Source: an optimization exercise on an open RTL-to-GDS flow (aim: small area). Production flows keep margins and buffers that such runs may drop. Function was checked by simulation only, so behaviour that the tests miss may differ from the original. Not every run is shown, and edits may drop behaviour that the tests do not exercise.

run_1/met1.png
Drawn at 1 px/um.
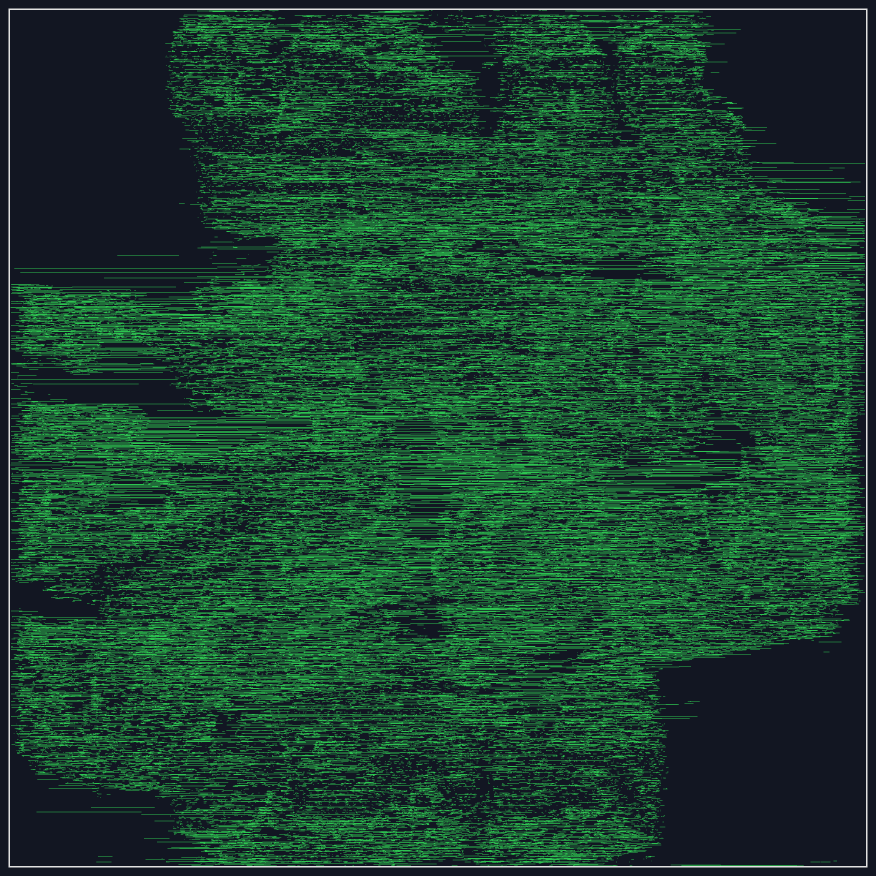
run_1/met2.png
Drawn at 1 px/um.
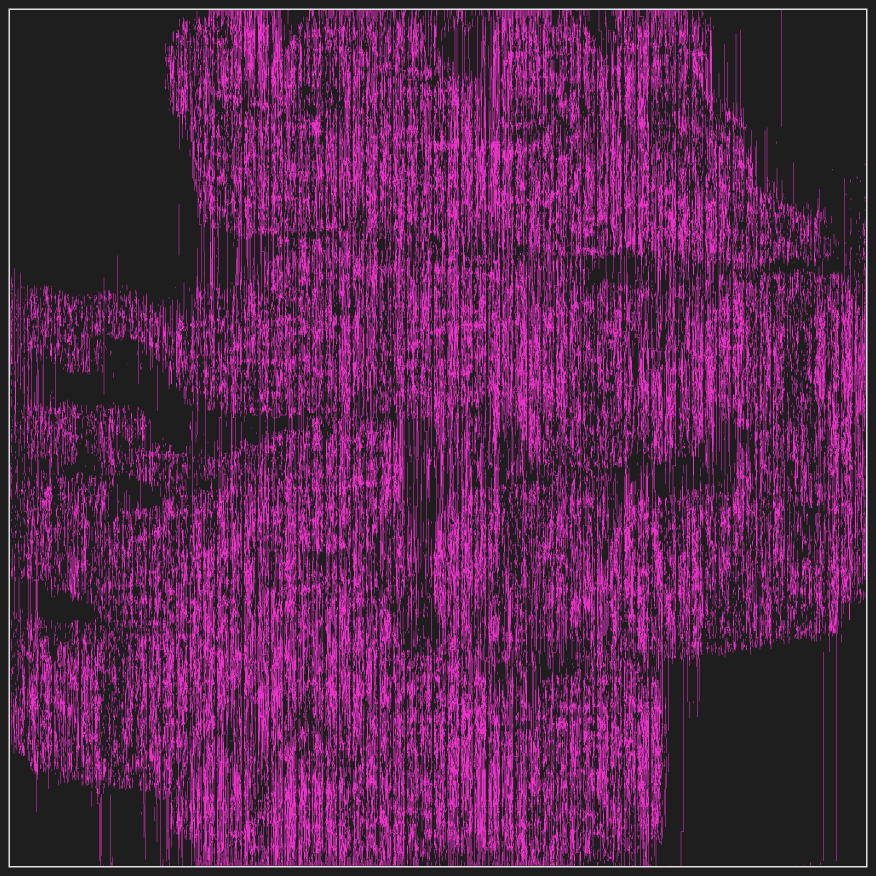
run_1/met3.png
Drawn at 1 px/um.
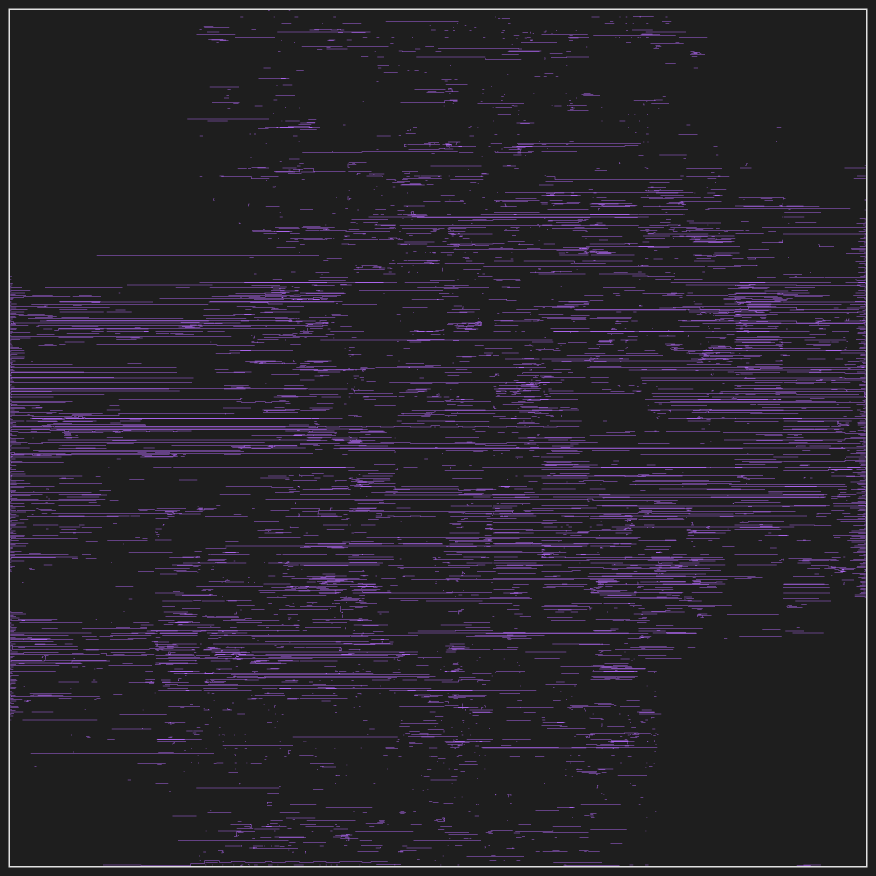
==> design.v <==
module tensor_process_elem (
 	input  logic clk				   
    ,input  logic reset				   
    ,input  logic load_bias            
    ,input  logic [31:0] bias_in       
    ,input  logic stall                
    ,input  logic [31:0] left_in 	   
    ,input  logic [31:0] top_in        
    ,output logic [31:0] sum_out	   
);
	logic signed [15:0] mult0, mult1, mult2, mult3;	 
	logic signed [31:0] sum;						 
	logic signed [31:0] accumulator;				 
    assign mult0 = $signed(left_in[7:0])   * $signed(top_in[7:0]);
    assign mult1 = $signed(left_in[15:8])  * $signed(top_in[15:8]);
    assign mult2 = $signed(left_in[23:16]) * $signed(top_in[23:16]);
    assign mult3 = $signed(left_in[31:24]) * $signed(top_in[31:24]);
    assign sum = accumulator + 32'(mult0) + 32'(mult1) + 32'(mult2) + 32'(mult3);
    always_ff @(posedge clk) begin
    	if (reset) begin
    		accumulator <= 'b0;
    	end else begin
            accumulator <= (load_bias) ? $signed(bias_in) : (stall) ? accumulator : sum;
        end
    end
    assign sum_out = accumulator;
endmodule
module systolic_tensor_array (
    input   logic    clk              
    ,input  logic    reset            
    ,input  logic    stall            
    ,input  logic [31:0]  A0          
    ,input  logic [31:0]  A1          
    ,input  logic [31:0]  A2          
    ,input  logic [31:0]  A3          
    ,input  logic [31:0]  B0          
    ,input  logic [31:0]  B1          
    ,input  logic [31:0]  B2          
    ,input  logic [31:0]  B3          
    ,input  logic [3:0]   load_bias0  
    ,input  logic [3:0]   load_bias1  
    ,input  logic [3:0]   load_bias2  
    ,input  logic [3:0]   load_bias3  
    ,input  logic [127:0] bias0       
    ,input  logic [127:0] bias1       
    ,input  logic [127:0] bias2       
    ,input  logic [127:0] bias3       
    ,output logic [127:0] C0          
    ,output logic [127:0] C1          
    ,output logic [127:0] C2          
    ,output logic [127:0] C3          
    ,output logic   sta_idle          
);
    localparam int N = 4;
    logic [N-1:0][N-1:0][31:0] A_data;
    logic [N-1:0][N-1:0][31:0] B_data;
    logic [N-1:0][N-1:0][31:0] pe_outputs;
    logic [N-1:0][N-1:0]       lb_all;
    logic [N-1:0][N-1:0][31:0] bias_all;
    assign lb_all[0] = load_bias0;  assign bias_all[0] = bias0;
    assign lb_all[1] = load_bias1;  assign bias_all[1] = bias1;
    assign lb_all[2] = load_bias2;  assign bias_all[2] = bias2;
    assign lb_all[3] = load_bias3;  assign bias_all[3] = bias3;
    assign A_data[0][0] = A0;  assign B_data[0][0] = B0;
    assign A_data[1][0] = A1;  assign B_data[0][1] = B1;
    assign A_data[2][0] = A2;  assign B_data[0][2] = B2;
    assign A_data[3][0] = A3;  assign B_data[0][3] = B3;
    generate
        for (genvar row = 0; row < N; row++) begin : gen_rows
            for (genvar col = 0; col < N; col++) begin : gen_cols
                if (col != 0) begin : gen_a_data
                    logic [31:0] a_q;
                    always_ff @(posedge clk) begin
                        if (reset)
                            a_q <= '0;
                        else if (stall)
                            a_q <= a_q;
                        else
                            a_q <= A_data[row][col-1];
                    end
                    assign A_data[row][col] = a_q;
                end
                if (row != 0) begin : gen_b_data
                    logic [31:0] b_q;
                    always_ff @(posedge clk) begin
                        if (reset)
                            b_q <= '0;
                        else if (stall)
                            b_q <= b_q;
                        else
                            b_q <= B_data[row-1][col];
                    end
                    assign B_data[row][col] = b_q;
                end
                tensor_process_elem pe (
                    .clk(clk)
                    ,.reset(reset)
                    ,.load_bias(lb_all[row][col])
                    ,.bias_in(bias_all[row][col])
                    ,.stall(stall)
                    ,.left_in(A_data[row][col])
                    ,.top_in(B_data[row][col])
                    ,.sum_out(pe_outputs[row][col])
                );
            end
        end
    endgenerate
    assign C0 = pe_outputs[0];
    assign C1 = pe_outputs[1];
    assign C2 = pe_outputs[2];
    assign C3 = pe_outputs[3];
    always_comb begin
        sta_idle = 1'b1;  
        for (int row = 0; row < N; row++) begin
            for (int col = 0; col < N; col++) begin
                if (A_data[row][col] != 32'b0) sta_idle = 1'b0;
                if (B_data[row][col] != 32'b0) sta_idle = 1'b0;
                if (lb_all[row][col])          sta_idle = 1'b0;
            end
        end
    end
endmodule
==> run.sh <==
#!/bin/bash
# synth_recipe.tcl (not shown) runs the flow's synth.tcl, then flattens the netlist and writes it again
# the make line also repeats each setting of config.mk as NAME=value (left out here)
make -C /OpenROAD-flow-scripts/flow DESIGN_CONFIG=/design/flow/config.mk WORK_HOME=/design/flow/orfs CLKGATE_MAP_FILE= SYNTH_SCRIPT=/design/flow/synth_recipe.tcl finish
==> config.mk <==
export PLATFORM = sky130hd
export DESIGN_NAME = systolic_tensor_array
export DESIGN_NICKNAME = systolic_tensor_array
export VERILOG_FILES = /design/flow/design.v
export SDC_FILE = /design/flow/constraint.sdc
export NUM_CORES = 4
export LEC_CHECK = 0
export CAP_MARGIN = 20
export CORE_MARGIN = 2
export CORE_UTILIZATION = 40
export SLEW_MARGIN = 20
==> constraint.sdc <==
create_clock -name core_clock -period 12.0 [get_ports {clk}]
set_input_delay 2.4000 -clock core_clock [delete_from_list [all_inputs] [get_ports {clk}]]
set_output_delay 2.4000 -clock core_clock [all_outputs]
set_load 0.01 [all_outputs]
==> key figures, run 1 <==
Yosys
  • Top cells by count, synth: 7349 x inv_1, 7328 x fa_1, 2399 x nand2_1
  • Warnings from Yosys: 2
  • Largest family of logic cells by synthesized area: adder cells
  • Adder-Cell Fraction of Synth Area: a little under 60%
  • Most instantiated library cell after synthesis: inv_1
  • Synth Flop Type: dfxtp_1
  • Synth area leaders: fa_1 51%, inv_1 9.5%, dfxtp_1 8.8%
  • Netlist Area Pre-Place: ~290000 um2
  • Seq cells post-synth: about 1300
  • Part of the Yosys area used for sequential elements: just under 9%
  • Synth Area in Compound Gates: ~4.6%
  • Synth async-reset ratio: 0%
  • Netlist cell types: between 90 and 100
  • Post-Synth Simple-Gate Area: between 10% and 20%
  • Post-Synth XOR/XNOR Area: under 10%
  • Post-synthesis mux area share: under 10%
  • Cell taking the most area after synthesis: fa_1

Detailed routing
  • Wire per inst: approximately 26 um
  • Residual DRC: 0
  • Post-route ant nets: 0
  • Highest metal used: met5
  • Vias: 208143
  • Met2 routed wirelength: ~470000 um
  • DRT Pass-1 Iters: 6

Timing
  • Setup slack after layout: roughly 1.6 ns
  • Final min period: ~10 ns
  • Hold Slack: 0.5052 ns
  • RSZ-0062 raised after global routing: no
  • Sum Neg Setup Slack: 0 ns
  • Slew Limit Fails: 0
  • Relative slew slack: between 15 and 20%
  • Worst-Margin Slew: roughly 1.3 ns
  • Hold Fails Final Rpt: 0

Status
  • Run status: finished clean

Critical path
  • Crit Reg-Reg Startpoint: gen_rows[1].gen_cols[2].gen_a_data.a_q[23]$_SDFFE_PP0N_
  • Reg2Reg Depth: 25
  • Critical Path Stages: 24
  • Critical Path Slowest Stage Cell: clkdlybuf4s50_1
  • Slowest stage delay, CP: about 0.8 ns
  • Crit path max fanout: 15
  • CP Capture Type: flop
  • R2R setup slack: approximately 2.2 ns
  • Critical Path, Cell by Cell: clkdlybuf4s50_1 -> and2_1 -> inv_1 -> buf_4 -> fa_1 -> fa_1 -> inv_1 -> fa_1 -> fa_1 -> inv_1 -> fa_1 -> fa_1 -> fa_1 -> inv_1 -> fa_1 -> ha_1 -> a211o_1 -> or3_1 -> a211oi_1 -> nor2_1 -> a21oi_1 -> o21ai_0 -> xnor2_1 -> a2111oi_0
  • Cell class contributing the biggest share of worst-path delay: adder cells
  • Bufs and invs on worst path: 6
  • Reg-to-reg endpoint: gen_rows[1].gen_cols[2].pe.accumulator[28]$_SDFFE_PP0P_

Floorplanning
  • Die extent in y: approximately 860 um
  • Die Span X: approximately 860 um
  • Core Region: between 700000 and 800000 um2
  • # Taps: ~9600
  • Die ar.: between 700000 and 800000 um2
  • Initial core utilization: 40.18%
  • IO Pins: 1300
  • Num rows: roughly 310

Final layout
  • Clock Buffer Count: between 200 and 250
  • Fraction of area in registers: 7.999%
  • Largest reg by FF count: gen_rows.gen_cols.pe.accumulator
  • Fill cell count: between 60000 and 70000
  • Commonest cells after routing, fill and taps aside: 7348 x inv_1, 7323 x fa_1, 2384 x nand2_1
  • P&R area growth vs syn: 10.35%
  • Final net count: around 40000
  • Buffering overhead: under 10%
  • Fraction of area in multi-input gates: 72.44%
  • Max FFs per register: about 510
  • Seq Cell Count: ~1300
  • Bufs w/o clock: about 1700
  • Clock-cell share: under 10%
  • Inverters: around 7400
  • Ant diodes: between 100 and 150

Hold path
  • Min-delay src: gen_rows[2].gen_cols[0].gen_b_data.b_q[12]$_SDFFE_PP0N_
  • Hold worst-path end: gen_rows[2].gen_cols[0].gen_b_data.b_q[12]$_SDFFE_PP0N_
  • Worst hold path cell count: 2
  • HP Class: reg2reg

Global routing
  • First-pass GRT wire length: about 1500000 um
  • Met1 GRT Util: between 30% and 40%
  • GR Util met3: 5.961%
  • Largest net degree at the start of global routing: roughly 150
  • Initial antenna violation count: between 200 and 250
  • GRT Resource Usage Total: between 20% and 30%
  • Vias in the first global route: between 200k and 250k

Placed design
  • Setup WS pre-CTS: about 0.58 ns
  • Dpl cells: 39637
  • Routability cong.: 0.9558
  • Count of input and output buffers: between 1000 and 1500
  • HPWL Detailed: just under 900000 um

Clock network
  • Worst-Skew Late Latency: 1.00 ns
  • CTS Hold Bufs: 0
  • Post-CTS setup buffer count: 0
  • CTS Buf Count: 182
  • CTS resizes: 0
  • CTS Sinks: approximately 1300

Flow run
  • Max cap viols: 0
## Picture notes: met1.png
longest straight run: 224 um
main direction: horizontal
share of all routed wire: 41%
wire length on this layer: 422 mm
nets with wire on the layer: 37468

## Picture notes: met2.png
nets with wire on the layer: 34612
longest straight run: 255 um

## Picture notes: met3.png
nets with wire on the layer: 2780
wire length on this layer: 84.5 mm
main direction: horizontal

run_1/met4.png
Drawn at 1 px/um.
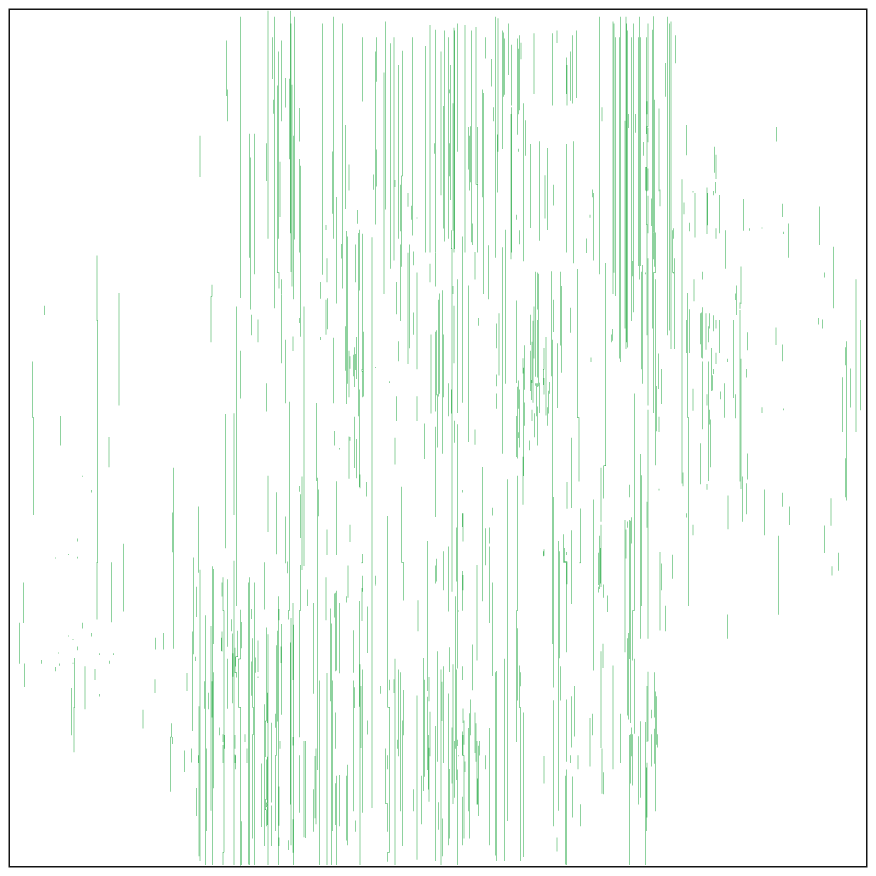

==> run 2: a larger rewrite; changed files in full <==
removed: run.sh
==> design.v <==
module pe_fa (
    input  logic a, b, ci,
    output logic s, co
);
    assign s  = a ^ b ^ ci;
    assign co = (a & b) | (ci & (a ^ b));
endmodule
module pe_ha (
    input  logic a, b,
    output logic s, co
);
    assign s  = a ^ b;
    assign co = a & b;
endmodule
module pe_pfx (
    input  logic [31:18] acc,
    output logic [31:18] p1, p0
);
    assign p1[18] = 1'b1;
    assign p0[18] = 1'b1;
    generate
        for (genvar i = 19; i < 32; i++) begin : gen_pfx
            assign p1[i] = p1[i-1] & acc[i-1];
            assign p0[i] = p0[i-1] & ~acc[i-1];
        end
    endgenerate
endmodule
module tensor_process_elem (
    input  logic reset
    ,input  logic load_bias
    ,input  logic [31:0] bias_in
    ,input  logic en
    ,input  logic [31:0] left_in
    ,input  logic [31:0] top_in
    ,input  logic [31:0] acc
    ,output logic [31:0] acc_d
);
    logic [31:0] a, b;
    logic [18:0] L;
    logic [31:0] nxt;
    assign a = left_in;
    assign b = top_in & {32{en}};
    wire te1, te2, te3, tp4, tp5, tp6, tp7, tp8, tp9, tp10, tp11, tp12, tp13, te14, te15, te16, tp17, tp18, tp19, tp20, tp21, tp22, tp23, tp24, tp25, tp26, te27, te28, te29, tp30, tp31, tp32, tp33, tp34, tp35, tp36, tp37, tp38, tp39, te40, te41, te42, tp43, tp44, tp45, tp46, tp47, tp48, tp49, tp50, tp51, tp52, te53, te54, te55, tp56, tp57, tp58, tp59, tp60, tp61, tp62, tp63, tp64, tp65, te66, te67, te68, tp69, tp70, tp71, tp72, tp73, tp74, tp75, tp76, tp77, tp78, te79, te80, te81, tp82, tp83, tp84, tp85, tp86, tp87, tp88, tp89, tp90, tp91, te92, te93, te94, tp95, tp96, tp97, tp98, tp99, tp100, tp101, tp102, tp103, tp104, te105, te106, te107, tp108, tp109, tp110, tp111, tp112, tp113, tp114, tp115, tp116, tp117, te118, te119, te120, tp121, tp122, tp123, tp124, tp125, tp126, tp127, tp128, tp129, tp130, te131, te132, te133, tp134, tp135, tp136, tp137, tp138, tp139, tp140, tp141, tp142, tp143, te144, te145, te146, tp147, tp148, tp149, tp150, tp151, tp152, tp153, tp154, tp155, tp156, te157, te158, te159, tp160, tp161, tp162, tp163, tp164, tp165, tp166, tp167, tp168, tp169, te170, te171, te172, tp173, tp174, tp175, tp176, tp177, tp178, tp179, tp180, tp181, tp182, te183, te184, te185, tp186, tp187, tp188, tp189, tp190, tp191, tp192, tp193, tp194, tp195, te196, te197, te198, tp199, tp200, tp201, tp202, tp203, tp204, tp205, tp206, tp207, tp208, ts209, tc210, ts211, tc212, ts213, tc214, ts215, tc216, ts217, tc218, ts219, tc220, ts221, tc222, ts223, tc224, ts225, tc226, ts227, tc228, ts229, tc230, ts231, tc232, ts233, tc234, ts235, tc236, ts237, tc238, ts239, tc240, ts241, tc242, ts243, tc244, ts245, tc246, ts247, tc248, ts249, tc250, ts251, tc252, ts253, tc254, ts255, tc256, ts257, tc258, ts259, tc260, ts261, tc262, ts263, tc264, ts265, tc266, ts267, tc268, ts269, tc270, ts271, tc272, ts273, tc274, ts275, tc276, ts277, tc278, ts279, tc280, ts281, tc282, ts283, tc284, ts285, tc286, ts287, tc288, ts289, tc290, ts291, tc292, ts293, tc294, ts295, tc296, ts297, tc298, ts299, tc300, ts301, tc302, ts303, tc304, ts305, tc306, ts307, tc308, ts309, tc310, ts311, tc312, ts313, tc314, ts315, tc316, ts317, tc318, ts319, tc320, ts321, tc322, ts323, tc324, ts325, tc326, ts327, tc328, ts329, tc330, ts331, tc332, ts333, tc334, ts335, tc336, ts337, tc338, ts339, tc340, ts341, tc342, ts343, tc344, ts345, tc346, ts347, tc348, ts349, tc350, ts351, tc352, ts353, tc354, ts355, tc356, ts357, tc358, ts359, tc360, ts361, tc362, ts363, tc364, ts365, tc366, ts367, tc368, ts369, tc370, ts371, tc372, ts373, tc374, ts375, tc376, ts377, tc378, ts379, tc380, ts381, tc382, ts383, tc384, ts385, tc386, ts387, tc388, ts389, tc390, ts391, tc392, ts393, tc394, ts395, tc396, ts397, tc398, ts399, tc400, ts401, tc402, ts403, tc404, ts405, tc406, ts407, tc408, ts409, tc410, ts411, tc412, ts413, tc414, ts415, tc416, ts417, tc418, ts419, tc420, ts421, tc422, ts423, tc424, ts425, tc426, ts427, tc428, ts429, tc430, ts431, tc432, ts433, tc434, ts435, tc436, ts437, tc438, ts439, tc440, ts441, tc442, ts443, tc444, ts445, tc446, ts447, tc448, ts449, tc450, ts451, tc452, ts453, tc454, ts455, tc456, ts457, tc458, ts459, tc460, ts461, tc462, ts463, tc464, ts465, tc466, ts467, tc468, ts469, tc470, ts471, tc472, ts473, tc474, ts475, tc476, ts477, tc478, ts479, tc480, ts481, tc482, ts483, tc484, ts485, tc486, ts487, tc488, ts489, tc490, ts491, tc492, ts493, tc494, ts495, tc496, ts497, tc498, ts499, tc500, ts501, tc502, ts503, tc504, ts505, tc506, ts507, tc508, ts509, tc510, ts511, tc512, ts513, tc514, ts515, tc516, ts517, tc518, ts519, tc520, ts521, tc522, ts523, tc524, ts525, tc526, ts527, tc528, ts529, tc530, tr531, tg532, tr533, tq534, tk535, ts536, tc537, ts538, tc539, ts540, tc541, ts542, tc543, tr544, tg545, tr546, tq547, tg548, tr549, tq550, tg551, tr552, tq553, tg554, tr555, tq556, tk557;
    assign te1 = a[0] ^ 1'b0;
    assign te2 = (a[1] & ~a[0] & ~1'b0) | (~a[1] & a[0] & 1'b0);
    assign te3 = a[1];
    assign tp4 = ((te1 & b[0]) | (te2 & 1'b0)) ^ te3;
    assign tp5 = ((te1 & b[1]) | (te2 & b[0])) ^ te3;
    assign tp6 = ((te1 & b[2]) | (te2 & b[1])) ^ te3;
    assign tp7 = ((te1 & b[3]) | (te2 & b[2])) ^ te3;
    assign tp8 = ((te1 & b[4]) | (te2 & b[3])) ^ te3;
    assign tp9 = ((te1 & b[5]) | (te2 & b[4])) ^ te3;
    assign tp10 = ((te1 & b[6]) | (te2 & b[5])) ^ te3;
    assign tp11 = ((te1 & b[7]) | (te2 & b[6])) ^ te3;
    assign tp12 = ~(((te1 & b[7]) | (te2 & b[7])) ^ te3);
    assign tp13 = te3;
    assign te14 = a[2] ^ a[1];
    assign te15 = (a[3] & ~a[2] & ~a[1]) | (~a[3] & a[2] & a[1]);
    assign te16 = a[3];
    assign tp17 = ((te14 & b[0]) | (te15 & 1'b0)) ^ te16;
    assign tp18 = ((te14 & b[1]) | (te15 & b[0])) ^ te16;
    assign tp19 = ((te14 & b[2]) | (te15 & b[1])) ^ te16;
    assign tp20 = ((te14 & b[3]) | (te15 & b[2])) ^ te16;
    assign tp21 = ((te14 & b[4]) | (te15 & b[3])) ^ te16;
    assign tp22 = ((te14 & b[5]) | (te15 & b[4])) ^ te16;
    assign tp23 = ((te14 & b[6]) | (te15 & b[5])) ^ te16;
    assign tp24 = ((te14 & b[7]) | (te15 & b[6])) ^ te16;
    assign tp25 = ~(((te14 & b[7]) | (te15 & b[7])) ^ te16);
    assign tp26 = te16;
    assign te27 = a[4] ^ a[3];
    assign te28 = (a[5] & ~a[4] & ~a[3]) | (~a[5] & a[4] & a[3]);
    assign te29 = a[5];
    assign tp30 = ((te27 & b[0]) | (te28 & 1'b0)) ^ te29;
    assign tp31 = ((te27 & b[1]) | (te28 & b[0])) ^ te29;
    assign tp32 = ((te27 & b[2]) | (te28 & b[1])) ^ te29;
    assign tp33 = ((te27 & b[3]) | (te28 & b[2])) ^ te29;
    assign tp34 = ((te27 & b[4]) | (te28 & b[3])) ^ te29;
    assign tp35 = ((te27 & b[5]) | (te28 & b[4])) ^ te29;
    assign tp36 = ((te27 & b[6]) | (te28 & b[5])) ^ te29;
    assign tp37 = ((te27 & b[7]) | (te28 & b[6])) ^ te29;
    assign tp38 = ~(((te27 & b[7]) | (te28 & b[7])) ^ te29);
    assign tp39 = te29;
    assign te40 = a[6] ^ a[5];
    assign te41 = (a[7] & ~a[6] & ~a[5]) | (~a[7] & a[6] & a[5]);
    assign te42 = a[7];
    assign tp43 = ((te40 & b[0]) | (te41 & 1'b0)) ^ te42;
    assign tp44 = ((te40 & b[1]) | (te41 & b[0])) ^ te42;
    assign tp45 = ((te40 & b[2]) | (te41 & b[1])) ^ te42;
    assign tp46 = ((te40 & b[3]) | (te41 & b[2])) ^ te42;
    assign tp47 = ((te40 & b[4]) | (te41 & b[3])) ^ te42;
    assign tp48 = ((te40 & b[5]) | (te41 & b[4])) ^ te42;
    assign tp49 = ((te40 & b[6]) | (te41 & b[5])) ^ te42;
    assign tp50 = ((te40 & b[7]) | (te41 & b[6])) ^ te42;
    assign tp51 = ~(((te40 & b[7]) | (te41 & b[7])) ^ te42);
    assign tp52 = te42;
    assign te53 = a[8] ^ 1'b0;
    assign te54 = (a[9] & ~a[8] & ~1'b0) | (~a[9] & a[8] & 1'b0);
    assign te55 = a[9];
    assign tp56 = ((te53 & b[8]) | (te54 & 1'b0)) ^ te55;
    assign tp57 = ((te53 & b[9]) | (te54 & b[8])) ^ te55;
    assign tp58 = ((te53 & b[10]) | (te54 & b[9])) ^ te55;
    assign tp59 = ((te53 & b[11]) | (te54 & b[10])) ^ te55;
    assign tp60 = ((te53 & b[12]) | (te54 & b[11])) ^ te55;
    assign tp61 = ((te53 & b[13]) | (te54 & b[12])) ^ te55;
    assign tp62 = ((te53 & b[14]) | (te54 & b[13])) ^ te55;
    assign tp63 = ((te53 & b[15]) | (te54 & b[14])) ^ te55;
    assign tp64 = ~(((te53 & b[15]) | (te54 & b[15])) ^ te55);
    assign tp65 = te55;
    assign te66 = a[10] ^ a[9];
    assign te67 = (a[11] & ~a[10] & ~a[9]) | (~a[11] & a[10] & a[9]);
    assign te68 = a[11];
    assign tp69 = ((te66 & b[8]) | (te67 & 1'b0)) ^ te68;
    assign tp70 = ((te66 & b[9]) | (te67 & b[8])) ^ te68;
    assign tp71 = ((te66 & b[10]) | (te67 & b[9])) ^ te68;
    assign tp72 = ((te66 & b[11]) | (te67 & b[10])) ^ te68;
    assign tp73 = ((te66 & b[12]) | (te67 & b[11])) ^ te68;
    assign tp74 = ((te66 & b[13]) | (te67 & b[12])) ^ te68;
    assign tp75 = ((te66 & b[14]) | (te67 & b[13])) ^ te68;
    assign tp76 = ((te66 & b[15]) | (te67 & b[14])) ^ te68;
    assign tp77 = ~(((te66 & b[15]) | (te67 & b[15])) ^ te68);
    assign tp78 = te68;
    assign te79 = a[12] ^ a[11];
    assign te80 = (a[13] & ~a[12] & ~a[11]) | (~a[13] & a[12] & a[11]);
    assign te81 = a[13];
    assign tp82 = ((te79 & b[8]) | (te80 & 1'b0)) ^ te81;
    assign tp83 = ((te79 & b[9]) | (te80 & b[8])) ^ te81;
    assign tp84 = ((te79 & b[10]) | (te80 & b[9])) ^ te81;
    assign tp85 = ((te79 & b[11]) | (te80 & b[10])) ^ te81;
    assign tp86 = ((te79 & b[12]) | (te80 & b[11])) ^ te81;
    assign tp87 = ((te79 & b[13]) | (te80 & b[12])) ^ te81;
    assign tp88 = ((te79 & b[14]) | (te80 & b[13])) ^ te81;
    assign tp89 = ((te79 & b[15]) | (te80 & b[14])) ^ te81;
    assign tp90 = ~(((te79 & b[15]) | (te80 & b[15])) ^ te81);
    assign tp91 = te81;
    assign te92 = a[14] ^ a[13];
    assign te93 = (a[15] & ~a[14] & ~a[13]) | (~a[15] & a[14] & a[13]);
    assign te94 = a[15];
    assign tp95 = ((te92 & b[8]) | (te93 & 1'b0)) ^ te94;
    assign tp96 = ((te92 & b[9]) | (te93 & b[8])) ^ te94;
    assign tp97 = ((te92 & b[10]) | (te93 & b[9])) ^ te94;
    assign tp98 = ((te92 & b[11]) | (te93 & b[10])) ^ te94;
    assign tp99 = ((te92 & b[12]) | (te93 & b[11])) ^ te94;
    assign tp100 = ((te92 & b[13]) | (te93 & b[12])) ^ te94;
    assign tp101 = ((te92 & b[14]) | (te93 & b[13])) ^ te94;
    assign tp102 = ((te92 & b[15]) | (te93 & b[14])) ^ te94;
    assign tp103 = ~(((te92 & b[15]) | (te93 & b[15])) ^ te94);
    assign tp104 = te94;
    assign te105 = a[16] ^ 1'b0;
    assign te106 = (a[17] & ~a[16] & ~1'b0) | (~a[17] & a[16] & 1'b0);
    assign te107 = a[17];
    assign tp108 = ((te105 & b[16]) | (te106 & 1'b0)) ^ te107;
    assign tp109 = ((te105 & b[17]) | (te106 & b[16])) ^ te107;
    assign tp110 = ((te105 & b[18]) | (te106 & b[17])) ^ te107;
    assign tp111 = ((te105 & b[19]) | (te106 & b[18])) ^ te107;
    assign tp112 = ((te105 & b[20]) | (te106 & b[19])) ^ te107;
    assign tp113 = ((te105 & b[21]) | (te106 & b[20])) ^ te107;
    assign tp114 = ((te105 & b[22]) | (te106 & b[21])) ^ te107;
    assign tp115 = ((te105 & b[23]) | (te106 & b[22])) ^ te107;
    assign tp116 = ~(((te105 & b[23]) | (te106 & b[23])) ^ te107);
    assign tp117 = te107;
    assign te118 = a[18] ^ a[17];
    assign te119 = (a[19] & ~a[18] & ~a[17]) | (~a[19] & a[18] & a[17]);
    assign te120 = a[19];
    assign tp121 = ((te118 & b[16]) | (te119 & 1'b0)) ^ te120;
    assign tp122 = ((te118 & b[17]) | (te119 & b[16])) ^ te120;
    assign tp123 = ((te118 & b[18]) | (te119 & b[17])) ^ te120;
    assign tp124 = ((te118 & b[19]) | (te119 & b[18])) ^ te120;
    assign tp125 = ((te118 & b[20]) | (te119 & b[19])) ^ te120;
    assign tp126 = ((te118 & b[21]) | (te119 & b[20])) ^ te120;
    assign tp127 = ((te118 & b[22]) | (te119 & b[21])) ^ te120;
    assign tp128 = ((te118 & b[23]) | (te119 & b[22])) ^ te120;
    assign tp129 = ~(((te118 & b[23]) | (te119 & b[23])) ^ te120);
    assign tp130 = te120;
    assign te131 = a[20] ^ a[19];
    assign te132 = (a[21] & ~a[20] & ~a[19]) | (~a[21] & a[20] & a[19]);
    assign te133 = a[21];
    assign tp134 = ((te131 & b[16]) | (te132 & 1'b0)) ^ te133;
    assign tp135 = ((te131 & b[17]) | (te132 & b[16])) ^ te133;
    assign tp136 = ((te131 & b[18]) | (te132 & b[17])) ^ te133;
    assign tp137 = ((te131 & b[19]) | (te132 & b[18])) ^ te133;
    assign tp138 = ((te131 & b[20]) | (te132 & b[19])) ^ te133;
    assign tp139 = ((te131 & b[21]) | (te132 & b[20])) ^ te133;
    assign tp140 = ((te131 & b[22]) | (te132 & b[21])) ^ te133;
    assign tp141 = ((te131 & b[23]) | (te132 & b[22])) ^ te133;
    assign tp142 = ~(((te131 & b[23]) | (te132 & b[23])) ^ te133);
    assign tp143 = te133;
    assign te144 = a[22] ^ a[21];
    assign te145 = (a[23] & ~a[22] & ~a[21]) | (~a[23] & a[22] & a[21]);
    assign te146 = a[23];
    assign tp147 = ((te144 & b[16]) | (te145 & 1'b0)) ^ te146;
    assign tp148 = ((te144 & b[17]) | (te145 & b[16])) ^ te146;
    assign tp149 = ((te144 & b[18]) | (te145 & b[17])) ^ te146;
    assign tp150 = ((te144 & b[19]) | (te145 & b[18])) ^ te146;
    assign tp151 = ((te144 & b[20]) | (te145 & b[19])) ^ te146;
    assign tp152 = ((te144 & b[21]) | (te145 & b[20])) ^ te146;
    assign tp153 = ((te144 & b[22]) | (te145 & b[21])) ^ te146;
    assign tp154 = ((te144 & b[23]) | (te145 & b[22])) ^ te146;
    assign tp155 = ~(((te144 & b[23]) | (te145 & b[23])) ^ te146);
    assign tp156 = te146;
    assign te157 = a[24] ^ 1'b0;
    assign te158 = (a[25] & ~a[24] & ~1'b0) | (~a[25] & a[24] & 1'b0);
    assign te159 = a[25];
    assign tp160 = ((te157 & b[24]) | (te158 & 1'b0)) ^ te159;
    assign tp161 = ((te157 & b[25]) | (te158 & b[24])) ^ te159;
    assign tp162 = ((te157 & b[26]) | (te158 & b[25])) ^ te159;
    assign tp163 = ((te157 & b[27]) | (te158 & b[26])) ^ te159;
    assign tp164 = ((te157 & b[28]) | (te158 & b[27])) ^ te159;
    assign tp165 = ((te157 & b[29]) | (te158 & b[28])) ^ te159;
    assign tp166 = ((te157 & b[30]) | (te158 & b[29])) ^ te159;
    assign tp167 = ((te157 & b[31]) | (te158 & b[30])) ^ te159;
    assign tp168 = ~(((te157 & b[31]) | (te158 & b[31])) ^ te159);
    assign tp169 = te159;
    assign te170 = a[26] ^ a[25];
    assign te171 = (a[27] & ~a[26] & ~a[25]) | (~a[27] & a[26] & a[25]);
    assign te172 = a[27];
    assign tp173 = ((te170 & b[24]) | (te171 & 1'b0)) ^ te172;
    assign tp174 = ((te170 & b[25]) | (te171 & b[24])) ^ te172;
    assign tp175 = ((te170 & b[26]) | (te171 & b[25])) ^ te172;
    assign tp176 = ((te170 & b[27]) | (te171 & b[26])) ^ te172;
    assign tp177 = ((te170 & b[28]) | (te171 & b[27])) ^ te172;
    assign tp178 = ((te170 & b[29]) | (te171 & b[28])) ^ te172;
    assign tp179 = ((te170 & b[30]) | (te171 & b[29])) ^ te172;
    assign tp180 = ((te170 & b[31]) | (te171 & b[30])) ^ te172;
    assign tp181 = ~(((te170 & b[31]) | (te171 & b[31])) ^ te172);
    assign tp182 = te172;
    assign te183 = a[28] ^ a[27];
    assign te184 = (a[29] & ~a[28] & ~a[27]) | (~a[29] & a[28] & a[27]);
    assign te185 = a[29];
    assign tp186 = ((te183 & b[24]) | (te184 & 1'b0)) ^ te185;
    assign tp187 = ((te183 & b[25]) | (te184 & b[24])) ^ te185;
    assign tp188 = ((te183 & b[26]) | (te184 & b[25])) ^ te185;
    assign tp189 = ((te183 & b[27]) | (te184 & b[26])) ^ te185;
    assign tp190 = ((te183 & b[28]) | (te184 & b[27])) ^ te185;
    assign tp191 = ((te183 & b[29]) | (te184 & b[28])) ^ te185;
    assign tp192 = ((te183 & b[30]) | (te184 & b[29])) ^ te185;
    assign tp193 = ((te183 & b[31]) | (te184 & b[30])) ^ te185;
    assign tp194 = ~(((te183 & b[31]) | (te184 & b[31])) ^ te185);
    assign tp195 = te185;
    assign te196 = a[30] ^ a[29];
    assign te197 = (a[31] & ~a[30] & ~a[29]) | (~a[31] & a[30] & a[29]);
    assign te198 = a[31];
    assign tp199 = ((te196 & b[24]) | (te197 & 1'b0)) ^ te198;
    assign tp200 = ((te196 & b[25]) | (te197 & b[24])) ^ te198;
    assign tp201 = ((te196 & b[26]) | (te197 & b[25])) ^ te198;
    assign tp202 = ((te196 & b[27]) | (te197 & b[26])) ^ te198;
    assign tp203 = ((te196 & b[28]) | (te197 & b[27])) ^ te198;
    assign tp204 = ((te196 & b[29]) | (te197 & b[28])) ^ te198;
    assign tp205 = ((te196 & b[30]) | (te197 & b[29])) ^ te198;
    assign tp206 = ((te196 & b[31]) | (te197 & b[30])) ^ te198;
    assign tp207 = ~(((te196 & b[31]) | (te197 & b[31])) ^ te198);
    assign tp208 = te198;
    pe_fa uts209 (.a(acc[0]), .b(tp13), .ci(tp65), .s(ts209), .co(tc210));
    pe_fa uts211 (.a(tp117), .b(tp169), .ci(tp4), .s(ts211), .co(tc212));
    pe_fa uts213 (.a(tp56), .b(tp108), .ci(tp160), .s(ts213), .co(tc214));
    pe_fa uts215 (.a(ts209), .b(ts211), .ci(ts213), .s(ts215), .co(tc216));
    pe_fa uts217 (.a(acc[1]), .b(tp5), .ci(tp57), .s(ts217), .co(tc218));
    pe_fa uts219 (.a(tp109), .b(tp161), .ci(tc210), .s(ts219), .co(tc220));
    pe_fa uts221 (.a(tc212), .b(tc214), .ci(ts217), .s(ts221), .co(tc222));
    pe_fa uts223 (.a(ts219), .b(tc216), .ci(ts221), .s(ts223), .co(tc224));
    pe_fa uts225 (.a(acc[2]), .b(tp26), .ci(tp78), .s(ts225), .co(tc226));
    pe_fa uts227 (.a(tp130), .b(tp182), .ci(tp6), .s(ts227), .co(tc228));
    pe_fa uts229 (.a(tp17), .b(tp58), .ci(tp69), .s(ts229), .co(tc230));
    pe_fa uts231 (.a(tp110), .b(tp121), .ci(tp162), .s(ts231), .co(tc232));
    pe_fa uts233 (.a(tp173), .b(ts225), .ci(tc218), .s(ts233), .co(tc234));
    pe_fa uts235 (.a(tc220), .b(ts227), .ci(ts229), .s(ts235), .co(tc236));
    pe_fa uts237 (.a(ts231), .b(tc222), .ci(ts233), .s(ts237), .co(tc238));
    pe_fa uts239 (.a(ts235), .b(tc224), .ci(ts237), .s(ts239), .co(tc240));
    pe_fa uts241 (.a(acc[3]), .b(tp7), .ci(tp18), .s(ts241), .co(tc242));
    pe_fa uts243 (.a(tp59), .b(tp70), .ci(tp111), .s(ts243), .co(tc244));
    pe_fa uts245 (.a(tp122), .b(tp163), .ci(tp174), .s(ts245), .co(tc246));
    pe_fa uts247 (.a(tc226), .b(tc228), .ci(tc230), .s(ts247), .co(tc248));
    pe_fa uts249 (.a(tc232), .b(ts241), .ci(ts243), .s(ts249), .co(tc250));
    pe_fa uts251 (.a(ts245), .b(tc234), .ci(tc236), .s(ts251), .co(tc252));
    pe_fa uts253 (.a(ts247), .b(ts249), .ci(tc238), .s(ts253), .co(tc254));
    pe_fa uts255 (.a(ts251), .b(tc240), .ci(ts253), .s(ts255), .co(tc256));
    pe_fa uts257 (.a(acc[4]), .b(tp39), .ci(tp91), .s(ts257), .co(tc258));
    pe_fa uts259 (.a(tp143), .b(tp195), .ci(tp8), .s(ts259), .co(tc260));
    pe_fa uts261 (.a(tp19), .b(tp30), .ci(tp60), .s(ts261), .co(tc262));
    pe_fa uts263 (.a(tp71), .b(tp82), .ci(tp112), .s(ts263), .co(tc264));
    pe_fa uts265 (.a(tp123), .b(tp134), .ci(tp164), .s(ts265), .co(tc266));
    pe_fa uts267 (.a(tp175), .b(tp186), .ci(ts257), .s(ts267), .co(tc268));
    pe_fa uts269 (.a(tc242), .b(tc244), .ci(tc246), .s(ts269), .co(tc270));
    pe_fa uts271 (.a(ts259), .b(ts261), .ci(ts263), .s(ts271), .co(tc272));
    pe_fa uts273 (.a(ts265), .b(ts267), .ci(tc248), .s(ts273), .co(tc274));
    pe_fa uts275 (.a(tc250), .b(ts269), .ci(ts271), .s(ts275), .co(tc276));
    pe_fa uts277 (.a(tc252), .b(ts273), .ci(ts275), .s(ts277), .co(tc278));
    pe_fa uts279 (.a(tc254), .b(ts277), .ci(tc256), .s(ts279), .co(tc280));
    pe_fa uts281 (.a(acc[5]), .b(tp9), .ci(tp20), .s(ts281), .co(tc282));
    pe_fa uts283 (.a(tp31), .b(tp61), .ci(tp72), .s(ts283), .co(tc284));
    pe_fa uts285 (.a(tp83), .b(tp113), .ci(tp124), .s(ts285), .co(tc286));
    pe_fa uts287 (.a(tp135), .b(tp165), .ci(tp176), .s(ts287), .co(tc288));
    pe_fa uts289 (.a(tp187), .b(tc258), .ci(tc260), .s(ts289), .co(tc290));
    pe_fa uts291 (.a(tc262), .b(tc264), .ci(tc266), .s(ts291), .co(tc292));
    pe_fa uts293 (.a(tc268), .b(ts281), .ci(ts283), .s(ts293), .co(tc294));
    pe_fa uts295 (.a(ts285), .b(ts287), .ci(ts289), .s(ts295), .co(tc296));
    pe_fa uts297 (.a(tc270), .b(tc272), .ci(ts291), .s(ts297), .co(tc298));
    pe_fa uts299 (.a(ts293), .b(tc274), .ci(ts295), .s(ts299), .co(tc300));
    pe_fa uts301 (.a(tc276), .b(ts297), .ci(ts299), .s(ts301), .co(tc302));
    pe_fa uts303 (.a(tc278), .b(ts301), .ci(tc280), .s(ts303), .co(tc304));
    pe_fa uts305 (.a(acc[6]), .b(tp52), .ci(tp104), .s(ts305), .co(tc306));
    pe_fa uts307 (.a(tp156), .b(tp208), .ci(tp10), .s(ts307), .co(tc308));
    pe_fa uts309 (.a(tp21), .b(tp32), .ci(tp43), .s(ts309), .co(tc310));
    pe_fa uts311 (.a(tp62), .b(tp73), .ci(tp84), .s(ts311), .co(tc312));
    pe_fa uts313 (.a(tp95), .b(tp114), .ci(tp125), .s(ts313), .co(tc314));
    pe_fa uts315 (.a(tp136), .b(tp147), .ci(tp166), .s(ts315), .co(tc316));
    pe_fa uts317 (.a(tp177), .b(tp188), .ci(tp199), .s(ts317), .co(tc318));
    pe_fa uts319 (.a(ts305), .b(tc282), .ci(tc284), .s(ts319), .co(tc320));
    pe_fa uts321 (.a(tc286), .b(tc288), .ci(ts307), .s(ts321), .co(tc322));
    pe_fa uts323 (.a(ts309), .b(ts311), .ci(ts313), .s(ts323), .co(tc324));
    pe_fa uts325 (.a(ts315), .b(ts317), .ci(tc290), .s(ts325), .co(tc326));
    pe_fa uts327 (.a(tc292), .b(tc294), .ci(ts319), .s(ts327), .co(tc328));
    pe_fa uts329 (.a(ts321), .b(ts323), .ci(tc296), .s(ts329), .co(tc330));
    pe_fa uts331 (.a(ts325), .b(tc298), .ci(ts327), .s(ts331), .co(tc332));
    pe_fa uts333 (.a(tc300), .b(ts329), .ci(ts331), .s(ts333), .co(tc334));
    pe_fa uts335 (.a(tc302), .b(ts333), .ci(tc304), .s(ts335), .co(tc336));
    pe_fa uts337 (.a(acc[7]), .b(tp11), .ci(tp22), .s(ts337), .co(tc338));
    pe_fa uts339 (.a(tp33), .b(tp44), .ci(tp63), .s(ts339), .co(tc340));
    pe_fa uts341 (.a(tp74), .b(tp85), .ci(tp96), .s(ts341), .co(tc342));
    pe_fa uts343 (.a(tp115), .b(tp126), .ci(tp137), .s(ts343), .co(tc344));
    pe_fa uts345 (.a(tp148), .b(tp167), .ci(tp178), .s(ts345), .co(tc346));
    pe_fa uts347 (.a(tp189), .b(tp200), .ci(tc306), .s(ts347), .co(tc348));
    pe_fa uts349 (.a(tc308), .b(tc310), .ci(tc312), .s(ts349), .co(tc350));
    pe_fa uts351 (.a(tc314), .b(tc316), .ci(tc318), .s(ts351), .co(tc352));
    pe_fa uts353 (.a(ts337), .b(ts339), .ci(ts341), .s(ts353), .co(tc354));
    pe_fa uts355 (.a(ts343), .b(ts345), .ci(ts347), .s(ts355), .co(tc356));
    pe_fa uts357 (.a(tc320), .b(tc322), .ci(tc324), .s(ts357), .co(tc358));
    pe_fa uts359 (.a(ts349), .b(ts351), .ci(ts353), .s(ts359), .co(tc360));
    pe_fa uts361 (.a(ts355), .b(tc326), .ci(tc328), .s(ts361), .co(tc362));
    pe_fa uts363 (.a(ts357), .b(ts359), .ci(tc330), .s(ts363), .co(tc364));
    pe_fa uts365 (.a(tc332), .b(ts361), .ci(ts363), .s(ts365), .co(tc366));
    pe_fa uts367 (.a(tc334), .b(ts365), .ci(tc336), .s(ts367), .co(tc368));
    pe_fa uts369 (.a(acc[8]), .b(tp12), .ci(tp23), .s(ts369), .co(tc370));
    pe_fa uts371 (.a(tp34), .b(tp45), .ci(tp64), .s(ts371), .co(tc372));
    pe_fa uts373 (.a(tp75), .b(tp86), .ci(tp97), .s(ts373), .co(tc374));
    pe_fa uts375 (.a(tp116), .b(tp127), .ci(tp138), .s(ts375), .co(tc376));
    pe_fa uts377 (.a(tp149), .b(tp168), .ci(tp179), .s(ts377), .co(tc378));
    pe_fa uts379 (.a(tp190), .b(tp201), .ci(tc338), .s(ts379), .co(tc380));
    pe_fa uts381 (.a(tc340), .b(tc342), .ci(tc344), .s(ts381), .co(tc382));
    pe_fa uts383 (.a(tc346), .b(tc348), .ci(ts369), .s(ts383), .co(tc384));
    pe_fa uts385 (.a(ts371), .b(ts373), .ci(ts375), .s(ts385), .co(tc386));
    pe_fa uts387 (.a(ts377), .b(tc350), .ci(tc352), .s(ts387), .co(tc388));
    pe_fa uts389 (.a(ts379), .b(tc354), .ci(tc356), .s(ts389), .co(tc390));
    pe_fa uts391 (.a(ts381), .b(ts383), .ci(ts385), .s(ts391), .co(tc392));
    pe_fa uts393 (.a(tc358), .b(ts387), .ci(tc360), .s(ts393), .co(tc394));
    pe_fa uts395 (.a(ts389), .b(ts391), .ci(tc362), .s(ts395), .co(tc396));
    pe_fa uts397 (.a(ts393), .b(tc364), .ci(ts395), .s(ts397), .co(tc398));
    pe_fa uts399 (.a(tc366), .b(ts397), .ci(tc368), .s(ts399), .co(tc400));
    pe_fa uts401 (.a(acc[9]), .b(tp24), .ci(tp35), .s(ts401), .co(tc402));
    pe_fa uts403 (.a(tp46), .b(tp76), .ci(tp87), .s(ts403), .co(tc404));
    pe_fa uts405 (.a(tp98), .b(tp128), .ci(tp139), .s(ts405), .co(tc406));
    pe_fa uts407 (.a(tp150), .b(tp180), .ci(tp191), .s(ts407), .co(tc408));
    pe_fa uts409 (.a(tp202), .b(tc370), .ci(tc372), .s(ts409), .co(tc410));
    pe_fa uts411 (.a(tc374), .b(tc376), .ci(tc378), .s(ts411), .co(tc412));
    pe_fa uts413 (.a(ts401), .b(ts403), .ci(ts405), .s(ts413), .co(tc414));
    pe_fa uts415 (.a(ts407), .b(tc380), .ci(tc382), .s(ts415), .co(tc416));
    pe_fa uts417 (.a(tc384), .b(tc386), .ci(ts409), .s(ts417), .co(tc418));
    pe_fa uts419 (.a(ts411), .b(ts413), .ci(tc388), .s(ts419), .co(tc420));
    pe_fa uts421 (.a(ts415), .b(tc390), .ci(tc392), .s(ts421), .co(tc422));
    pe_fa uts423 (.a(ts417), .b(ts419), .ci(tc394), .s(ts423), .co(tc424));
    pe_fa uts425 (.a(ts421), .b(tc396), .ci(ts423), .s(ts425), .co(tc426));
    pe_fa uts427 (.a(tc398), .b(ts425), .ci(tc400), .s(ts427), .co(tc428));
    pe_fa uts429 (.a(acc[10]), .b(tp25), .ci(tp36), .s(ts429), .co(tc430));
    pe_fa uts431 (.a(tp47), .b(tp77), .ci(tp88), .s(ts431), .co(tc432));
    pe_fa uts433 (.a(tp99), .b(tp129), .ci(tp140), .s(ts433), .co(tc434));
    pe_fa uts435 (.a(tp151), .b(tp181), .ci(tp192), .s(ts435), .co(tc436));
    pe_fa uts437 (.a(tp203), .b(tc402), .ci(tc404), .s(ts437), .co(tc438));
    pe_fa uts439 (.a(tc406), .b(tc408), .ci(ts429), .s(ts439), .co(tc440));
    pe_fa uts441 (.a(ts431), .b(ts433), .ci(ts435), .s(ts441), .co(tc442));
    pe_fa uts443 (.a(tc410), .b(tc412), .ci(tc414), .s(ts443), .co(tc444));
    pe_fa uts445 (.a(ts437), .b(ts439), .ci(ts441), .s(ts445), .co(tc446));
    pe_fa uts447 (.a(tc416), .b(tc418), .ci(ts443), .s(ts447), .co(tc448));
    pe_fa uts449 (.a(ts445), .b(tc420), .ci(tc422), .s(ts449), .co(tc450));
    pe_fa uts451 (.a(ts447), .b(tc424), .ci(ts449), .s(ts451), .co(tc452));
    assign ts453 = ~(tc426 ^ ts451);
    assign tc454 = tc426 | ts451;
    pe_fa uts455 (.a(acc[11]), .b(tp37), .ci(tp48), .s(ts455), .co(tc456));
    pe_fa uts457 (.a(tp89), .b(tp100), .ci(tp141), .s(ts457), .co(tc458));
    pe_fa uts459 (.a(tp152), .b(tp193), .ci(tp204), .s(ts459), .co(tc460));
    pe_fa uts461 (.a(tc430), .b(tc432), .ci(tc434), .s(ts461), .co(tc462));
    pe_fa uts463 (.a(tc436), .b(ts455), .ci(ts457), .s(ts463), .co(tc464));
    pe_fa uts465 (.a(ts459), .b(tc438), .ci(tc440), .s(ts465), .co(tc466));
    pe_fa uts467 (.a(tc442), .b(ts461), .ci(ts463), .s(ts467), .co(tc468));
    pe_fa uts469 (.a(tc444), .b(ts465), .ci(tc446), .s(ts469), .co(tc470));
    pe_fa uts471 (.a(ts467), .b(tc448), .ci(ts469), .s(ts471), .co(tc472));
    pe_fa uts473 (.a(tc450), .b(ts471), .ci(tc452), .s(ts473), .co(tc474));
    assign ts475 = ~(tc454 ^ ts473);
    assign tc476 = tc454 | ts473;
    pe_fa uts477 (.a(acc[12]), .b(tp38), .ci(tp49), .s(ts477), .co(tc478));
    pe_fa uts479 (.a(tp90), .b(tp101), .ci(tp142), .s(ts479), .co(tc480));
    pe_fa uts481 (.a(tp153), .b(tp194), .ci(tp205), .s(ts481), .co(tc482));
    pe_fa uts483 (.a(tc456), .b(tc458), .ci(tc460), .s(ts483), .co(tc484));
    pe_fa uts485 (.a(ts477), .b(ts479), .ci(ts481), .s(ts485), .co(tc486));
    pe_fa uts487 (.a(tc462), .b(tc464), .ci(ts483), .s(ts487), .co(tc488));
    pe_fa uts489 (.a(ts485), .b(tc466), .ci(tc468), .s(ts489), .co(tc490));
    pe_fa uts491 (.a(ts487), .b(tc470), .ci(ts489), .s(ts491), .co(tc492));
    pe_fa uts493 (.a(tc472), .b(ts491), .ci(tc474), .s(ts493), .co(tc494));
    pe_fa uts495 (.a(acc[13]), .b(tp50), .ci(tp102), .s(ts495), .co(tc496));
    pe_fa uts497 (.a(tp154), .b(tp206), .ci(tc478), .s(ts497), .co(tc498));
    pe_fa uts499 (.a(tc480), .b(tc482), .ci(ts495), .s(ts499), .co(tc500));
    pe_fa uts501 (.a(tc484), .b(ts497), .ci(tc486), .s(ts501), .co(tc502));
    pe_fa uts503 (.a(ts499), .b(tc488), .ci(ts501), .s(ts503), .co(tc504));
    pe_fa uts505 (.a(tc490), .b(ts503), .ci(tc492), .s(ts505), .co(tc506));
    assign ts507 = ~(ts505 ^ tc494);
    assign tc508 = ts505 | tc494;
    pe_fa uts509 (.a(acc[14]), .b(tp51), .ci(tp103), .s(ts509), .co(tc510));
    pe_fa uts511 (.a(tp155), .b(tp207), .ci(tc496), .s(ts511), .co(tc512));
    pe_fa uts513 (.a(ts509), .b(tc498), .ci(tc500), .s(ts513), .co(tc514));
    pe_fa uts515 (.a(ts511), .b(tc502), .ci(ts513), .s(ts515), .co(tc516));
    pe_fa uts517 (.a(tc504), .b(ts515), .ci(tc506), .s(ts517), .co(tc518));
    pe_fa uts519 (.a(acc[15]), .b(tc510), .ci(tc512), .s(ts519), .co(tc520));
    pe_fa uts521 (.a(tc514), .b(ts519), .ci(tc516), .s(ts521), .co(tc522));
    assign ts523 = ~(ts521 ^ tc518);
    assign tc524 = ts521 | tc518;
    pe_fa uts525 (.a(acc[16]), .b(tc520), .ci(tc522), .s(ts525), .co(tc526));
    pe_ha uts527 (.a(ts453), .b(tc428), .s(ts527), .co(tc528));
    pe_ha uts529 (.a(tc476), .b(ts493), .s(ts529), .co(tc530));
    assign tr531 = ts475 ^ tc528;
    assign tg532 = tc528 & ts475;
    assign tr533 = ts529 ^ tg532;
    assign tq534 = ts475 & ts529;
    assign tk535 = tc530 | (tc528 & tq534);
    pe_ha uts536 (.a(ts517), .b(tc508), .s(ts536), .co(tc537));
    pe_ha uts538 (.a(ts523), .b(tc537), .s(ts538), .co(tc539));
    pe_fa uts540 (.a(ts525), .b(tc524), .ci(tc539), .s(ts540), .co(tc541));
    pe_fa uts542 (.a(acc[17]), .b(tc526), .ci(tc541), .s(ts542), .co(tc543));
    assign tr544 = ts507 ^ tk535;
    assign tg545 = tk535 & ts507;
    assign tr546 = ts536 ^ tg545;
    assign tq547 = ts507 & ts536;
    assign tg548 = tk535 & tq547;
    assign tr549 = ts538 ^ tg548;
    assign tq550 = tq547 & ts538;
    assign tg551 = tk535 & tq550;
    assign tr552 = ts540 ^ tg551;
    assign tq553 = tq550 & ts540;
    assign tg554 = tk535 & tq553;
    assign tr555 = ts542 ^ tg554;
    assign tq556 = tq553 & ts542;
    assign tk557 = tc543 | (tk535 & tq556);
    assign L[0] = ts215;
    assign L[1] = ts223;
    assign L[2] = ts239;
    assign L[3] = ts255;
    assign L[4] = ts279;
    assign L[5] = ts303;
    assign L[6] = ts335;
    assign L[7] = ts367;
    assign L[8] = ts399;
    assign L[9] = ts427;
    assign L[10] = ts527;
    assign L[11] = tr531;
    assign L[12] = tr533;
    assign L[13] = tr544;
    assign L[14] = tr546;
    assign L[15] = tr549;
    assign L[16] = tr552;
    assign L[17] = tr555;
    assign L[18] = tk557;
    logic inc, dec;
    logic [31:18] p1, p0;
    pe_pfx u_pfx (.acc(acc[31:18]), .p1(p1), .p0(p0));
    assign inc = L[18] & L[17];
    assign dec = ~L[18] & ~L[17];
    assign nxt[16:0] = L[16:0];
    assign nxt[17] = ~L[17];
    assign nxt[31:18] = acc[31:18] ^ (({14{inc}} & p1) | ({14{dec}} & p0));
    assign acc_d = reset ? 32'd0 : load_bias ? bias_in : nxt;
endmodule
module systolic_tensor_array (
    input   logic    clk              
    ,input  logic    reset            
    ,input  logic    stall            
    ,input  logic [31:0]  A0          
    ,input  logic [31:0]  A1          
    ,input  logic [31:0]  A2          
    ,input  logic [31:0]  A3          
    ,input  logic [31:0]  B0          
    ,input  logic [31:0]  B1          
    ,input  logic [31:0]  B2          
    ,input  logic [31:0]  B3          
    ,input  logic [3:0]   load_bias0  
    ,input  logic [3:0]   load_bias1  
    ,input  logic [3:0]   load_bias2  
    ,input  logic [3:0]   load_bias3  
    ,input  logic [127:0] bias0       
    ,input  logic [127:0] bias1       
    ,input  logic [127:0] bias2       
    ,input  logic [127:0] bias3       
    ,output logic [127:0] C0          
    ,output logic [127:0] C1          
    ,output logic [127:0] C2          
    ,output logic [127:0] C3          
    ,output logic   sta_idle          
);
    localparam int N = 4;
    logic [N-1:0][N-1:0][31:0] A_data;
    logic [N-1:0][N-1:0][31:0] B_data;
    logic [N-1:0][N-1:0]       A_nz;      
    logic [N-1:0][N-1:0]       B_nz;      
    logic [N-1:0][N-1:0][31:0] pe_outputs;
    logic [N-1:0][N-1:0]       lb_all;
    logic [N-1:0][N-1:0][31:0] bias_all;
    assign lb_all[0] = load_bias0;  assign bias_all[0] = bias0;
    assign lb_all[1] = load_bias1;  assign bias_all[1] = bias1;
    assign lb_all[2] = load_bias2;  assign bias_all[2] = bias2;
    assign lb_all[3] = load_bias3;  assign bias_all[3] = bias3;
    assign A_data[0][0] = A0;  assign B_data[0][0] = B0;
    assign A_data[1][0] = A1;  assign B_data[0][1] = B1;
    assign A_data[2][0] = A2;  assign B_data[0][2] = B2;
    assign A_data[3][0] = A3;  assign B_data[0][3] = B3;
    generate
        for (genvar i = 0; i < N; i++) begin : gen_edge
            assign A_nz[i][0] = |A_data[i][0];
            assign B_nz[0][i] = |B_data[0][i];
        end
        for (genvar row = 0; row < N; row++) begin : gen_rows
            for (genvar col = 0; col < N; col++) begin : gen_cols
                if (col != 0) begin : gen_a_data
                    logic [31:0] a_q;
                    logic        a_nz;
                    always_ff @(posedge clk) begin
                        if (!stall)
                            a_q <= A_data[row][col-1];
                    end
                    always_ff @(posedge clk) begin
                        if (reset)
                            a_nz <= 1'b0;
                        else if (!stall)
                            a_nz <= A_nz[row][col-1];
                    end
                    assign A_data[row][col] = a_q;
                    assign A_nz[row][col]   = a_nz;
                end
                if (row != 0) begin : gen_b_data
                    logic [31:0] b_q;
                    logic        b_nz;
                    always_ff @(posedge clk) begin
                        if (!stall)
                            b_q <= B_data[row-1][col];
                    end
                    always_ff @(posedge clk) begin
                        if (reset)
                            b_nz <= 1'b0;
                        else if (!stall)
                            b_nz <= B_nz[row-1][col];
                    end
                    assign B_data[row][col] = b_q;
                    assign B_nz[row][col]   = b_nz;
                end
                logic en;
                if (row == 0 && col == 0) begin : gen_en00
                    assign en = !stall;
                end else if (row == 0) begin : gen_en0c
                    assign en = !stall && A_nz[row][col];
                end else if (col == 0) begin : gen_enr0
                    assign en = !stall && B_nz[row][col];
                end else begin : gen_enrc
                    assign en = !stall && A_nz[row][col] && B_nz[row][col];
                end
                logic [31:0] acc_q, acc_d;
                tensor_process_elem pe (
                    .reset(reset)
                    ,.load_bias(lb_all[row][col])
                    ,.bias_in(bias_all[row][col])
                    ,.en(en)
                    ,.left_in(A_data[row][col])
                    ,.top_in(B_data[row][col])
                    ,.acc(acc_q)
                    ,.acc_d(acc_d)
                );
                always_ff @(posedge clk) begin
                    acc_q <= acc_d;
                end
                assign pe_outputs[row][col] = acc_q;
            end
        end
    endgenerate
    assign C0 = pe_outputs[0];
    assign C1 = pe_outputs[1];
    assign C2 = pe_outputs[2];
    assign C3 = pe_outputs[3];
    assign sta_idle = !(|A_nz || |B_nz || |lb_all);
endmodule
==> flow/run.sh <==
#!/bin/bash
# Standard ORFS layout, with the port buffers made from the smallest buffer cell.
set -euo pipefail
export BUFFER_PORTS_ARGS="-buffer_cell sky130_fd_sc_hd__buf_1"
bash standard.sh > standard_flow.log 2>&1
==> standard.sh <==
#!/bin/bash
# synth_recipe.tcl (not shown) runs the flow's synth.tcl, then flattens the netlist and writes it again
# the make line also repeats each setting of config.mk as NAME=value (left out here)
make -C /OpenROAD-flow-scripts/flow DESIGN_CONFIG=/design/flow/config.mk WORK_HOME=/design/flow/orfs CLKGATE_MAP_FILE= SYNTH_SCRIPT=/design/flow/synth_recipe.tcl "${@:-finish}"
==> config.mk <==
export PLATFORM = sky130hd
export DESIGN_NAME = systolic_tensor_array
export DESIGN_NICKNAME = systolic_tensor_array
export VERILOG_FILES = /design/flow/design.v
export SDC_FILE = /design/flow/constraint.sdc
export NUM_CORES = 4
export LEC_CHECK = 0
export ABC_AREA = 1
export CAP_MARGIN = 20
export CORE_MARGIN = 2
export CORE_UTILIZATION = 55
export SLEW_MARGIN = 20
export SYNTH_HIERARCHICAL = 1
run_2/met4.png
Drawn at 1 px/um.
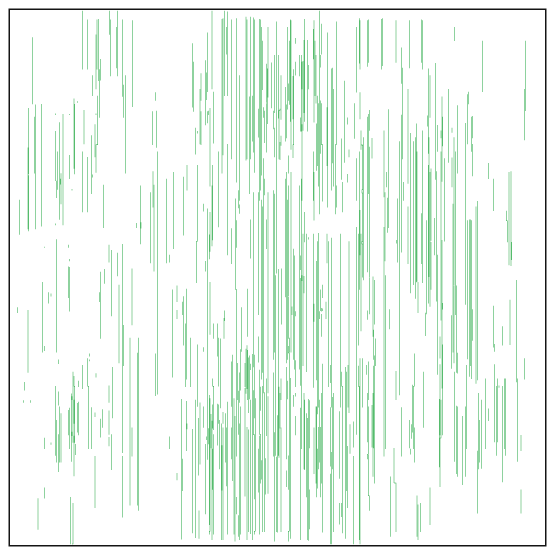
share of all routed wire: 7.4%
wire length on this layer: 41.4 mm
nets with wire on the layer: 524

run_2/met1.png
Drawn at 1 px/um.
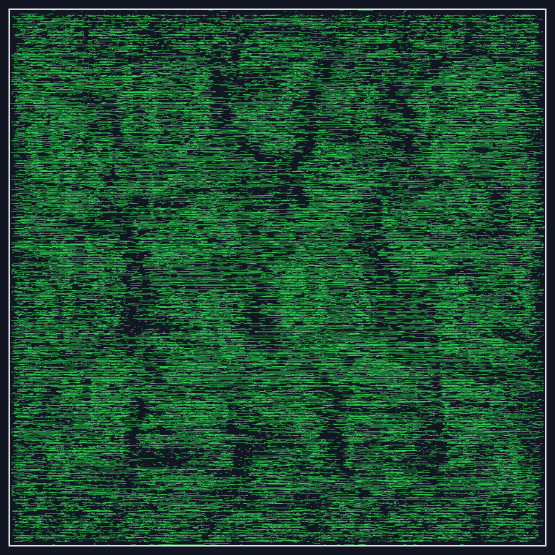
longest straight run: 136 um
main direction: horizontal
nets with wire on the layer: 18978
share of all routed wire: 38%
wire length on this layer: 212 mm

run_2/met2.png
Drawn at 1 px/um.
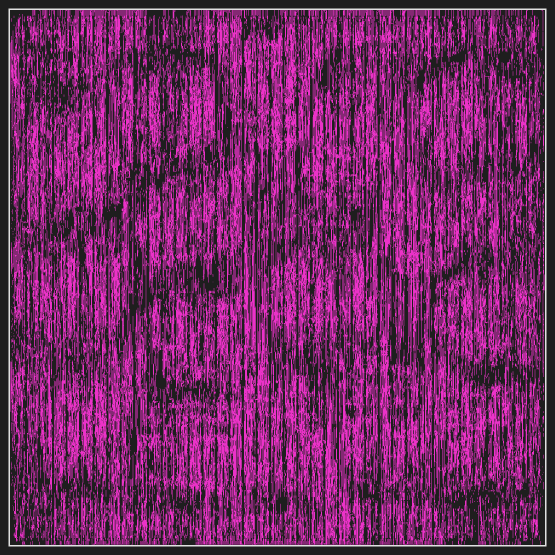
main direction: vertical
share of all routed wire: 45%
nets with wire on the layer: 17229

==> run 2 against run 1 <==
Effect of this change: clock skew shrank 0.057 ns; worst setup slack gained 0.12 ns; via count shrank 39%; global-route usage grew 11 points; critical endpoint is now gen_rows[2].gen_cols[3].acc_q[20]$_DFF_P_; sequential cell count grew 24; still clean on timing, DRC and antenna.
==> key figures, run 2 <==
Global routing
  • Vias in the first global route: 124171 (-45%)
  • Largest net degree at the start of global routing: 189 (+23%)
  • GR Util met3: 9.326% (+3.4 points)
  • Initial antenna violation count: 57 (-76%)
  • Total gr overflow: 0
  • Met1 GRT Util: 50.00% (+12 points)
  • First-pass GRT wire length: 821000 um (-46%)

Floorplanning
  • Die Span X: 535.0 um (-37%)
  • Die extent in y: 535.0 um (-37%)
  • Core Region: 279900 um2 (-61%)
  • IO Pins: 1300 (unchanged)
  • # Taps: 3724 (-61%)
  • Die ar.: 286200 um2 (-61%)

Timing
  • Sum Neg Setup Slack: 0 ns (unchanged)
  • Final min period: 10.25 ns (-0.1223 ns)
  • Hold Slack: 0.4512 ns (-0.05409 ns)
  • Hold Fails Final Rpt: 0 (unchanged)
  • Relative slew slack: 14.62% (-0.82 points)
  • Worst-Margin Slew: 1.281 ns (+0.02270 ns)
  • Slew Limit Fails: 0 (unchanged)
  • Setup slack after layout: 1.750 ns (+0.1223 ns)
  • RSZ-0062 raised after global routing: no

Critical path
  • R2R setup slack: 3.25 ns (+1.01 ns)
  • CP Capture Type: flop
  • Reg-to-reg endpoint: gen_rows[1].gen_cols[2].acc_q[31]$_DFF_P_
  • Cell class contributing the biggest share of worst-path delay: adder cells
  • Critical Path Slowest Stage Cell: fa_1
  • Critical Path Stages: 30 (+25%)
  • Slowest stage delay, CP: 0.49 ns (-0.32 ns)
  • Setup crit start: stall
  • Crit path max fanout: 51 (+36)
  • Worst setup SP type: input port
  • Crit Reg-Reg Startpoint: gen_rows[1].gen_cols[2].gen_a_data.a_q[11]$_DFFE_PN_

Clock network
  • CTS Sinks: 1304 (+1.9%)
  • CTS resizes: 0 (unchanged)
  • Post-CTS setup buffer count: 0 (unchanged)
  • Worst-Skew Late Latency: 0.89 ns (-0.11 ns)
  • CTS Hold Bufs: 0 (unchanged)
  • CTS Buf Count: 162 (-11%)

Yosys
  • Top cells by count, synth: 2512 x fa_1, 2280 x nand2_1, 2032 x xor2_1
  • Adder-Cell Fraction of Synth Area: 33.72% (-25 points)
  • Synth Area in Compound Gates: 10.92% (+6.3 points)
  • Mapped Cells: about 16000
  • Synth async-reset ratio: 0% (unchanged)
  • Part of the Yosys area used for sequential elements: 21.79% (+13 points)
  • Netlist cell types: 36 (-63%)
  • Netlist Area Pre-Place: 155100 um2 (-47%)
  • Post-Synth Simple-Gate Area: 15.36% (+4.1 points)
  • Most instantiated library cell after synthesis: fa_1
  • Synth Flop Type: edfxtp_1
  • Warnings from Yosys: 7 (+5)
  • Seq cells post-synth: 1304 (+1.9%)
  • Cell taking the most area after synthesis: fa_1
  • Synth area leaders: fa_1 32%, edfxtp_1 15%, xor2_1 11%
  • Post-synthesis mux area share: 0% (-3.1 points)
  • Post-synth EDFFs: 768
  • Largest family of logic cells by synthesized area: adder cells

Final layout
  • Fraction of area in multi-input gates: 66.47% (-6.0 points)
  • Commonest cells after routing, fill and taps aside: 2512 x fa_1, 2280 x nand2_1, 2032 x xor2_1
  • Largest reg by FF count: gen_rows.gen_cols.acc_q
  • Fraction of area in registers: 20.23% (+12 points)
  • Clock-cell share: 3.257% (+1.3 points)
  • Fill cell count: 25092 (-64%)
  • Seq Cell Count: 1304 (+1.9%)
  • Max FFs per register: 512 (unchanged)
  • Clock Buffer Count: 206 (-13%)
  • Final net count: 20734 (-49%)
  • Bufs w/o clock: 1440 (-17%)
  • Ant diodes: 30 (-76%)
  • Buffering overhead: 3.594% (-1.5 points)
  • P&R area growth vs syn: 7.716%

Detailed routing
  • DRT Pass-1 Iters: 8 (+2)
  • Wire per inst: 26.62 um (+3.5%)
  • Vias: 125936 (-39%)
  • Highest metal used: met5
  • Residual DRC: 0 (unchanged)
  • Post-route ant nets: 0 (unchanged)
  • Met2 routed wirelength: 254500 um (-46%)

Placed design
  • Dpl cells: 20835 (-47%)
  • Setup WS pre-CTS: 0.9645 ns (+0.3822 ns)
  • Count of input and output buffers: 1299 (unchanged)
  • Routability cong.: 1.056 (+10%)
  • HPWL Detailed: 469100 um (-47%)

Hold path
  • Worst hold path cell count: 0 (-2)
  • HP Class: reg2reg
  • Min-delay src: gen_rows[2].gen_cols[0].gen_b_data.b_q[22]$_DFFE_PN_

Flow run
  • Max cap viols: 0 (unchanged)

Status
  • Run status: finished clean
run_2/met3.png
Drawn at 1 px/um.
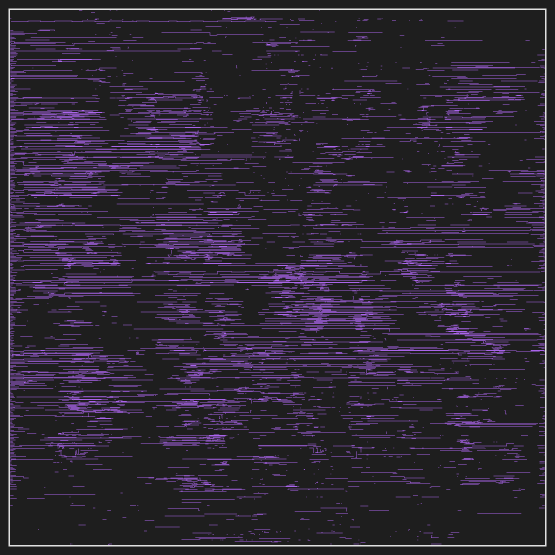

==> run 2 -> run 3 <==
==> run.sh (new file) <==
#!/bin/bash
# synth_recipe.tcl (not shown) runs the flow's synth.tcl, then flattens the netlist and writes it again
# the make line also repeats each setting of config.mk as NAME=value (left out here)
make -C /OpenROAD-flow-scripts/flow DESIGN_CONFIG=/design/flow/config.mk WORK_HOME=/design/flow/orfs CLKGATE_MAP_FILE= SYNTH_SCRIPT=/design/flow/synth_recipe.tcl finish
removed: flow/run.sh
removed: standard.sh
run_3/met3.png
Drawn at 1 px/um.
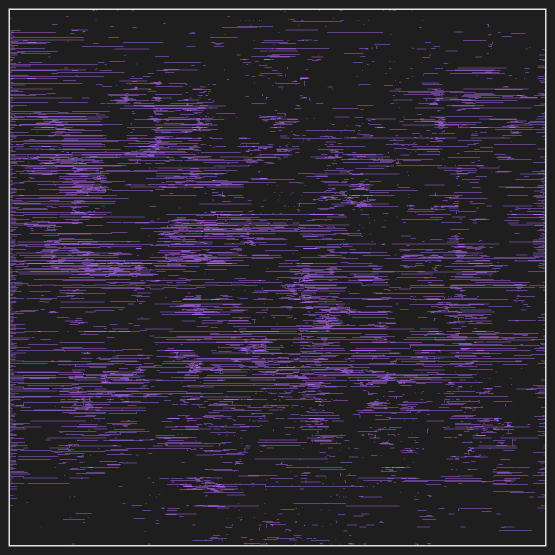
main direction: horizontal
wire length on this layer: 59.4 mm

run_3/met4.png
Drawn at 1 px/um.
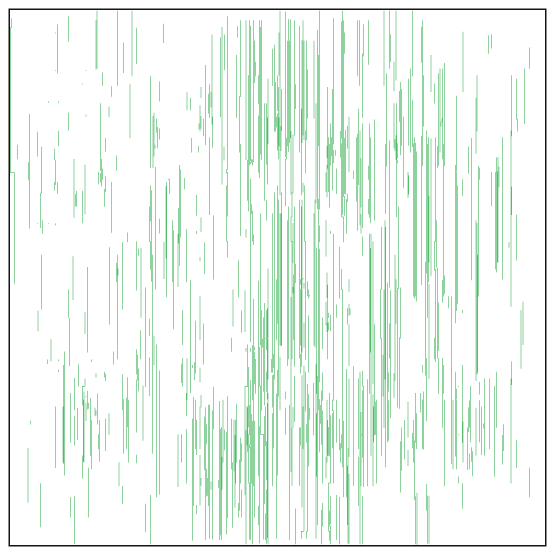
main direction: vertical
share of all routed wire: 7.3%
longest straight run: 240 um
nets with wire on the layer: 579
wire length on this layer: 41.8 mm

==> run 3 against run 2 <==
Effect of this change: critical path depth stayed put; critical path type unchanged; via count is 1.3% higher; non-clock buffer count is 1 lower.
==> key figures, run 3 <==
Yosys
  • Post-Synth XOR/XNOR Area: between 10% and 20%
  • Largest family of logic cells by synthesized area: adder cells
  • Mapped Cells: 16255 (unchanged)
  • Netlist Area Pre-Place: 155100 um2 (unchanged)
  • Post-synthesis mux area share: 0% (unchanged)
  • Most instantiated library cell after synthesis: fa_1
  • Part of the Yosys area used for sequential elements: 21.79% (unchanged)
  • Synth area leaders: fa_1 32%, edfxtp_1 15%, xor2_1 11%
  • Synth async-reset ratio: 0% (unchanged)
  • Synth Area per Inst: 9.541 um2
  • Netlist cell types: 36 (unchanged)
  • Synth Flop Type: edfxtp_1
  • Cell taking the most area after synthesis: fa_1
  • Warnings from Yosys: 7 (unchanged)
  • Seq cells post-synth: 1304 (unchanged)
  • Post-Synth Simple-Gate Area: 15.36% (unchanged)
  • Top cells by count, synth: 2512 x fa_1, 2280 x nand2_1, 2032 x xor2_1
  • Adder-Cell Fraction of Synth Area: 33.72% (unchanged)
  • Synth Area in Compound Gates: 10.92% (unchanged)
  • Post-synth EDFFs: 768 (unchanged)

Timing
  • Hold Fails Final Rpt: 0 (unchanged)
  • Hold Slack: 0.4564 ns (+0.005284 ns)
  • Max Clock Freq: about 100 MHz
  • Slew Limit Fails: 0 (unchanged)
  • Worst-Margin Slew: 1.126 ns (-0.1552 ns)
  • Final critical-path share of the clock period: between 80% and 90%
  • Final min period: 10.16 ns (-0.09428 ns)
  • Setup violators final: 0
  • Setup slack after layout: 1.845 ns (+0.09428 ns)
  • Clock Skew: 0.04495 ns
  • RSZ-0062 raised after global routing: no
  • Relative slew slack: 24.34% (+9.7 points)
  • Sum Neg Setup Slack: 0 ns (unchanged)

Final layout
  • Multi-input gate area: roughly 110000 um2
  • Clock Buffer Count: 204 (-0.97%)
  • Bufs w/o clock: 1439 (-0.069%)
  • Ant diodes: 48 (+60%)
  • Buffering overhead: 8.041% (+4.4 points)
  • Final net count: 20735 (+0.0048%)
  • Fraction of area in registers: 19.27% (-0.96 points)
  • Max FFs per register: 512 (unchanged)
  • Clock-cell share: 3.189% (-0.067 points)
  • Commonest cells after routing, fill and taps aside: 2512 x fa_1, 2280 x nand2_1, 2032 x xor2_1
  • Register area: roughly 34000 um2
  • Proportion of layout cells with a drive suffix above 1: a little under 6%
  • Fill cell count: 23863 (-4.9%)
  • Fraction of area in multi-input gates: 63.33% (-3.1 points)
  • Inverters: ~1600
  • Largest reg by FF count: gen_rows.gen_cols.acc_q
  • Non-filler cells, final: roughly 21000
  • Largest registers: gen_rows.gen_cols.acc_q: 512 flops, gen_rows.gen_cols.gen_a_data.a_q: 384 flops, gen_rows.gen_cols.gen_b_data.b_q: 384 flops
  • P&R area growth vs syn: 13.06%
  • Seq Cell Count: 1304 (unchanged)
  • Util after Layout: 62.65%

Clock network
  • CTS Buf Count: 164 (+1.2%)
  • H-tree lvl count: 4
  • Worst-Skew Late Latency: 0.91 ns (+0.02 ns)
  • CTS Sinks: 1304 (unchanged)
  • CTS Hold Bufs: 0 (unchanged)
  • Clk slew on worst S/H paths: about 0.06 ns
  • Max clock buf depth: 4
  • CTS resizes: 0 (unchanged)
  • Post-CTS setup buffer count: 0 (unchanged)

Global routing
  • Total gr overflow: 0 (unchanged)
  • Met1 GRT Util: 50.42% (+0.42 points)
  • Initial antenna violation count: 85 (+49%)
  • Vias in the first global route: 125837 (+1.3%)
  • GR Util met3: 9.543% (+0.22 points)
  • M2 GR Usage: between 60% and 70%
  • Largest net degree at the start of global routing: 172 (-9.0%)
  • First-pass GRT wire length: 831300 um (+1.3%)

Critical path
  • R2R setup slack: 3.35 ns (+0.10 ns)
  • CP Capture Type: flop
  • Critical Path Slowest Stage Cell: fa_1
  • Crit Reg-Reg Startpoint: gen_rows[1].gen_cols[2].gen_a_data.a_q[9]$_DFFE_PN_
  • Worst setup SP type: input port
  • Crit path max fanout: 71 (+39%)
  • Critical path arrival: about 11 ns
  • Slowest stage delay, CP: 0.50 ns (about the same)
  • Reg-to-reg endpoint: gen_rows[1].gen_cols[2].acc_q[19]$_DFF_P_
  • Setup crit start: stall
  • Bufs and invs on worst path: 4
  • Reg2Reg Depth: 25
  • Cell class contributing the biggest share of worst-path delay: adder cells
  • Critical Path Stages: 30 (unchanged)
  • CP dominant cell by count: fa_1
  • Critical path required time: between 10 and 15 ns

Floorplanning
  • Die extent in y: 535.0 um (unchanged)
  • Num rows: 194
  • # Taps: 3724 (unchanged)
  • Die ar.: 286200 um2 (unchanged)
  • Die Span X: 535.0 um (unchanged)
  • Initial core utilization: between 50% and 60%
  • IO Pins: 1300 (unchanged)
  • Core Region: 279900 um2 (unchanged)

Placed design
  • HPWL Detailed: 472600 um (+0.75%)
  • Setup WS pre-CTS: 1.080 ns (+0.1158 ns)
  • Dpl cells: 20834 (-0.0048%)
  • Routability cong.: 1.038 (-1.7%)
  • Count of input and output buffers: 1299 (unchanged)

Hold path
  • Worst hold path cell count: 0 (unchanged)
  • Min-delay src: gen_rows[2].gen_cols[0].gen_b_data.b_q[16]$_DFFE_PN_
  • HP Class: reg2reg
  • Hold worst-path end: gen_rows[3].gen_cols[0].gen_b_data.b_q[16]$_DFFE_PN_

Detailed routing
  • Met2 routed wirelength: 257900 um (+1.3%)
  • Highest metal used: met5
  • Vias: 127524 (+1.3%)
  • DRT Pass-1 Iters: 9 (+1)
  • Wire per inst: 26.90 um (+1.0%)
  • Routed wire length: between 500000 and 600000 um
  • Residual DRC: 0 (unchanged)
  • Post-route ant nets: 0 (unchanged)

Status
  • Run status: finished clean

Flow run
  • Max cap viols: 0 (unchanged)
run_3/met1.png
Drawn at 1 px/um.
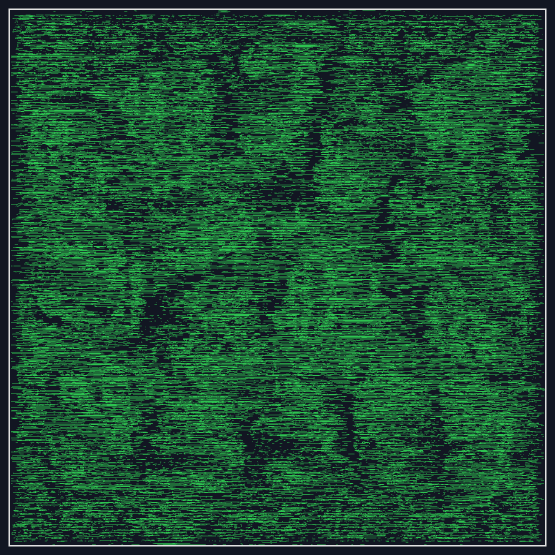
share of all routed wire: 37%
wire length on this layer: 210 mm
longest straight run: 151 um

run_3/final_placement.png
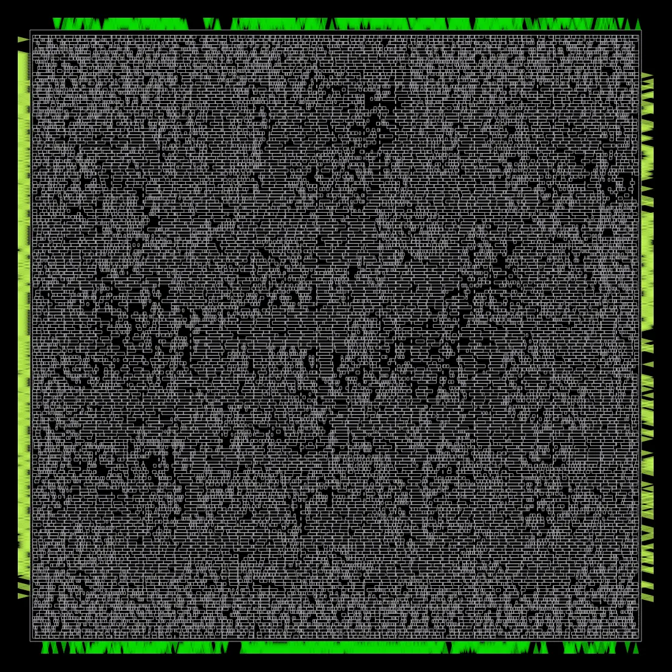

==> run 3 -> run 4 <==
==> flow/run.sh (new file) <==
#!/bin/bash
# Standard ORFS layout (standard.sh), with two changes:
#  - the port buffers are made from the smallest buffer cell (buf_1);
#  - clock tree synthesis uses clkbuf_8 and inserts no dummy loads.
set -euo pipefail
export BUFFER_PORTS_ARGS="-buffer_cell sky130_fd_sc_hd__buf_1"
export CTS_ARGS="-sink_clustering_enable -repair_clock_nets -dont_use_dummy_load -buf_list sky130_fd_sc_hd__clkbuf_8"
bash standard.sh > standard_flow.log 2>&1
==> standard.sh (new file) <==
#!/bin/bash
# synth_recipe.tcl (not shown) runs the flow's synth.tcl, then flattens the netlist and writes it again
# the make line also repeats each setting of config.mk as NAME=value (left out here)
make -C /OpenROAD-flow-scripts/flow DESIGN_CONFIG=/design/flow/config.mk WORK_HOME=/design/flow/orfs CLKGATE_MAP_FILE= SYNTH_SCRIPT=/design/flow/synth_recipe.tcl "${@:-finish}"
--- a/config.mk
+++ b/config.mk
@@ -10,3 +10,3 @@
 export CORE_MARGIN = 2
-export CORE_UTILIZATION = 55
+export CORE_UTILIZATION = 65
 export SLEW_MARGIN = 20
removed: run.sh
run_4/final_placement.png
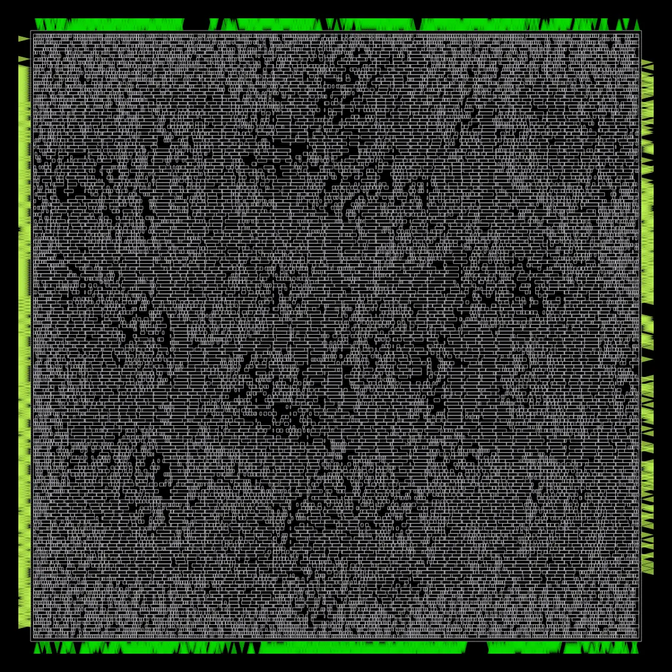
fraction of area in registers: 20.60%
# Taps: 3167
Seq Cell Count: 1304
Core Region: 237600 um2
Util after Layout: 69.02%

run_4/met1.png
Drawn at 1 px/um.
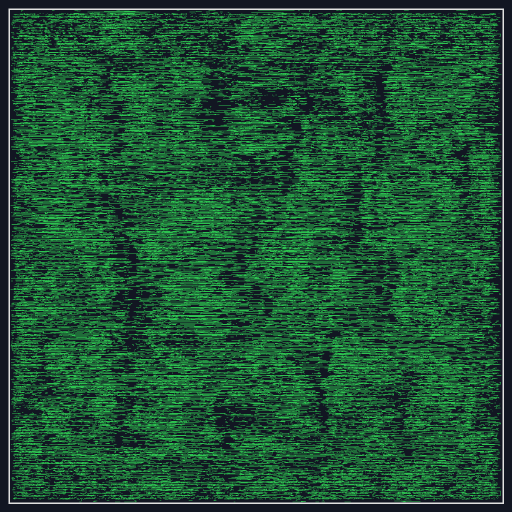
wire length on this layer: 194 mm
share of all routed wire: 35%

run_4/met4.png
Drawn at 1 px/um.
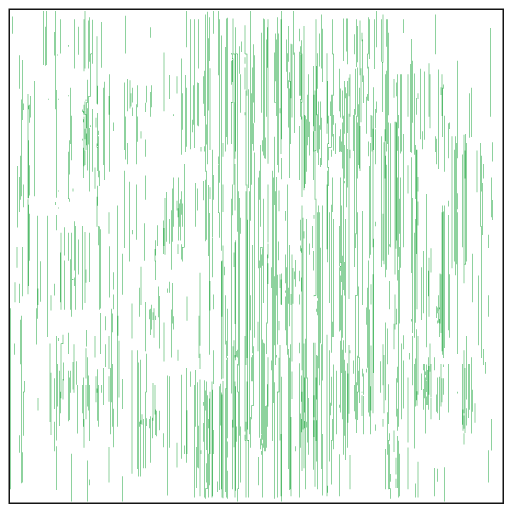
share of all routed wire: 9.0%
longest straight run: 270 um
wire length on this layer: 50.0 mm
main direction: vertical
nets with wire on the layer: 785

==> run 4 against run 3 <==
Effect of this change: still clean on timing, DRC and antenna; sequential cell count unchanged; clock-buffer cell count up 24; worst setup slack worse by 0.20 ns; cell count down 3.0%; worst hold slack worse by 0.021 ns; design area down 6.5%; synthesized cell count unchanged; register-to-register slack worse by 0.18 ns; area after synthesis unchanged; critical path depth unchanged; sequential share of layout area up 1.3 points.
==> key figures, run 4 <==
Global routing
  • GR Util met3: 12.76% (+3.2 points)
  • First-pass GRT wire length: 808800 um (-2.7%)
  • Largest net degree at the start of global routing: 153 (-11%)
  • Initial antenna violation count: 56 (-34%)
  • Met1 GRT Util: 56.70% (+6.3 points)
  • Vias in the first global route: 126751 (+0.73%)
  • M2 GR Usage: 67.90% (+6.9 points)
  • Total gr overflow: 0 (unchanged)

Clock network
  • CTS Hold Bufs: 0 (unchanged)
  • Clk slew on worst S/H paths: 0.06 ns (about the same)
  • Worst-Skew Late Latency: 1.04 ns (+0.13 ns)
  • CTS Buf Count: 228 (+39%)
  • CTS resizes: 0 (unchanged)
  • Post-CTS setup buffer count: 0 (unchanged)
  • H-tree lvl count: 4 (unchanged)

Critical path
  • Reg2Reg Depth: 25 (unchanged)
  • R2R setup slack: 3.17 ns (-0.18 ns)
  • Slowest stage delay, CP: 0.49 ns (about the same)
  • Cell class contributing the biggest share of worst-path delay: adder cells
  • CP Capture Type: flop
  • Worst setup SP type: input port
  • Crit Reg-Reg Startpoint: gen_rows[2].gen_cols[1].gen_a_data.a_q[13]$_DFFE_PN_
  • Critical Path Slowest Stage Cell: inv_8
  • Bufs and invs on worst path: 4 (unchanged)
  • Critical path arrival: 11.21 ns (+0.29 ns)
  • Reg-to-reg endpoint: gen_rows[2].gen_cols[1].acc_q[19]$_DFF_P_
  • Crit path max fanout: 56 (-21%)
  • Critical path required time: 12.85 ns (+0.08 ns)
  • Setup crit start: stall
  • Critical Path Stages: 30 (unchanged)

Placed design
  • Routability cong.: 1.086 (+4.6%)
  • Dpl cells: 20272 (-2.7%)

Timing
  • Sum Neg Setup Slack: 0 ns (unchanged)
  • Final min period: 10.36 ns (+0.2010 ns)
  • Worst-Margin Slew: 1.183 ns (+0.05740 ns)
  • Max Clock Freq: 96.56 MHz (-1.9%)
  • RSZ-0062 raised after global routing: no
  • Hold Slack: 0.4350 ns (-0.02146 ns)
  • Hold Fails Final Rpt: 0 (unchanged)
  • Final critical-path share of the clock period: 86.30% (+1.7 points)
  • Slew Limit Fails: 0 (unchanged)
  • Clock Skew: 0.1295 ns (+0.08459 ns)

Final layout
  • Proportion of layout cells with a drive suffix above 1: 5.585% (-0.21 points)
  • Bufs w/o clock: 1434 (-0.35%)
  • Fraction of area in multi-input gates: 67.71% (+4.4 points)
  • Inverters: 1606 (unchanged)
  • Fill cell count: 18934 (-21%)
  • Largest registers: gen_rows.gen_cols.acc_q: 512 flops, gen_rows.gen_cols.gen_a_data.a_q: 384 flops, gen_rows.gen_cols.gen_b_data.b_q: 384 flops
  • Largest reg by FF count: gen_rows.gen_cols.acc_q
  • Clock-cell share: 1.913% (-1.3 points)
  • Clock Buffer Count: 228 (+12%)
  • P&R area growth vs syn: 5.752%
  • Final net count: 20794 (+0.28%)
  • Buffering overhead: 3.619% (-4.4 points)

Yosys
  • Post-synth EDFFs: 768 (unchanged)
  • Cell taking the most area after synthesis: fa_1
  • Seq cells post-synth: 1304 (unchanged)
  • Most instantiated library cell after synthesis: fa_1
  • Synth Area in Compound Gates: 10.92% (unchanged)
  • Netlist cell types: 36 (unchanged)
  • Mapped Cells: 16255 (unchanged)
  • Post-Synth Simple-Gate Area: 15.36% (unchanged)
  • Synth Flop Type: edfxtp_1
  • Post-Synth XOR/XNOR Area: 11.48% (unchanged)
  • Part of the Yosys area used for sequential elements: 21.79% (unchanged)
  • Largest family of logic cells by synthesized area: adder cells

Floorplanning
  • Die extent in y: 492.5 um (-8.0%)
  • Die Span X: 492.5 um (-8.0%)
  • Num rows: 179 (-7.7%)
  • Initial core utilization: 65.26% (+9.9 points)

Flow run
  • Max cap viols: 0 (unchanged)

Hold path
  • Worst hold path cell count: 0 (unchanged)
  • Hold worst-path end: gen_rows[3].gen_cols[0].gen_b_data.b_q[25]$_DFFE_PN_
  • HP Class: reg2reg
  • Min-delay src: gen_rows[2].gen_cols[0].gen_b_data.b_q[25]$_DFFE_PN_

Detailed routing
  • Vias: 129856 (+1.8%)
  • Residual DRC: 0 (unchanged)
  • Post-route ant nets: 0 (unchanged)
  • DRT Pass-1 Iters: 8 (-1)
  • Highest metal used: met5
  • Wire per inst: 26.97 um (+0.25%)
  • Routed wire length: 553900 um (-2.8%)

Status
  • Run status: finished clean
run_4/met2.png
Drawn at 1 px/um.
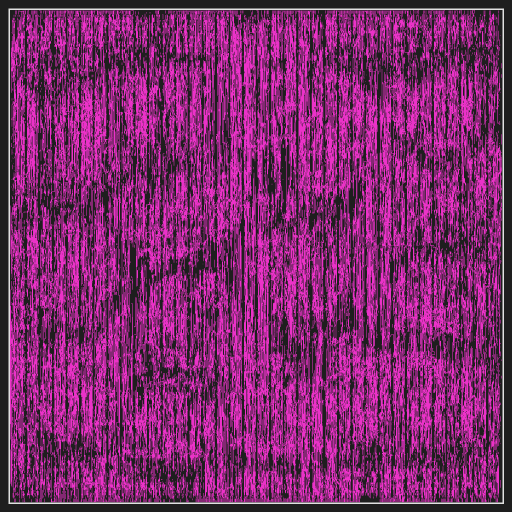

==> run 4 -> run 5 <==
--- a/config.mk
+++ b/config.mk
@@ -10,3 +10,3 @@
 export CORE_MARGIN = 2
-export CORE_UTILIZATION = 65
+export CORE_UTILIZATION = 70
 export SLEW_MARGIN = 20
run_5/met2.png
Drawn at 1 px/um.
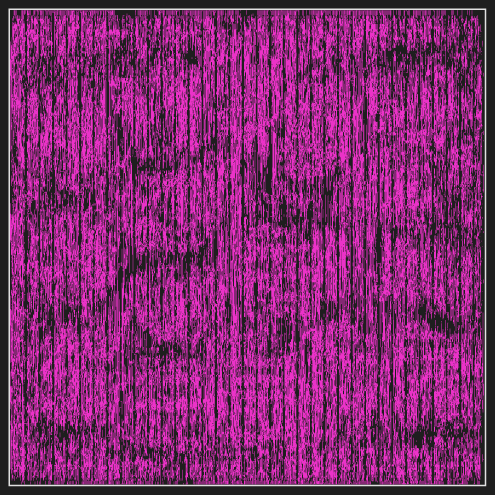
wire length on this layer: 237 mm
longest straight run: 145 um
main direction: vertical
nets with wire on the layer: 17798

run_5/met3.png
Drawn at 1 px/um.
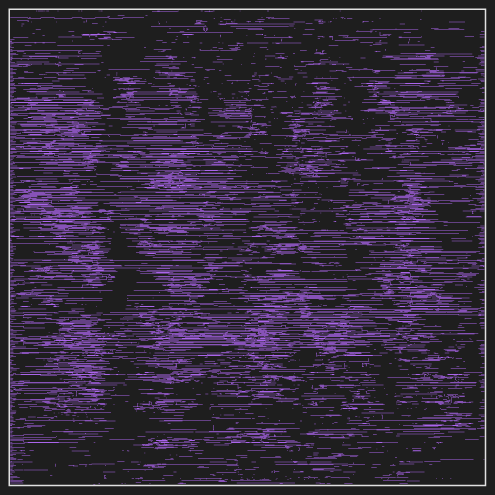
share of all routed wire: 13%
main direction: horizontal
wire length on this layer: 71.7 mm
nets with wire on the layer: 3570

run_5/met1.png
Drawn at 1 px/um.
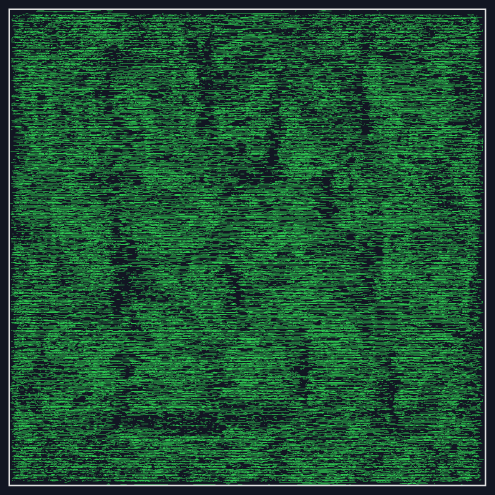
longest straight run: 111 um
nets with wire on the layer: 19001
wire length on this layer: 183 mm
share of all routed wire: 34%

==> run 5 against run 4 <==
Effect of this change: critical path depth is 1 lower; worst setup slack better by 0.043 ns; area after synthesis did not move; fmax rose by 0.42%; still clean; first-iteration DRC count up 10%; largest cell class unchanged; core utilization is 5.4 points higher.
==> key figures, run 5 <==
Hold path
  • HP Class: reg2reg
  • Worst hold path cell count: 0 (unchanged)
  • Min-delay src: gen_rows[2].gen_cols[0].gen_b_data.b_q[10]$_DFFE_PN_
  • Hold worst-path end: gen_rows[3].gen_cols[0].gen_b_data.b_q[10]$_DFFE_PN_

Timing
  • Final critical-path share of the clock period: 85.95% (-0.36 points)
  • Final min period: 10.31 ns (-0.04290 ns)
  • RSZ-0062 raised after global routing: no
  • Max Clock Freq: 96.96 MHz (+0.42%)
  • Hold Slack: 0.4112 ns (-0.02379 ns)
  • Slew Limit Fails: 0 (unchanged)
  • Sum Neg Setup Slack: 0 ns (unchanged)
  • Clock Skew: 0.1110 ns (-0.01857 ns)
  • Hold Fails Final Rpt: 0 (unchanged)
  • Worst-Margin Slew: 1.166 ns (-0.01666 ns)

Clock network
  • CTS Buf Count: 226 (-0.88%)
  • CTS Hold Bufs: 0 (unchanged)
  • Root buffer cell: clkbuf_8
  • Clk slew on worst S/H paths: 0.06 ns (about the same)
  • Worst-Skew Late Latency: 1.09 ns (+0.05 ns)
  • H-tree lvl count: 4 (unchanged)
  • Max clock buf depth: 3
  • Post-CTS setup buffer count: 0 (unchanged)
  • CTS resizes: 0 (unchanged)

Final layout
  • Largest reg by FF count: gen_rows.gen_cols.acc_q
  • Fraction of area in registers: 20.65% (+0.043 points)
  • Inverters: 1606 (unchanged)
  • Fraction of area in multi-input gates: 67.85% (+0.14 points)
  • P&R area growth vs syn: 5.531%
  • Proportion of layout cells with a drive suffix above 1: 5.514% (-0.071 points)
  • Seq Cell Count: 1304 (unchanged)
  • Clock-cell share: 1.901% (-0.013 points)
  • Bufs w/o clock: 1424 (-0.70%)
  • Util after Layout: 74.41% (+5.4 points)

Detailed routing
  • Post-route ant nets: 0 (unchanged)
  • Vias: 130969 (+0.86%)
  • Routed wire length: 543800 um (-1.8%)
  • Wire length on met3: approximately 70000 um
  • Highest metal used: met5
  • Residual DRC: 0 (unchanged)
  • DRT Pass-1 Iters: 14 (+6)
  • Wire per inst: 26.76 um (-0.79%)

Critical path
  • Worst setup SP type: input port
  • Setup crit start: stall
  • Crit path max fanout: 40 (-29%)
  • Slowest stage delay, CP: 0.74 ns (+0.25 ns)
  • CP Capture Type: flop
  • Bufs and invs on worst path: 3 (-1)
  • Reg-to-reg endpoint: gen_rows[1].gen_cols[3].acc_q[18]$_DFF_P_
  • Critical Path Stages: 29 (-3.3%)
  • R2R setup slack: 3.23 ns (+0.06 ns)
  • Reg2Reg Depth: 25 (unchanged)
  • Crit Reg-Reg Startpoint: gen_rows[1].gen_cols[3].gen_a_data.a_q[3]$_DFFE_PN_
  • Cell class contributing the biggest share of worst-path delay: adder cells

Global routing
  • Initial antenna violation count: 64 (+14%)
  • First-pass GRT wire length: 795600 um (-1.6%)
  • GR Util met3: 15.69% (+2.9 points)
  • Total gr overflow: 0 (unchanged)
  • Largest net degree at the start of global routing: 177 (+16%)
  • M2 GR Usage: 71.12% (+3.2 points)
  • Met1 GRT Util: 58.72% (+2.0 points)
  • Vias in the first global route: 127421 (+0.53%)

Flow run
  • Max cap viols: 0 (unchanged)

Yosys
  • Post-synth EDFFs: 768 (unchanged)
  • Synth Area per Inst: 9.541 um2
  • Post-Synth Simple-Gate Area: 15.36% (unchanged)
  • Synth Area in Compound Gates: 10.92% (unchanged)
  • Synth Flop Type: edfxtp_1
  • Largest family of logic cells by synthesized area: adder cells
  • Seq cells post-synth: 1304 (unchanged)
  • Netlist cell types: 36 (unchanged)
  • Mapped Cells: 16255 (unchanged)
  • Cell taking the most area after synthesis: fa_1
  • Post-Synth XOR/XNOR Area: 11.48% (unchanged)

Floorplanning
  • Initial core utilization: 70.51% (+5.2 points)
  • # Taps: 2958 (-6.6%)
  • Num rows: 172 (-3.9%)
  • Core Region: 219900 um2 (-7.4%)
  • Die extent in y: 474.7 um (-3.6%)
  • Die Span X: 474.7 um (-3.6%)

Status
  • Run status: finished clean

Placed design
  • Dpl cells: 20052 (-1.1%)
  • Routability cong.: 1.116 (+2.8%)
run_5/final_placement.png
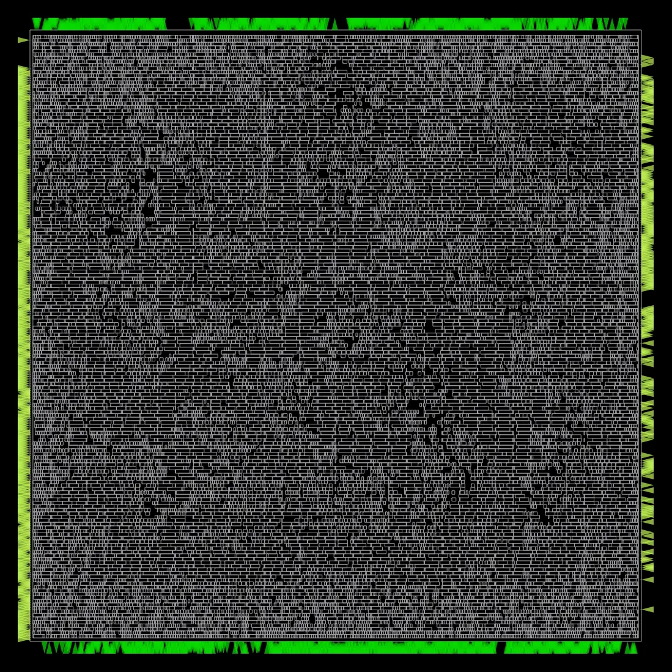

==> run 5 -> run 6 <==
--- a/design.v
+++ b/design.v
@@ -14,2 +14,39 @@
 endmodule
+module pe_benc (
+    input  logic hi, mid, lo,
+    output logic one, two
+);
+    assign one = mid ^ lo;
+    assign two = (hi & ~mid & ~lo) | (~hi & mid & lo);
+endmodule
+module pe_bsel (
+    input  logic one, two, b0, b1, neg,
+    output logic x
+);
+    assign x = ((one & b0) | (two & b1)) ^ neg;
+endmodule
+module pe_bseln (
+    input  logic one, two, b0, b1, neg,
+    output logic x
+);
+    assign x = ~(((one & b0) | (two & b1)) ^ neg);
+endmodule
+module pe_and (
+    input  logic a, b,
+    output logic y
+);
+    assign y = a & b;
+endmodule
+module pe_andn (
+    input  logic a, b,
+    output logic y
+);
+    assign y = a & ~b;
+endmodule
+module pe_out (
+    input  logic reset, load, bias, x,
+    output logic y
+);
+    assign y = ~reset & (load ? bias : x);
+endmodule
 module pe_pfx (
@@ -20,6 +57,8 @@
     assign p0[18] = 1'b1;
+    assign p1[19] = acc[18];
+    assign p0[19] = ~acc[18];
     generate
-        for (genvar i = 19; i < 32; i++) begin : gen_pfx
-            assign p1[i] = p1[i-1] & acc[i-1];
-            assign p0[i] = p0[i-1] & ~acc[i-1];
+        for (genvar i = 20; i < 32; i++) begin : gen_pfx
+            pe_and  u_p1 (.a(p1[i-1]), .b(acc[i-1]), .y(p1[i]));
+            pe_andn u_p0 (.a(p0[i-1]), .b(acc[i-1]), .y(p0[i]));
         end
@@ -40,4 +79,4 @@
     logic [31:0] nxt;
-    assign a = left_in;
-    assign b = top_in & {32{en}};
+    assign a = left_in & {32{en}};
+    assign b = top_in;
     wire te1, te2, te3, tp4, tp5, tp6, tp7, tp8, tp9, tp10, tp11, tp12, tp13, te14, te15, te16, tp17, tp18, tp19, tp20, tp21, tp22, tp23, tp24, tp25, tp26, te27, te28, te29, tp30, tp31, tp32, tp33, tp34, tp35, tp36, tp37, tp38, tp39, te40, te41, te42, tp43, tp44, tp45, tp46, tp47, tp48, tp49, tp50, tp51, tp52, te53, te54, te55, tp56, tp57, tp58, tp59, tp60, tp61, tp62, tp63, tp64, tp65, te66, te67, te68, tp69, tp70, tp71, tp72, tp73, tp74, tp75, tp76, tp77, tp78, te79, te80, te81, tp82, tp83, tp84, tp85, tp86, tp87, tp88, tp89, tp90, tp91, te92, te93, te94, tp95, tp96, tp97, tp98, tp99, tp100, tp101, tp102, tp103, tp104, te105, te106, te107, tp108, tp109, tp110, tp111, tp112, tp113, tp114, tp115, tp116, tp117, te118, te119, te120, tp121, tp122, tp123, tp124, tp125, tp126, tp127, tp128, tp129, tp130, te131, te132, te133, tp134, tp135, tp136, tp137, tp138, tp139, tp140, tp141, tp142, tp143, te144, te145, te146, tp147, tp148, tp149, tp150, tp151, tp152, tp153, tp154, tp155, tp156, te157, te158, te159, tp160, tp161, tp162, tp163, tp164, tp165, tp166, tp167, tp168, tp169, te170, te171, te172, tp173, tp174, tp175, tp176, tp177, tp178, tp179, tp180, tp181, tp182, te183, te184, te185, tp186, tp187, tp188, tp189, tp190, tp191, tp192, tp193, tp194, tp195, te196, te197, te198, tp199, tp200, tp201, tp202, tp203, tp204, tp205, tp206, tp207, tp208, ts209, tc210, ts211, tc212, ts213, tc214, ts215, tc216, ts217, tc218, ts219, tc220, ts221, tc222, ts223, tc224, ts225, tc226, ts227, tc228, ts229, tc230, ts231, tc232, ts233, tc234, ts235, tc236, ts237, tc238, ts239, tc240, ts241, tc242, ts243, tc244, ts245, tc246, ts247, tc248, ts249, tc250, ts251, tc252, ts253, tc254, ts255, tc256, ts257, tc258, ts259, tc260, ts261, tc262, ts263, tc264, ts265, tc266, ts267, tc268, ts269, tc270, ts271, tc272, ts273, tc274, ts275, tc276, ts277, tc278, ts279, tc280, ts281, tc282, ts283, tc284, ts285, tc286, ts287, tc288, ts289, tc290, ts291, tc292, ts293, tc294, ts295, tc296, ts297, tc298, ts299, tc300, ts301, tc302, ts303, tc304, ts305, tc306, ts307, tc308, ts309, tc310, ts311, tc312, ts313, tc314, ts315, tc316, ts317, tc318, ts319, tc320, ts321, tc322, ts323, tc324, ts325, tc326, ts327, tc328, ts329, tc330, ts331, tc332, ts333, tc334, ts335, tc336, ts337, tc338, ts339, tc340, ts341, tc342, ts343, tc344, ts345, tc346, ts347, tc348, ts349, tc350, ts351, tc352, ts353, tc354, ts355, tc356, ts357, tc358, ts359, tc360, ts361, tc362, ts363, tc364, ts365, tc366, ts367, tc368, ts369, tc370, ts371, tc372, ts373, tc374, ts375, tc376, ts377, tc378, ts379, tc380, ts381, tc382, ts383, tc384, ts385, tc386, ts387, tc388, ts389, tc390, ts391, tc392, ts393, tc394, ts395, tc396, ts397, tc398, ts399, tc400, ts401, tc402, ts403, tc404, ts405, tc406, ts407, tc408, ts409, tc410, ts411, tc412, ts413, tc414, ts415, tc416, ts417, tc418, ts419, tc420, ts421, tc422, ts423, tc424, ts425, tc426, ts427, tc428, ts429, tc430, ts431, tc432, ts433, tc434, ts435, tc436, ts437, tc438, ts439, tc440, ts441, tc442, ts443, tc444, ts445, tc446, ts447, tc448, ts449, tc450, ts451, tc452, ts453, tc454, ts455, tc456, ts457, tc458, ts459, tc460, ts461, tc462, ts463, tc464, ts465, tc466, ts467, tc468, ts469, tc470, ts471, tc472, ts473, tc474, ts475, tc476, ts477, tc478, ts479, tc480, ts481, tc482, ts483, tc484, ts485, tc486, ts487, tc488, ts489, tc490, ts491, tc492, ts493, tc494, ts495, tc496, ts497, tc498, ts499, tc500, ts501, tc502, ts503, tc504, ts505, tc506, ts507, tc508, ts509, tc510, ts511, tc512, ts513, tc514, ts515, tc516, ts517, tc518, ts519, tc520, ts521, tc522, ts523, tc524, ts525, tc526, ts527, tc528, ts529, tc530, tr531, tg532, tr533, tq534, tk535, ts536, tc537, ts538, tc539, ts540, tc541, ts542, tc543, tr544, tg545, tr546, tq547, tg548, tr549, tq550, tg551, tr552, tq553, tg554, tr555, tq556, tk557;
--- a/config.mk
+++ b/config.mk
@@ -10,3 +10,3 @@
 export CORE_MARGIN = 2
-export CORE_UTILIZATION = 70
+export CORE_UTILIZATION = 60
 export SLEW_MARGIN = 20
run_6/final_placement.png
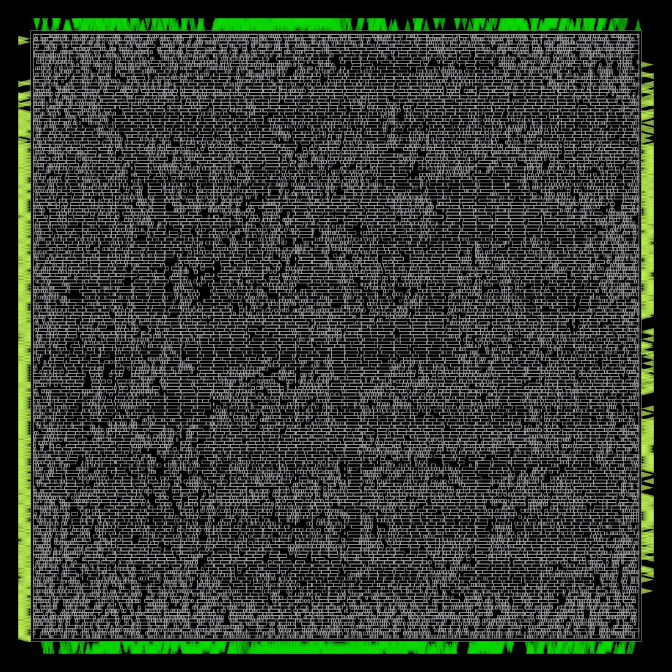
# Taps: 3402
fill cell count: 22490

run_6/met2.png
Drawn at 1 px/um.
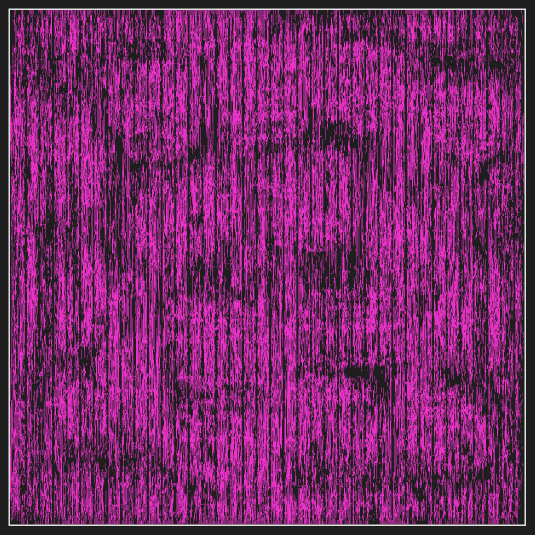
longest straight run: 201 um
wire length on this layer: 248 mm
nets with wire on the layer: 17961
share of all routed wire: 44%

==> run 6 against run 5 <==
Effect of this change: critical endpoint is now gen_rows[1].gen_cols[3].acc_q[29]$_DFF_P_; routed wire length increased by 3.0%; area after synthesis increased by 0.86%; critical path depth increased by 6; cell count increased by 6.2%; clock-buffer cell count increased by 9; sequential share of layout area decreased by 0.46 points; synthesized cell count increased by 3.7%; still clean; highest routed layer unchanged.
==> key figures, run 6 <==
Status
  • Run status: finished clean

Yosys
  • Mapped Cells: 16863 (+3.7%)
  • Netlist cell types: 30 (-17%)
  • Synth Area in Compound Gates: 10.84% (-0.081 points)
  • Top cells by count, synth: 2600 x nand2_1, 2512 x fa_1, 2224 x xor2_1
  • Post-synthesis mux area share: 0%
  • Synth Flop Type: edfxtp_1
  • Cell taking the most area after synthesis: fa_1
  • Adder-Cell Fraction of Synth Area: between 30% and 40%
  • Seq cells post-synth: 1304 (unchanged)
  • Synth Area per Inst: 9.276 um2 (-2.8%)
  • Synth async-reset ratio: 0%
  • Netlist Area Pre-Place: between 150000 and 200000 um2
  • Most instantiated library cell after synthesis: nand2_1
  • Post-Synth XOR/XNOR Area: 12.45% (+0.98 points)
  • Synth area leaders: fa_1 32%, edfxtp_1 15%, xor2_1 12%
  • Largest family of logic cells by synthesized area: adder cells
  • Post-Synth Simple-Gate Area: 14.40% (-0.96 points)
  • Part of the Yosys area used for sequential elements: a little over a fifth
  • Post-synth EDFFs: 768 (unchanged)

Critical path
  • Bufs and invs on worst path: 9 (+6)
  • Critical Path Stages: 35 (+21%)
  • Worst setup SP type: input port
  • Crit path to: gen_rows[1].gen_cols[3].acc_q[29]$_DFF_P_
  • CP Capture Type: flop
  • CP dominant cell by count: fa_1
  • Critical Path Slowest Stage Cell: nor2_2
  • Cell class contributing the biggest share of worst-path delay: adder cells
  • Reg2Reg Depth: 29 (+16%)
  • Crit path max fanout: 45 (+13%)
  • R2R setup slack: 3.02 ns (-0.21 ns)
  • Critical path arrival: between 10 and 15 ns
  • Reg-to-reg endpoint: gen_rows[0].gen_cols[2].acc_q[26]$_DFF_P_
  • Slowest stage delay, CP: 0.56 ns (-0.18 ns)
  • Setup crit start: stall
  • Critical path required time: about 13 ns
  • Crit Reg-Reg Startpoint: gen_rows[0].gen_cols[2].gen_a_data.a_nz$_SDFFE_PP0N_

Final layout
  • Multi-input gate area: about 110000 um2
  • Inverters: 2022 (+26%)
  • Bufs w/o clock: 1549 (+8.8%)
  • Commonest cells after routing, fill and taps aside: 2600 x nand2_1, 2512 x fa_1, 2224 x xor2_1
  • Buffering overhead: 4.105%
  • Seq Cell Count: 1304 (unchanged)
  • Largest class: multi-input combinational cells
  • Final instance area: approximately 170000 um2
  • P&R area growth vs syn: 7.029%
  • Non-filler cells, final: around 22000
  • Max FFs per register: 512
  • Fraction of area in multi-input gates: 66.57% (-1.3 points)
  • Ant diodes: 85
  • Proportion of layout cells with a drive suffix above 1: 6.637% (+1.1 points)
  • Clock-cell share: 1.932% (+0.031 points)
  • Largest registers: gen_rows.gen_cols.acc_q: 512 flops, gen_rows.gen_cols.gen_a_data.a_q: 384 flops, gen_rows.gen_cols.gen_b_data.b_q: 384 flops
  • Fraction of area in registers: 20.18% (-0.46 points)
  • Largest reg by FF count: gen_rows.gen_cols.acc_q
  • Util after Layout: 64.52% (-9.9 points)
  • Comb_multi_in: 12985
  • Final net count: 21556
  • Clock Buffer Count: 235

Clock network
  • Max clock buf depth: 4 (+1)
  • CTS Hold Bufs: 0 (unchanged)
  • Root buffer cell: clkbuf_8
  • Clk slew on worst S/H paths: 0.06 ns (about the same)
  • Worst-Skew Late Latency: 1.06 ns (-0.03 ns)
  • CTS resizes: 0 (unchanged)
  • Post-CTS setup buffer count: 0 (unchanged)
  • CTS Buf Count: 235 (+4.0%)
  • CTS tree: done
  • H-tree lvl count: 4 (unchanged)

Timing
  • Max Clock Freq: 94.37 MHz (-2.7%)
  • Hold Fails Final Rpt: 0 (unchanged)
  • Setup violators final: 0
  • RSZ-0062 raised after global routing: no
  • Relative slew slack: a little under a quarter
  • Final critical-path share of the clock period: 88.31% (+2.4 points)
  • Worst-Margin Slew: 1.145 ns (-0.02122 ns)
  • Slew Limit Fails: 0 (unchanged)
  • Hold Slack: 0.3626 ns (-0.04856 ns)
  • Clock Skew: 0.1214 ns (+0.01041 ns)
  • Sum Neg Setup Slack: 0 ns (unchanged)
  • Final min period: 10.60 ns (+0.2836 ns)

Global routing
  • Initial antenna violation count: 128 (+100%)
  • First-pass GRT wire length: 815600 um (+2.5%)
  • GRT Resource Usage Total: around two fifths
  • Met1 GRT Util: 53.01% (-5.7 points)
  • Total gr overflow: 0 (unchanged)
  • M2 GR Usage: 63.15% (-8.0 points)
  • Layer with the highest usage: met2
  • Vias in the first global route: 126585 (-0.66%)
  • GR Util met3: 11.08% (-4.6 points)
  • Largest net degree at the start of global routing: 133 (-25%)

Floorplanning
  • Die extent in y: 514.6 um (+8.4%)
  • Num rows: 187 (+8.7%)
  • IO Pins: 1300
  • Core Region: 259500 um2 (+18%)
  • Initial core utilization: 60.29% (-10 points)
  • Die Span X: 514.6 um (+8.4%)

Detailed routing
  • Number of vias per cell: a little over 6
  • DRT Pass-1 Iters: 10 (-4)
  • Post-route ant nets: 0 (unchanged)
  • Initial drt markers: 15279
  • Met2 routed wirelength: roughly 250000 um
  • Routed wire length: 560300 um (+3.0%)
  • Wire per inst: 25.96 um (-3.0%)
  • Vias: 130272 (-0.53%)
  • Highest metal used: met5
  • Residual DRC: 0 (unchanged)
  • Wire length on met3: 61840 um (-14%)
  • M1 WL: between 200000 and 250000 um

Hold path
  • HP Class: reg2reg
  • Min-delay src: gen_rows[2].gen_cols[1].gen_b_data.b_q[21]$_DFFE_PN_
  • Hold worst-path end: gen_rows[3].gen_cols[1].gen_b_data.b_q[21]$_DFFE_PN_
  • Worst hold path cell count: 0 (unchanged)

Placed design
  • Count of input and output buffers: roughly 1300
  • HPWL Detailed: ~470000 um
  • Setup WS pre-CTS: ~0.48 ns
  • Routability cong.: 1.094 (-2.0%)
  • Dpl cells: 21262 (+6.0%)
  • DP Area: approximately 160000 um2

Flow run
  • Max cap viols: 0 (unchanged)
run_6/met3.png
Drawn at 1 px/um.
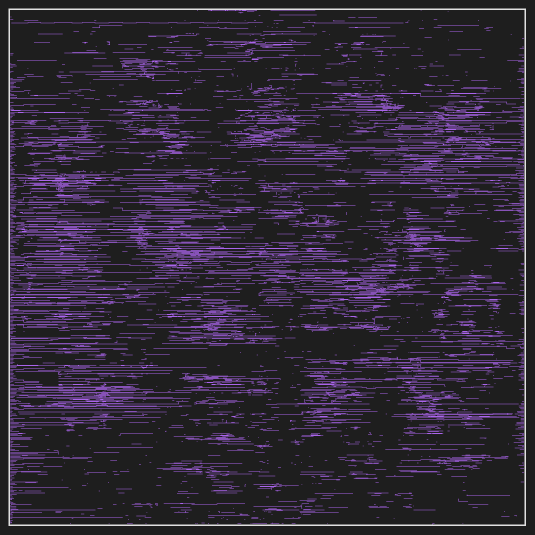
nets with wire on the layer: 3087
longest straight run: 180 um
wire length on this layer: 61.8 mm
main direction: horizontal
share of all routed wire: 11%

run_6/met1.png
Drawn at 1 px/um.
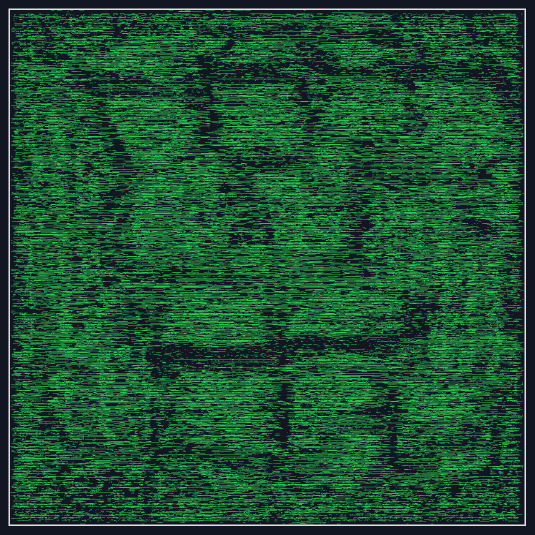

==> run 6 -> run 7 <==
--- a/design.v
+++ b/design.v
@@ -71,2 +71,3 @@
     ,input  logic en
+    ,input  logic anz
     ,input  logic [31:0] left_in
@@ -79,4 +80,4 @@
     logic [31:0] nxt;
-    assign a = left_in & {32{en}};
-    assign b = top_in;
+    assign a = left_in;
+    assign b = top_in & {32{en}};
     wire te1, te2, te3, tp4, tp5, tp6, tp7, tp8, tp9, tp10, tp11, tp12, tp13, te14, te15, te16, tp17, tp18, tp19, tp20, tp21, tp22, tp23, tp24, tp25, tp26, te27, te28, te29, tp30, tp31, tp32, tp33, tp34, tp35, tp36, tp37, tp38, tp39, te40, te41, te42, tp43, tp44, tp45, tp46, tp47, tp48, tp49, tp50, tp51, tp52, te53, te54, te55, tp56, tp57, tp58, tp59, tp60, tp61, tp62, tp63, tp64, tp65, te66, te67, te68, tp69, tp70, tp71, tp72, tp73, tp74, tp75, tp76, tp77, tp78, te79, te80, te81, tp82, tp83, tp84, tp85, tp86, tp87, tp88, tp89, tp90, tp91, te92, te93, te94, tp95, tp96, tp97, tp98, tp99, tp100, tp101, tp102, tp103, tp104, te105, te106, te107, tp108, tp109, tp110, tp111, tp112, tp113, tp114, tp115, tp116, tp117, te118, te119, te120, tp121, tp122, tp123, tp124, tp125, tp126, tp127, tp128, tp129, tp130, te131, te132, te133, tp134, tp135, tp136, tp137, tp138, tp139, tp140, tp141, tp142, tp143, te144, te145, te146, tp147, tp148, tp149, tp150, tp151, tp152, tp153, tp154, tp155, tp156, te157, te158, te159, tp160, tp161, tp162, tp163, tp164, tp165, tp166, tp167, tp168, tp169, te170, te171, te172, tp173, tp174, tp175, tp176, tp177, tp178, tp179, tp180, tp181, tp182, te183, te184, te185, tp186, tp187, tp188, tp189, tp190, tp191, tp192, tp193, tp194, tp195, te196, te197, te198, tp199, tp200, tp201, tp202, tp203, tp204, tp205, tp206, tp207, tp208, ts209, tc210, ts211, tc212, ts213, tc214, ts215, tc216, ts217, tc218, ts219, tc220, ts221, tc222, ts223, tc224, ts225, tc226, ts227, tc228, ts229, tc230, ts231, tc232, ts233, tc234, ts235, tc236, ts237, tc238, ts239, tc240, ts241, tc242, ts243, tc244, ts245, tc246, ts247, tc248, ts249, tc250, ts251, tc252, ts253, tc254, ts255, tc256, ts257, tc258, ts259, tc260, ts261, tc262, ts263, tc264, ts265, tc266, ts267, tc268, ts269, tc270, ts271, tc272, ts273, tc274, ts275, tc276, ts277, tc278, ts279, tc280, ts281, tc282, ts283, tc284, ts285, tc286, ts287, tc288, ts289, tc290, ts291, tc292, ts293, tc294, ts295, tc296, ts297, tc298, ts299, tc300, ts301, tc302, ts303, tc304, ts305, tc306, ts307, tc308, ts309, tc310, ts311, tc312, ts313, tc314, ts315, tc316, ts317, tc318, ts319, tc320, ts321, tc322, ts323, tc324, ts325, tc326, ts327, tc328, ts329, tc330, ts331, tc332, ts333, tc334, ts335, tc336, ts337, tc338, ts339, tc340, ts341, tc342, ts343, tc344, ts345, tc346, ts347, tc348, ts349, tc350, ts351, tc352, ts353, tc354, ts355, tc356, ts357, tc358, ts359, tc360, ts361, tc362, ts363, tc364, ts365, tc366, ts367, tc368, ts369, tc370, ts371, tc372, ts373, tc374, ts375, tc376, ts377, tc378, ts379, tc380, ts381, tc382, ts383, tc384, ts385, tc386, ts387, tc388, ts389, tc390, ts391, tc392, ts393, tc394, ts395, tc396, ts397, tc398, ts399, tc400, ts401, tc402, ts403, tc404, ts405, tc406, ts407, tc408, ts409, tc410, ts411, tc412, ts413, tc414, ts415, tc416, ts417, tc418, ts419, tc420, ts421, tc422, ts423, tc424, ts425, tc426, ts427, tc428, ts429, tc430, ts431, tc432, ts433, tc434, ts435, tc436, ts437, tc438, ts439, tc440, ts441, tc442, ts443, tc444, ts445, tc446, ts447, tc448, ts449, tc450, ts451, tc452, ts453, tc454, ts455, tc456, ts457, tc458, ts459, tc460, ts461, tc462, ts463, tc464, ts465, tc466, ts467, tc468, ts469, tc470, ts471, tc472, ts473, tc474, ts475, tc476, ts477, tc478, ts479, tc480, ts481, tc482, ts483, tc484, ts485, tc486, ts487, tc488, ts489, tc490, ts491, tc492, ts493, tc494, ts495, tc496, ts497, tc498, ts499, tc500, ts501, tc502, ts503, tc504, ts505, tc506, ts507, tc508, ts509, tc510, ts511, tc512, ts513, tc514, ts515, tc516, ts517, tc518, ts519, tc520, ts521, tc522, ts523, tc524, ts525, tc526, ts527, tc528, ts529, tc530, tr531, tg532, tr533, tq534, tk535, ts536, tc537, ts538, tc539, ts540, tc541, ts542, tc543, tr544, tg545, tr546, tq547, tg548, tr549, tq550, tg551, tr552, tq553, tg554, tr555, tq556, tk557;
@@ -84,3 +85,3 @@
     assign te2 = (a[1] & ~a[0] & ~1'b0) | (~a[1] & a[0] & 1'b0);
-    assign te3 = a[1];
+    assign te3 = a[1] & anz;
     assign tp4 = ((te1 & b[0]) | (te2 & 1'b0)) ^ te3;
@@ -97,3 +98,3 @@
     assign te15 = (a[3] & ~a[2] & ~a[1]) | (~a[3] & a[2] & a[1]);
-    assign te16 = a[3];
+    assign te16 = a[3] & anz;
     assign tp17 = ((te14 & b[0]) | (te15 & 1'b0)) ^ te16;
@@ -110,3 +111,3 @@
     assign te28 = (a[5] & ~a[4] & ~a[3]) | (~a[5] & a[4] & a[3]);
-    assign te29 = a[5];
+    assign te29 = a[5] & anz;
     assign tp30 = ((te27 & b[0]) | (te28 & 1'b0)) ^ te29;
@@ -123,3 +124,3 @@
     assign te41 = (a[7] & ~a[6] & ~a[5]) | (~a[7] & a[6] & a[5]);
-    assign te42 = a[7];
+    assign te42 = a[7] & anz;
     assign tp43 = ((te40 & b[0]) | (te41 & 1'b0)) ^ te42;
@@ -136,3 +137,3 @@
     assign te54 = (a[9] & ~a[8] & ~1'b0) | (~a[9] & a[8] & 1'b0);
-    assign te55 = a[9];
+    assign te55 = a[9] & anz;
     assign tp56 = ((te53 & b[8]) | (te54 & 1'b0)) ^ te55;
@@ -149,3 +150,3 @@
     assign te67 = (a[11] & ~a[10] & ~a[9]) | (~a[11] & a[10] & a[9]);
-    assign te68 = a[11];
+    assign te68 = a[11] & anz;
     assign tp69 = ((te66 & b[8]) | (te67 & 1'b0)) ^ te68;
@@ -162,3 +163,3 @@
     assign te80 = (a[13] & ~a[12] & ~a[11]) | (~a[13] & a[12] & a[11]);
-    assign te81 = a[13];
+    assign te81 = a[13] & anz;
     assign tp82 = ((te79 & b[8]) | (te80 & 1'b0)) ^ te81;
@@ -175,3 +176,3 @@
     assign te93 = (a[15] & ~a[14] & ~a[13]) | (~a[15] & a[14] & a[13]);
-    assign te94 = a[15];
+    assign te94 = a[15] & anz;
     assign tp95 = ((te92 & b[8]) | (te93 & 1'b0)) ^ te94;
@@ -188,3 +189,3 @@
     assign te106 = (a[17] & ~a[16] & ~1'b0) | (~a[17] & a[16] & 1'b0);
-    assign te107 = a[17];
+    assign te107 = a[17] & anz;
     assign tp108 = ((te105 & b[16]) | (te106 & 1'b0)) ^ te107;
@@ -201,3 +202,3 @@
     assign te119 = (a[19] & ~a[18] & ~a[17]) | (~a[19] & a[18] & a[17]);
-    assign te120 = a[19];
+    assign te120 = a[19] & anz;
     assign tp121 = ((te118 & b[16]) | (te119 & 1'b0)) ^ te120;
@@ -214,3 +215,3 @@
     assign te132 = (a[21] & ~a[20] & ~a[19]) | (~a[21] & a[20] & a[19]);
-    assign te133 = a[21];
+    assign te133 = a[21] & anz;
     assign tp134 = ((te131 & b[16]) | (te132 & 1'b0)) ^ te133;
@@ -227,3 +228,3 @@
     assign te145 = (a[23] & ~a[22] & ~a[21]) | (~a[23] & a[22] & a[21]);
-    assign te146 = a[23];
+    assign te146 = a[23] & anz;
     assign tp147 = ((te144 & b[16]) | (te145 & 1'b0)) ^ te146;
@@ -240,3 +241,3 @@
     assign te158 = (a[25] & ~a[24] & ~1'b0) | (~a[25] & a[24] & 1'b0);
-    assign te159 = a[25];
+    assign te159 = a[25] & anz;
     assign tp160 = ((te157 & b[24]) | (te158 & 1'b0)) ^ te159;
@@ -253,3 +254,3 @@
     assign te171 = (a[27] & ~a[26] & ~a[25]) | (~a[27] & a[26] & a[25]);
-    assign te172 = a[27];
+    assign te172 = a[27] & anz;
     assign tp173 = ((te170 & b[24]) | (te171 & 1'b0)) ^ te172;
@@ -266,3 +267,3 @@
     assign te184 = (a[29] & ~a[28] & ~a[27]) | (~a[29] & a[28] & a[27]);
-    assign te185 = a[29];
+    assign te185 = a[29] & anz;
     assign tp186 = ((te183 & b[24]) | (te184 & 1'b0)) ^ te185;
@@ -279,3 +280,3 @@
     assign te197 = (a[31] & ~a[30] & ~a[29]) | (~a[31] & a[30] & a[29]);
-    assign te198 = a[31];
+    assign te198 = a[31] & anz;
     assign tp199 = ((te196 & b[24]) | (te197 & 1'b0)) ^ te198;
@@ -598,2 +599,8 @@
                 end
+                logic anz;
+                if (col == 0) begin : gen_anz0
+                    assign anz = 1'b1;
+                end else begin : gen_anzc
+                    assign anz = A_nz[row][col];
+                end
                 logic [31:0] acc_q, acc_d;
@@ -604,2 +611,3 @@
                     ,.en(en)
+                    ,.anz(anz)
                     ,.left_in(A_data[row][col])
--- a/config.mk
+++ b/config.mk
@@ -10,3 +10,3 @@
 export CORE_MARGIN = 2
-export CORE_UTILIZATION = 60
+export CORE_UTILIZATION = 65
 export SLEW_MARGIN = 20
run_7/met1.png
Drawn at 1 px/um.
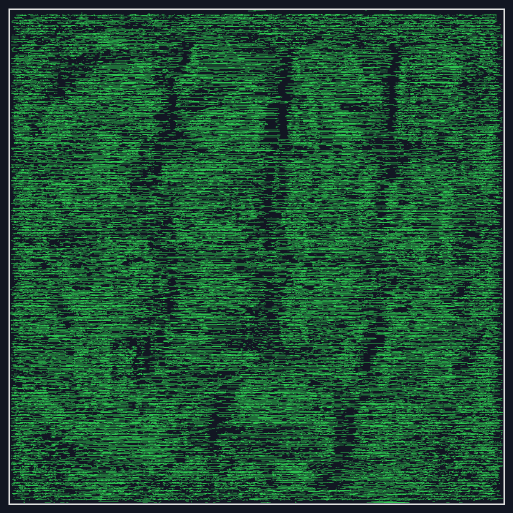
wire length on this layer: 195 mm
main direction: horizontal

run_7/met2.png
Drawn at 1 px/um.
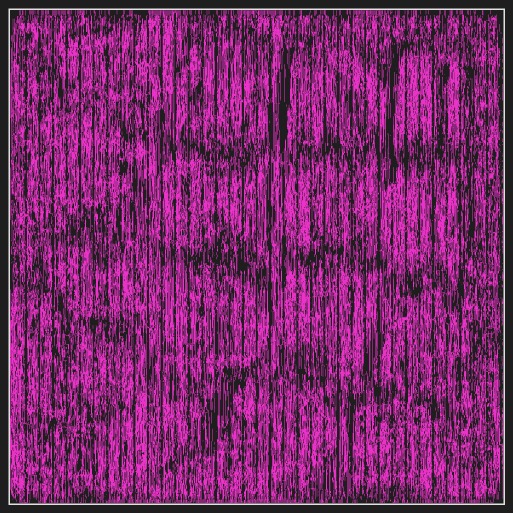
longest straight run: 133 um
wire length on this layer: 238 mm
nets with wire on the layer: 18278

run_7/final_placement.png
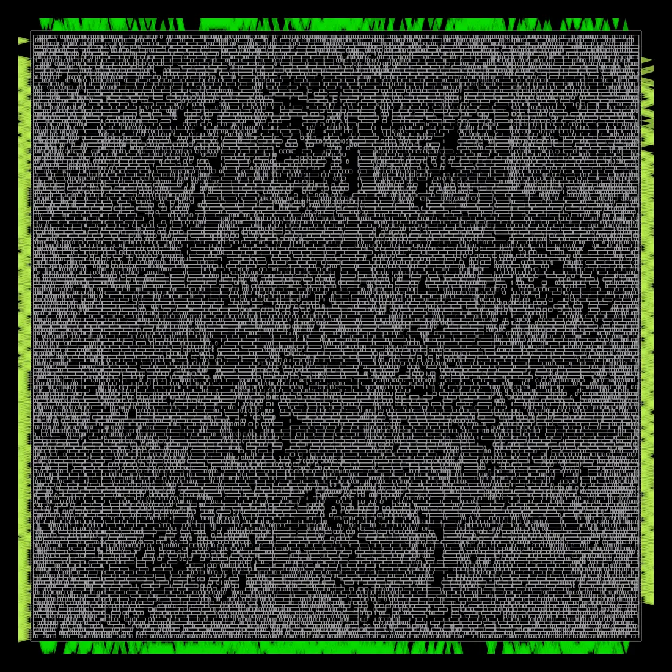
non-filler cells, final: 21135
Core Region: 238100 um2
num rows: 179
fill cell count: 19137
Util after Layout: 69.49%

==> run 7 against run 6 <==
Effect of this change: sequential cell count stayed put; global-route usage up 2.6 points; critical endpoint is now gen_rows[3].gen_cols[2].acc_q[31]$_DFF_P_; still clean on timing, DRC and antenna; highest routed layer unchanged; worst setup slack gained 0.17 ns; non-clock buffer count decreased by 175; synthesized cell count shrank 1.1%; die area shrank 8.1%; area after synthesis fell by 0.48%; worst hold slack better by 0.071 ns; fmax increased by 1.6%; register-to-register slack got worse by 0.45 ns.
==> key figures, run 7 <==
Status
  • Run status: finished clean

Floorplanning
  • Initial core utilization: 65.39% (+5.1 points)

Yosys
  • Synth async-reset ratio: 0% (unchanged)
  • Adder-Cell Fraction of Synth Area: 33.59% (+0.16 points)
  • Seq cells post-synth: 1304 (unchanged)

Critical path
  • CP dominant cell by count: fa_1
  • Critical path arrival: 11.30 ns (-0.18 ns)
  • Crit path max fanout: 56 (+24%)
  • Critical Path Slowest Stage Cell: inv_8

Detailed routing
  • DRT Pass-1 Iters: 14 (+4)
  • Number of vias per cell: 6.188 (+2.5%)
  • Highest metal used: met5
  • Routed wire length: 544400 um (-2.8%)

Final layout
  • Commonest cells after routing, fill and taps aside: 2664 x nand2_1, 2512 x fa_1, 2288 x xor2_1
  • Seq Cell Count: 1304 (unchanged)
  • Largest registers: gen_rows.gen_cols.acc_q: 512 flops, gen_rows.gen_cols.gen_a_data.a_q: 384 flops, gen_rows.gen_cols.gen_b_data.b_q: 384 flops
  • Fraction of area in registers: 20.43% (+0.24 points)

Placed design
  • Routability cong.: 1.118 (+2.2%)
  • DP Area: 162200 um2 (-1.1%)

Clock network
  • CTS resizes: 0 (unchanged)

Timing
  • Final critical-path share of the clock period: 86.93% (-1.4 points)

-- re-timing with driven ports --
The flow's constraints put no driver on any port. The routed layouts listed below were extracted and timed again, unchanged, in two steps. Step 1: set_driving_cell puts a clkbuf_16 on clk and a buf_2 on each other input, an assumption about the parent block. Step 2 moves the port delays by t, midway between the first and last clock arrival at a register: inputs arrive t later, outputs are due t later. That takes back most of the time a late clock gives input paths. Slacks: ideal ports / drivers / drivers and shift; pairs: ideal ports / drivers.
| run | t (ns) | slack for setup (ns) | worst register clock-pin slew, ns |
|---|---|---|---|
| run 1 | 1.104 | 1.628 / 1.405 / 0.301 | 0.08 / 0.08 |
| run 2 | 0.992 | 1.750 / 1.745 / 0.753 | 0.07 / 0.07 |
| run 3 | 0.985 | 1.845 / 1.825 / 0.840 | 0.08 / 0.08 |
| run 4 | 1.063 | 1.644 / 1.728 / 0.665 | 0.07 / 0.07 |
| run 5 | 1.125 | 1.687 / 1.774 / 0.648 | 0.09 / 0.09 |
| run 6 | 1.118 | 1.403 / 1.392 / 0.274 | 0.07 / 0.07 |
| run 7 | 1.090 | 1.568 / 1.656 / 0.566 | 0.07 / 0.07 |
After both steps every run listed still meets setup and hold. The setup slack of run 1, which loses most, moves by -0.223 ns with the drivers and by -1.327 ns with both steps.
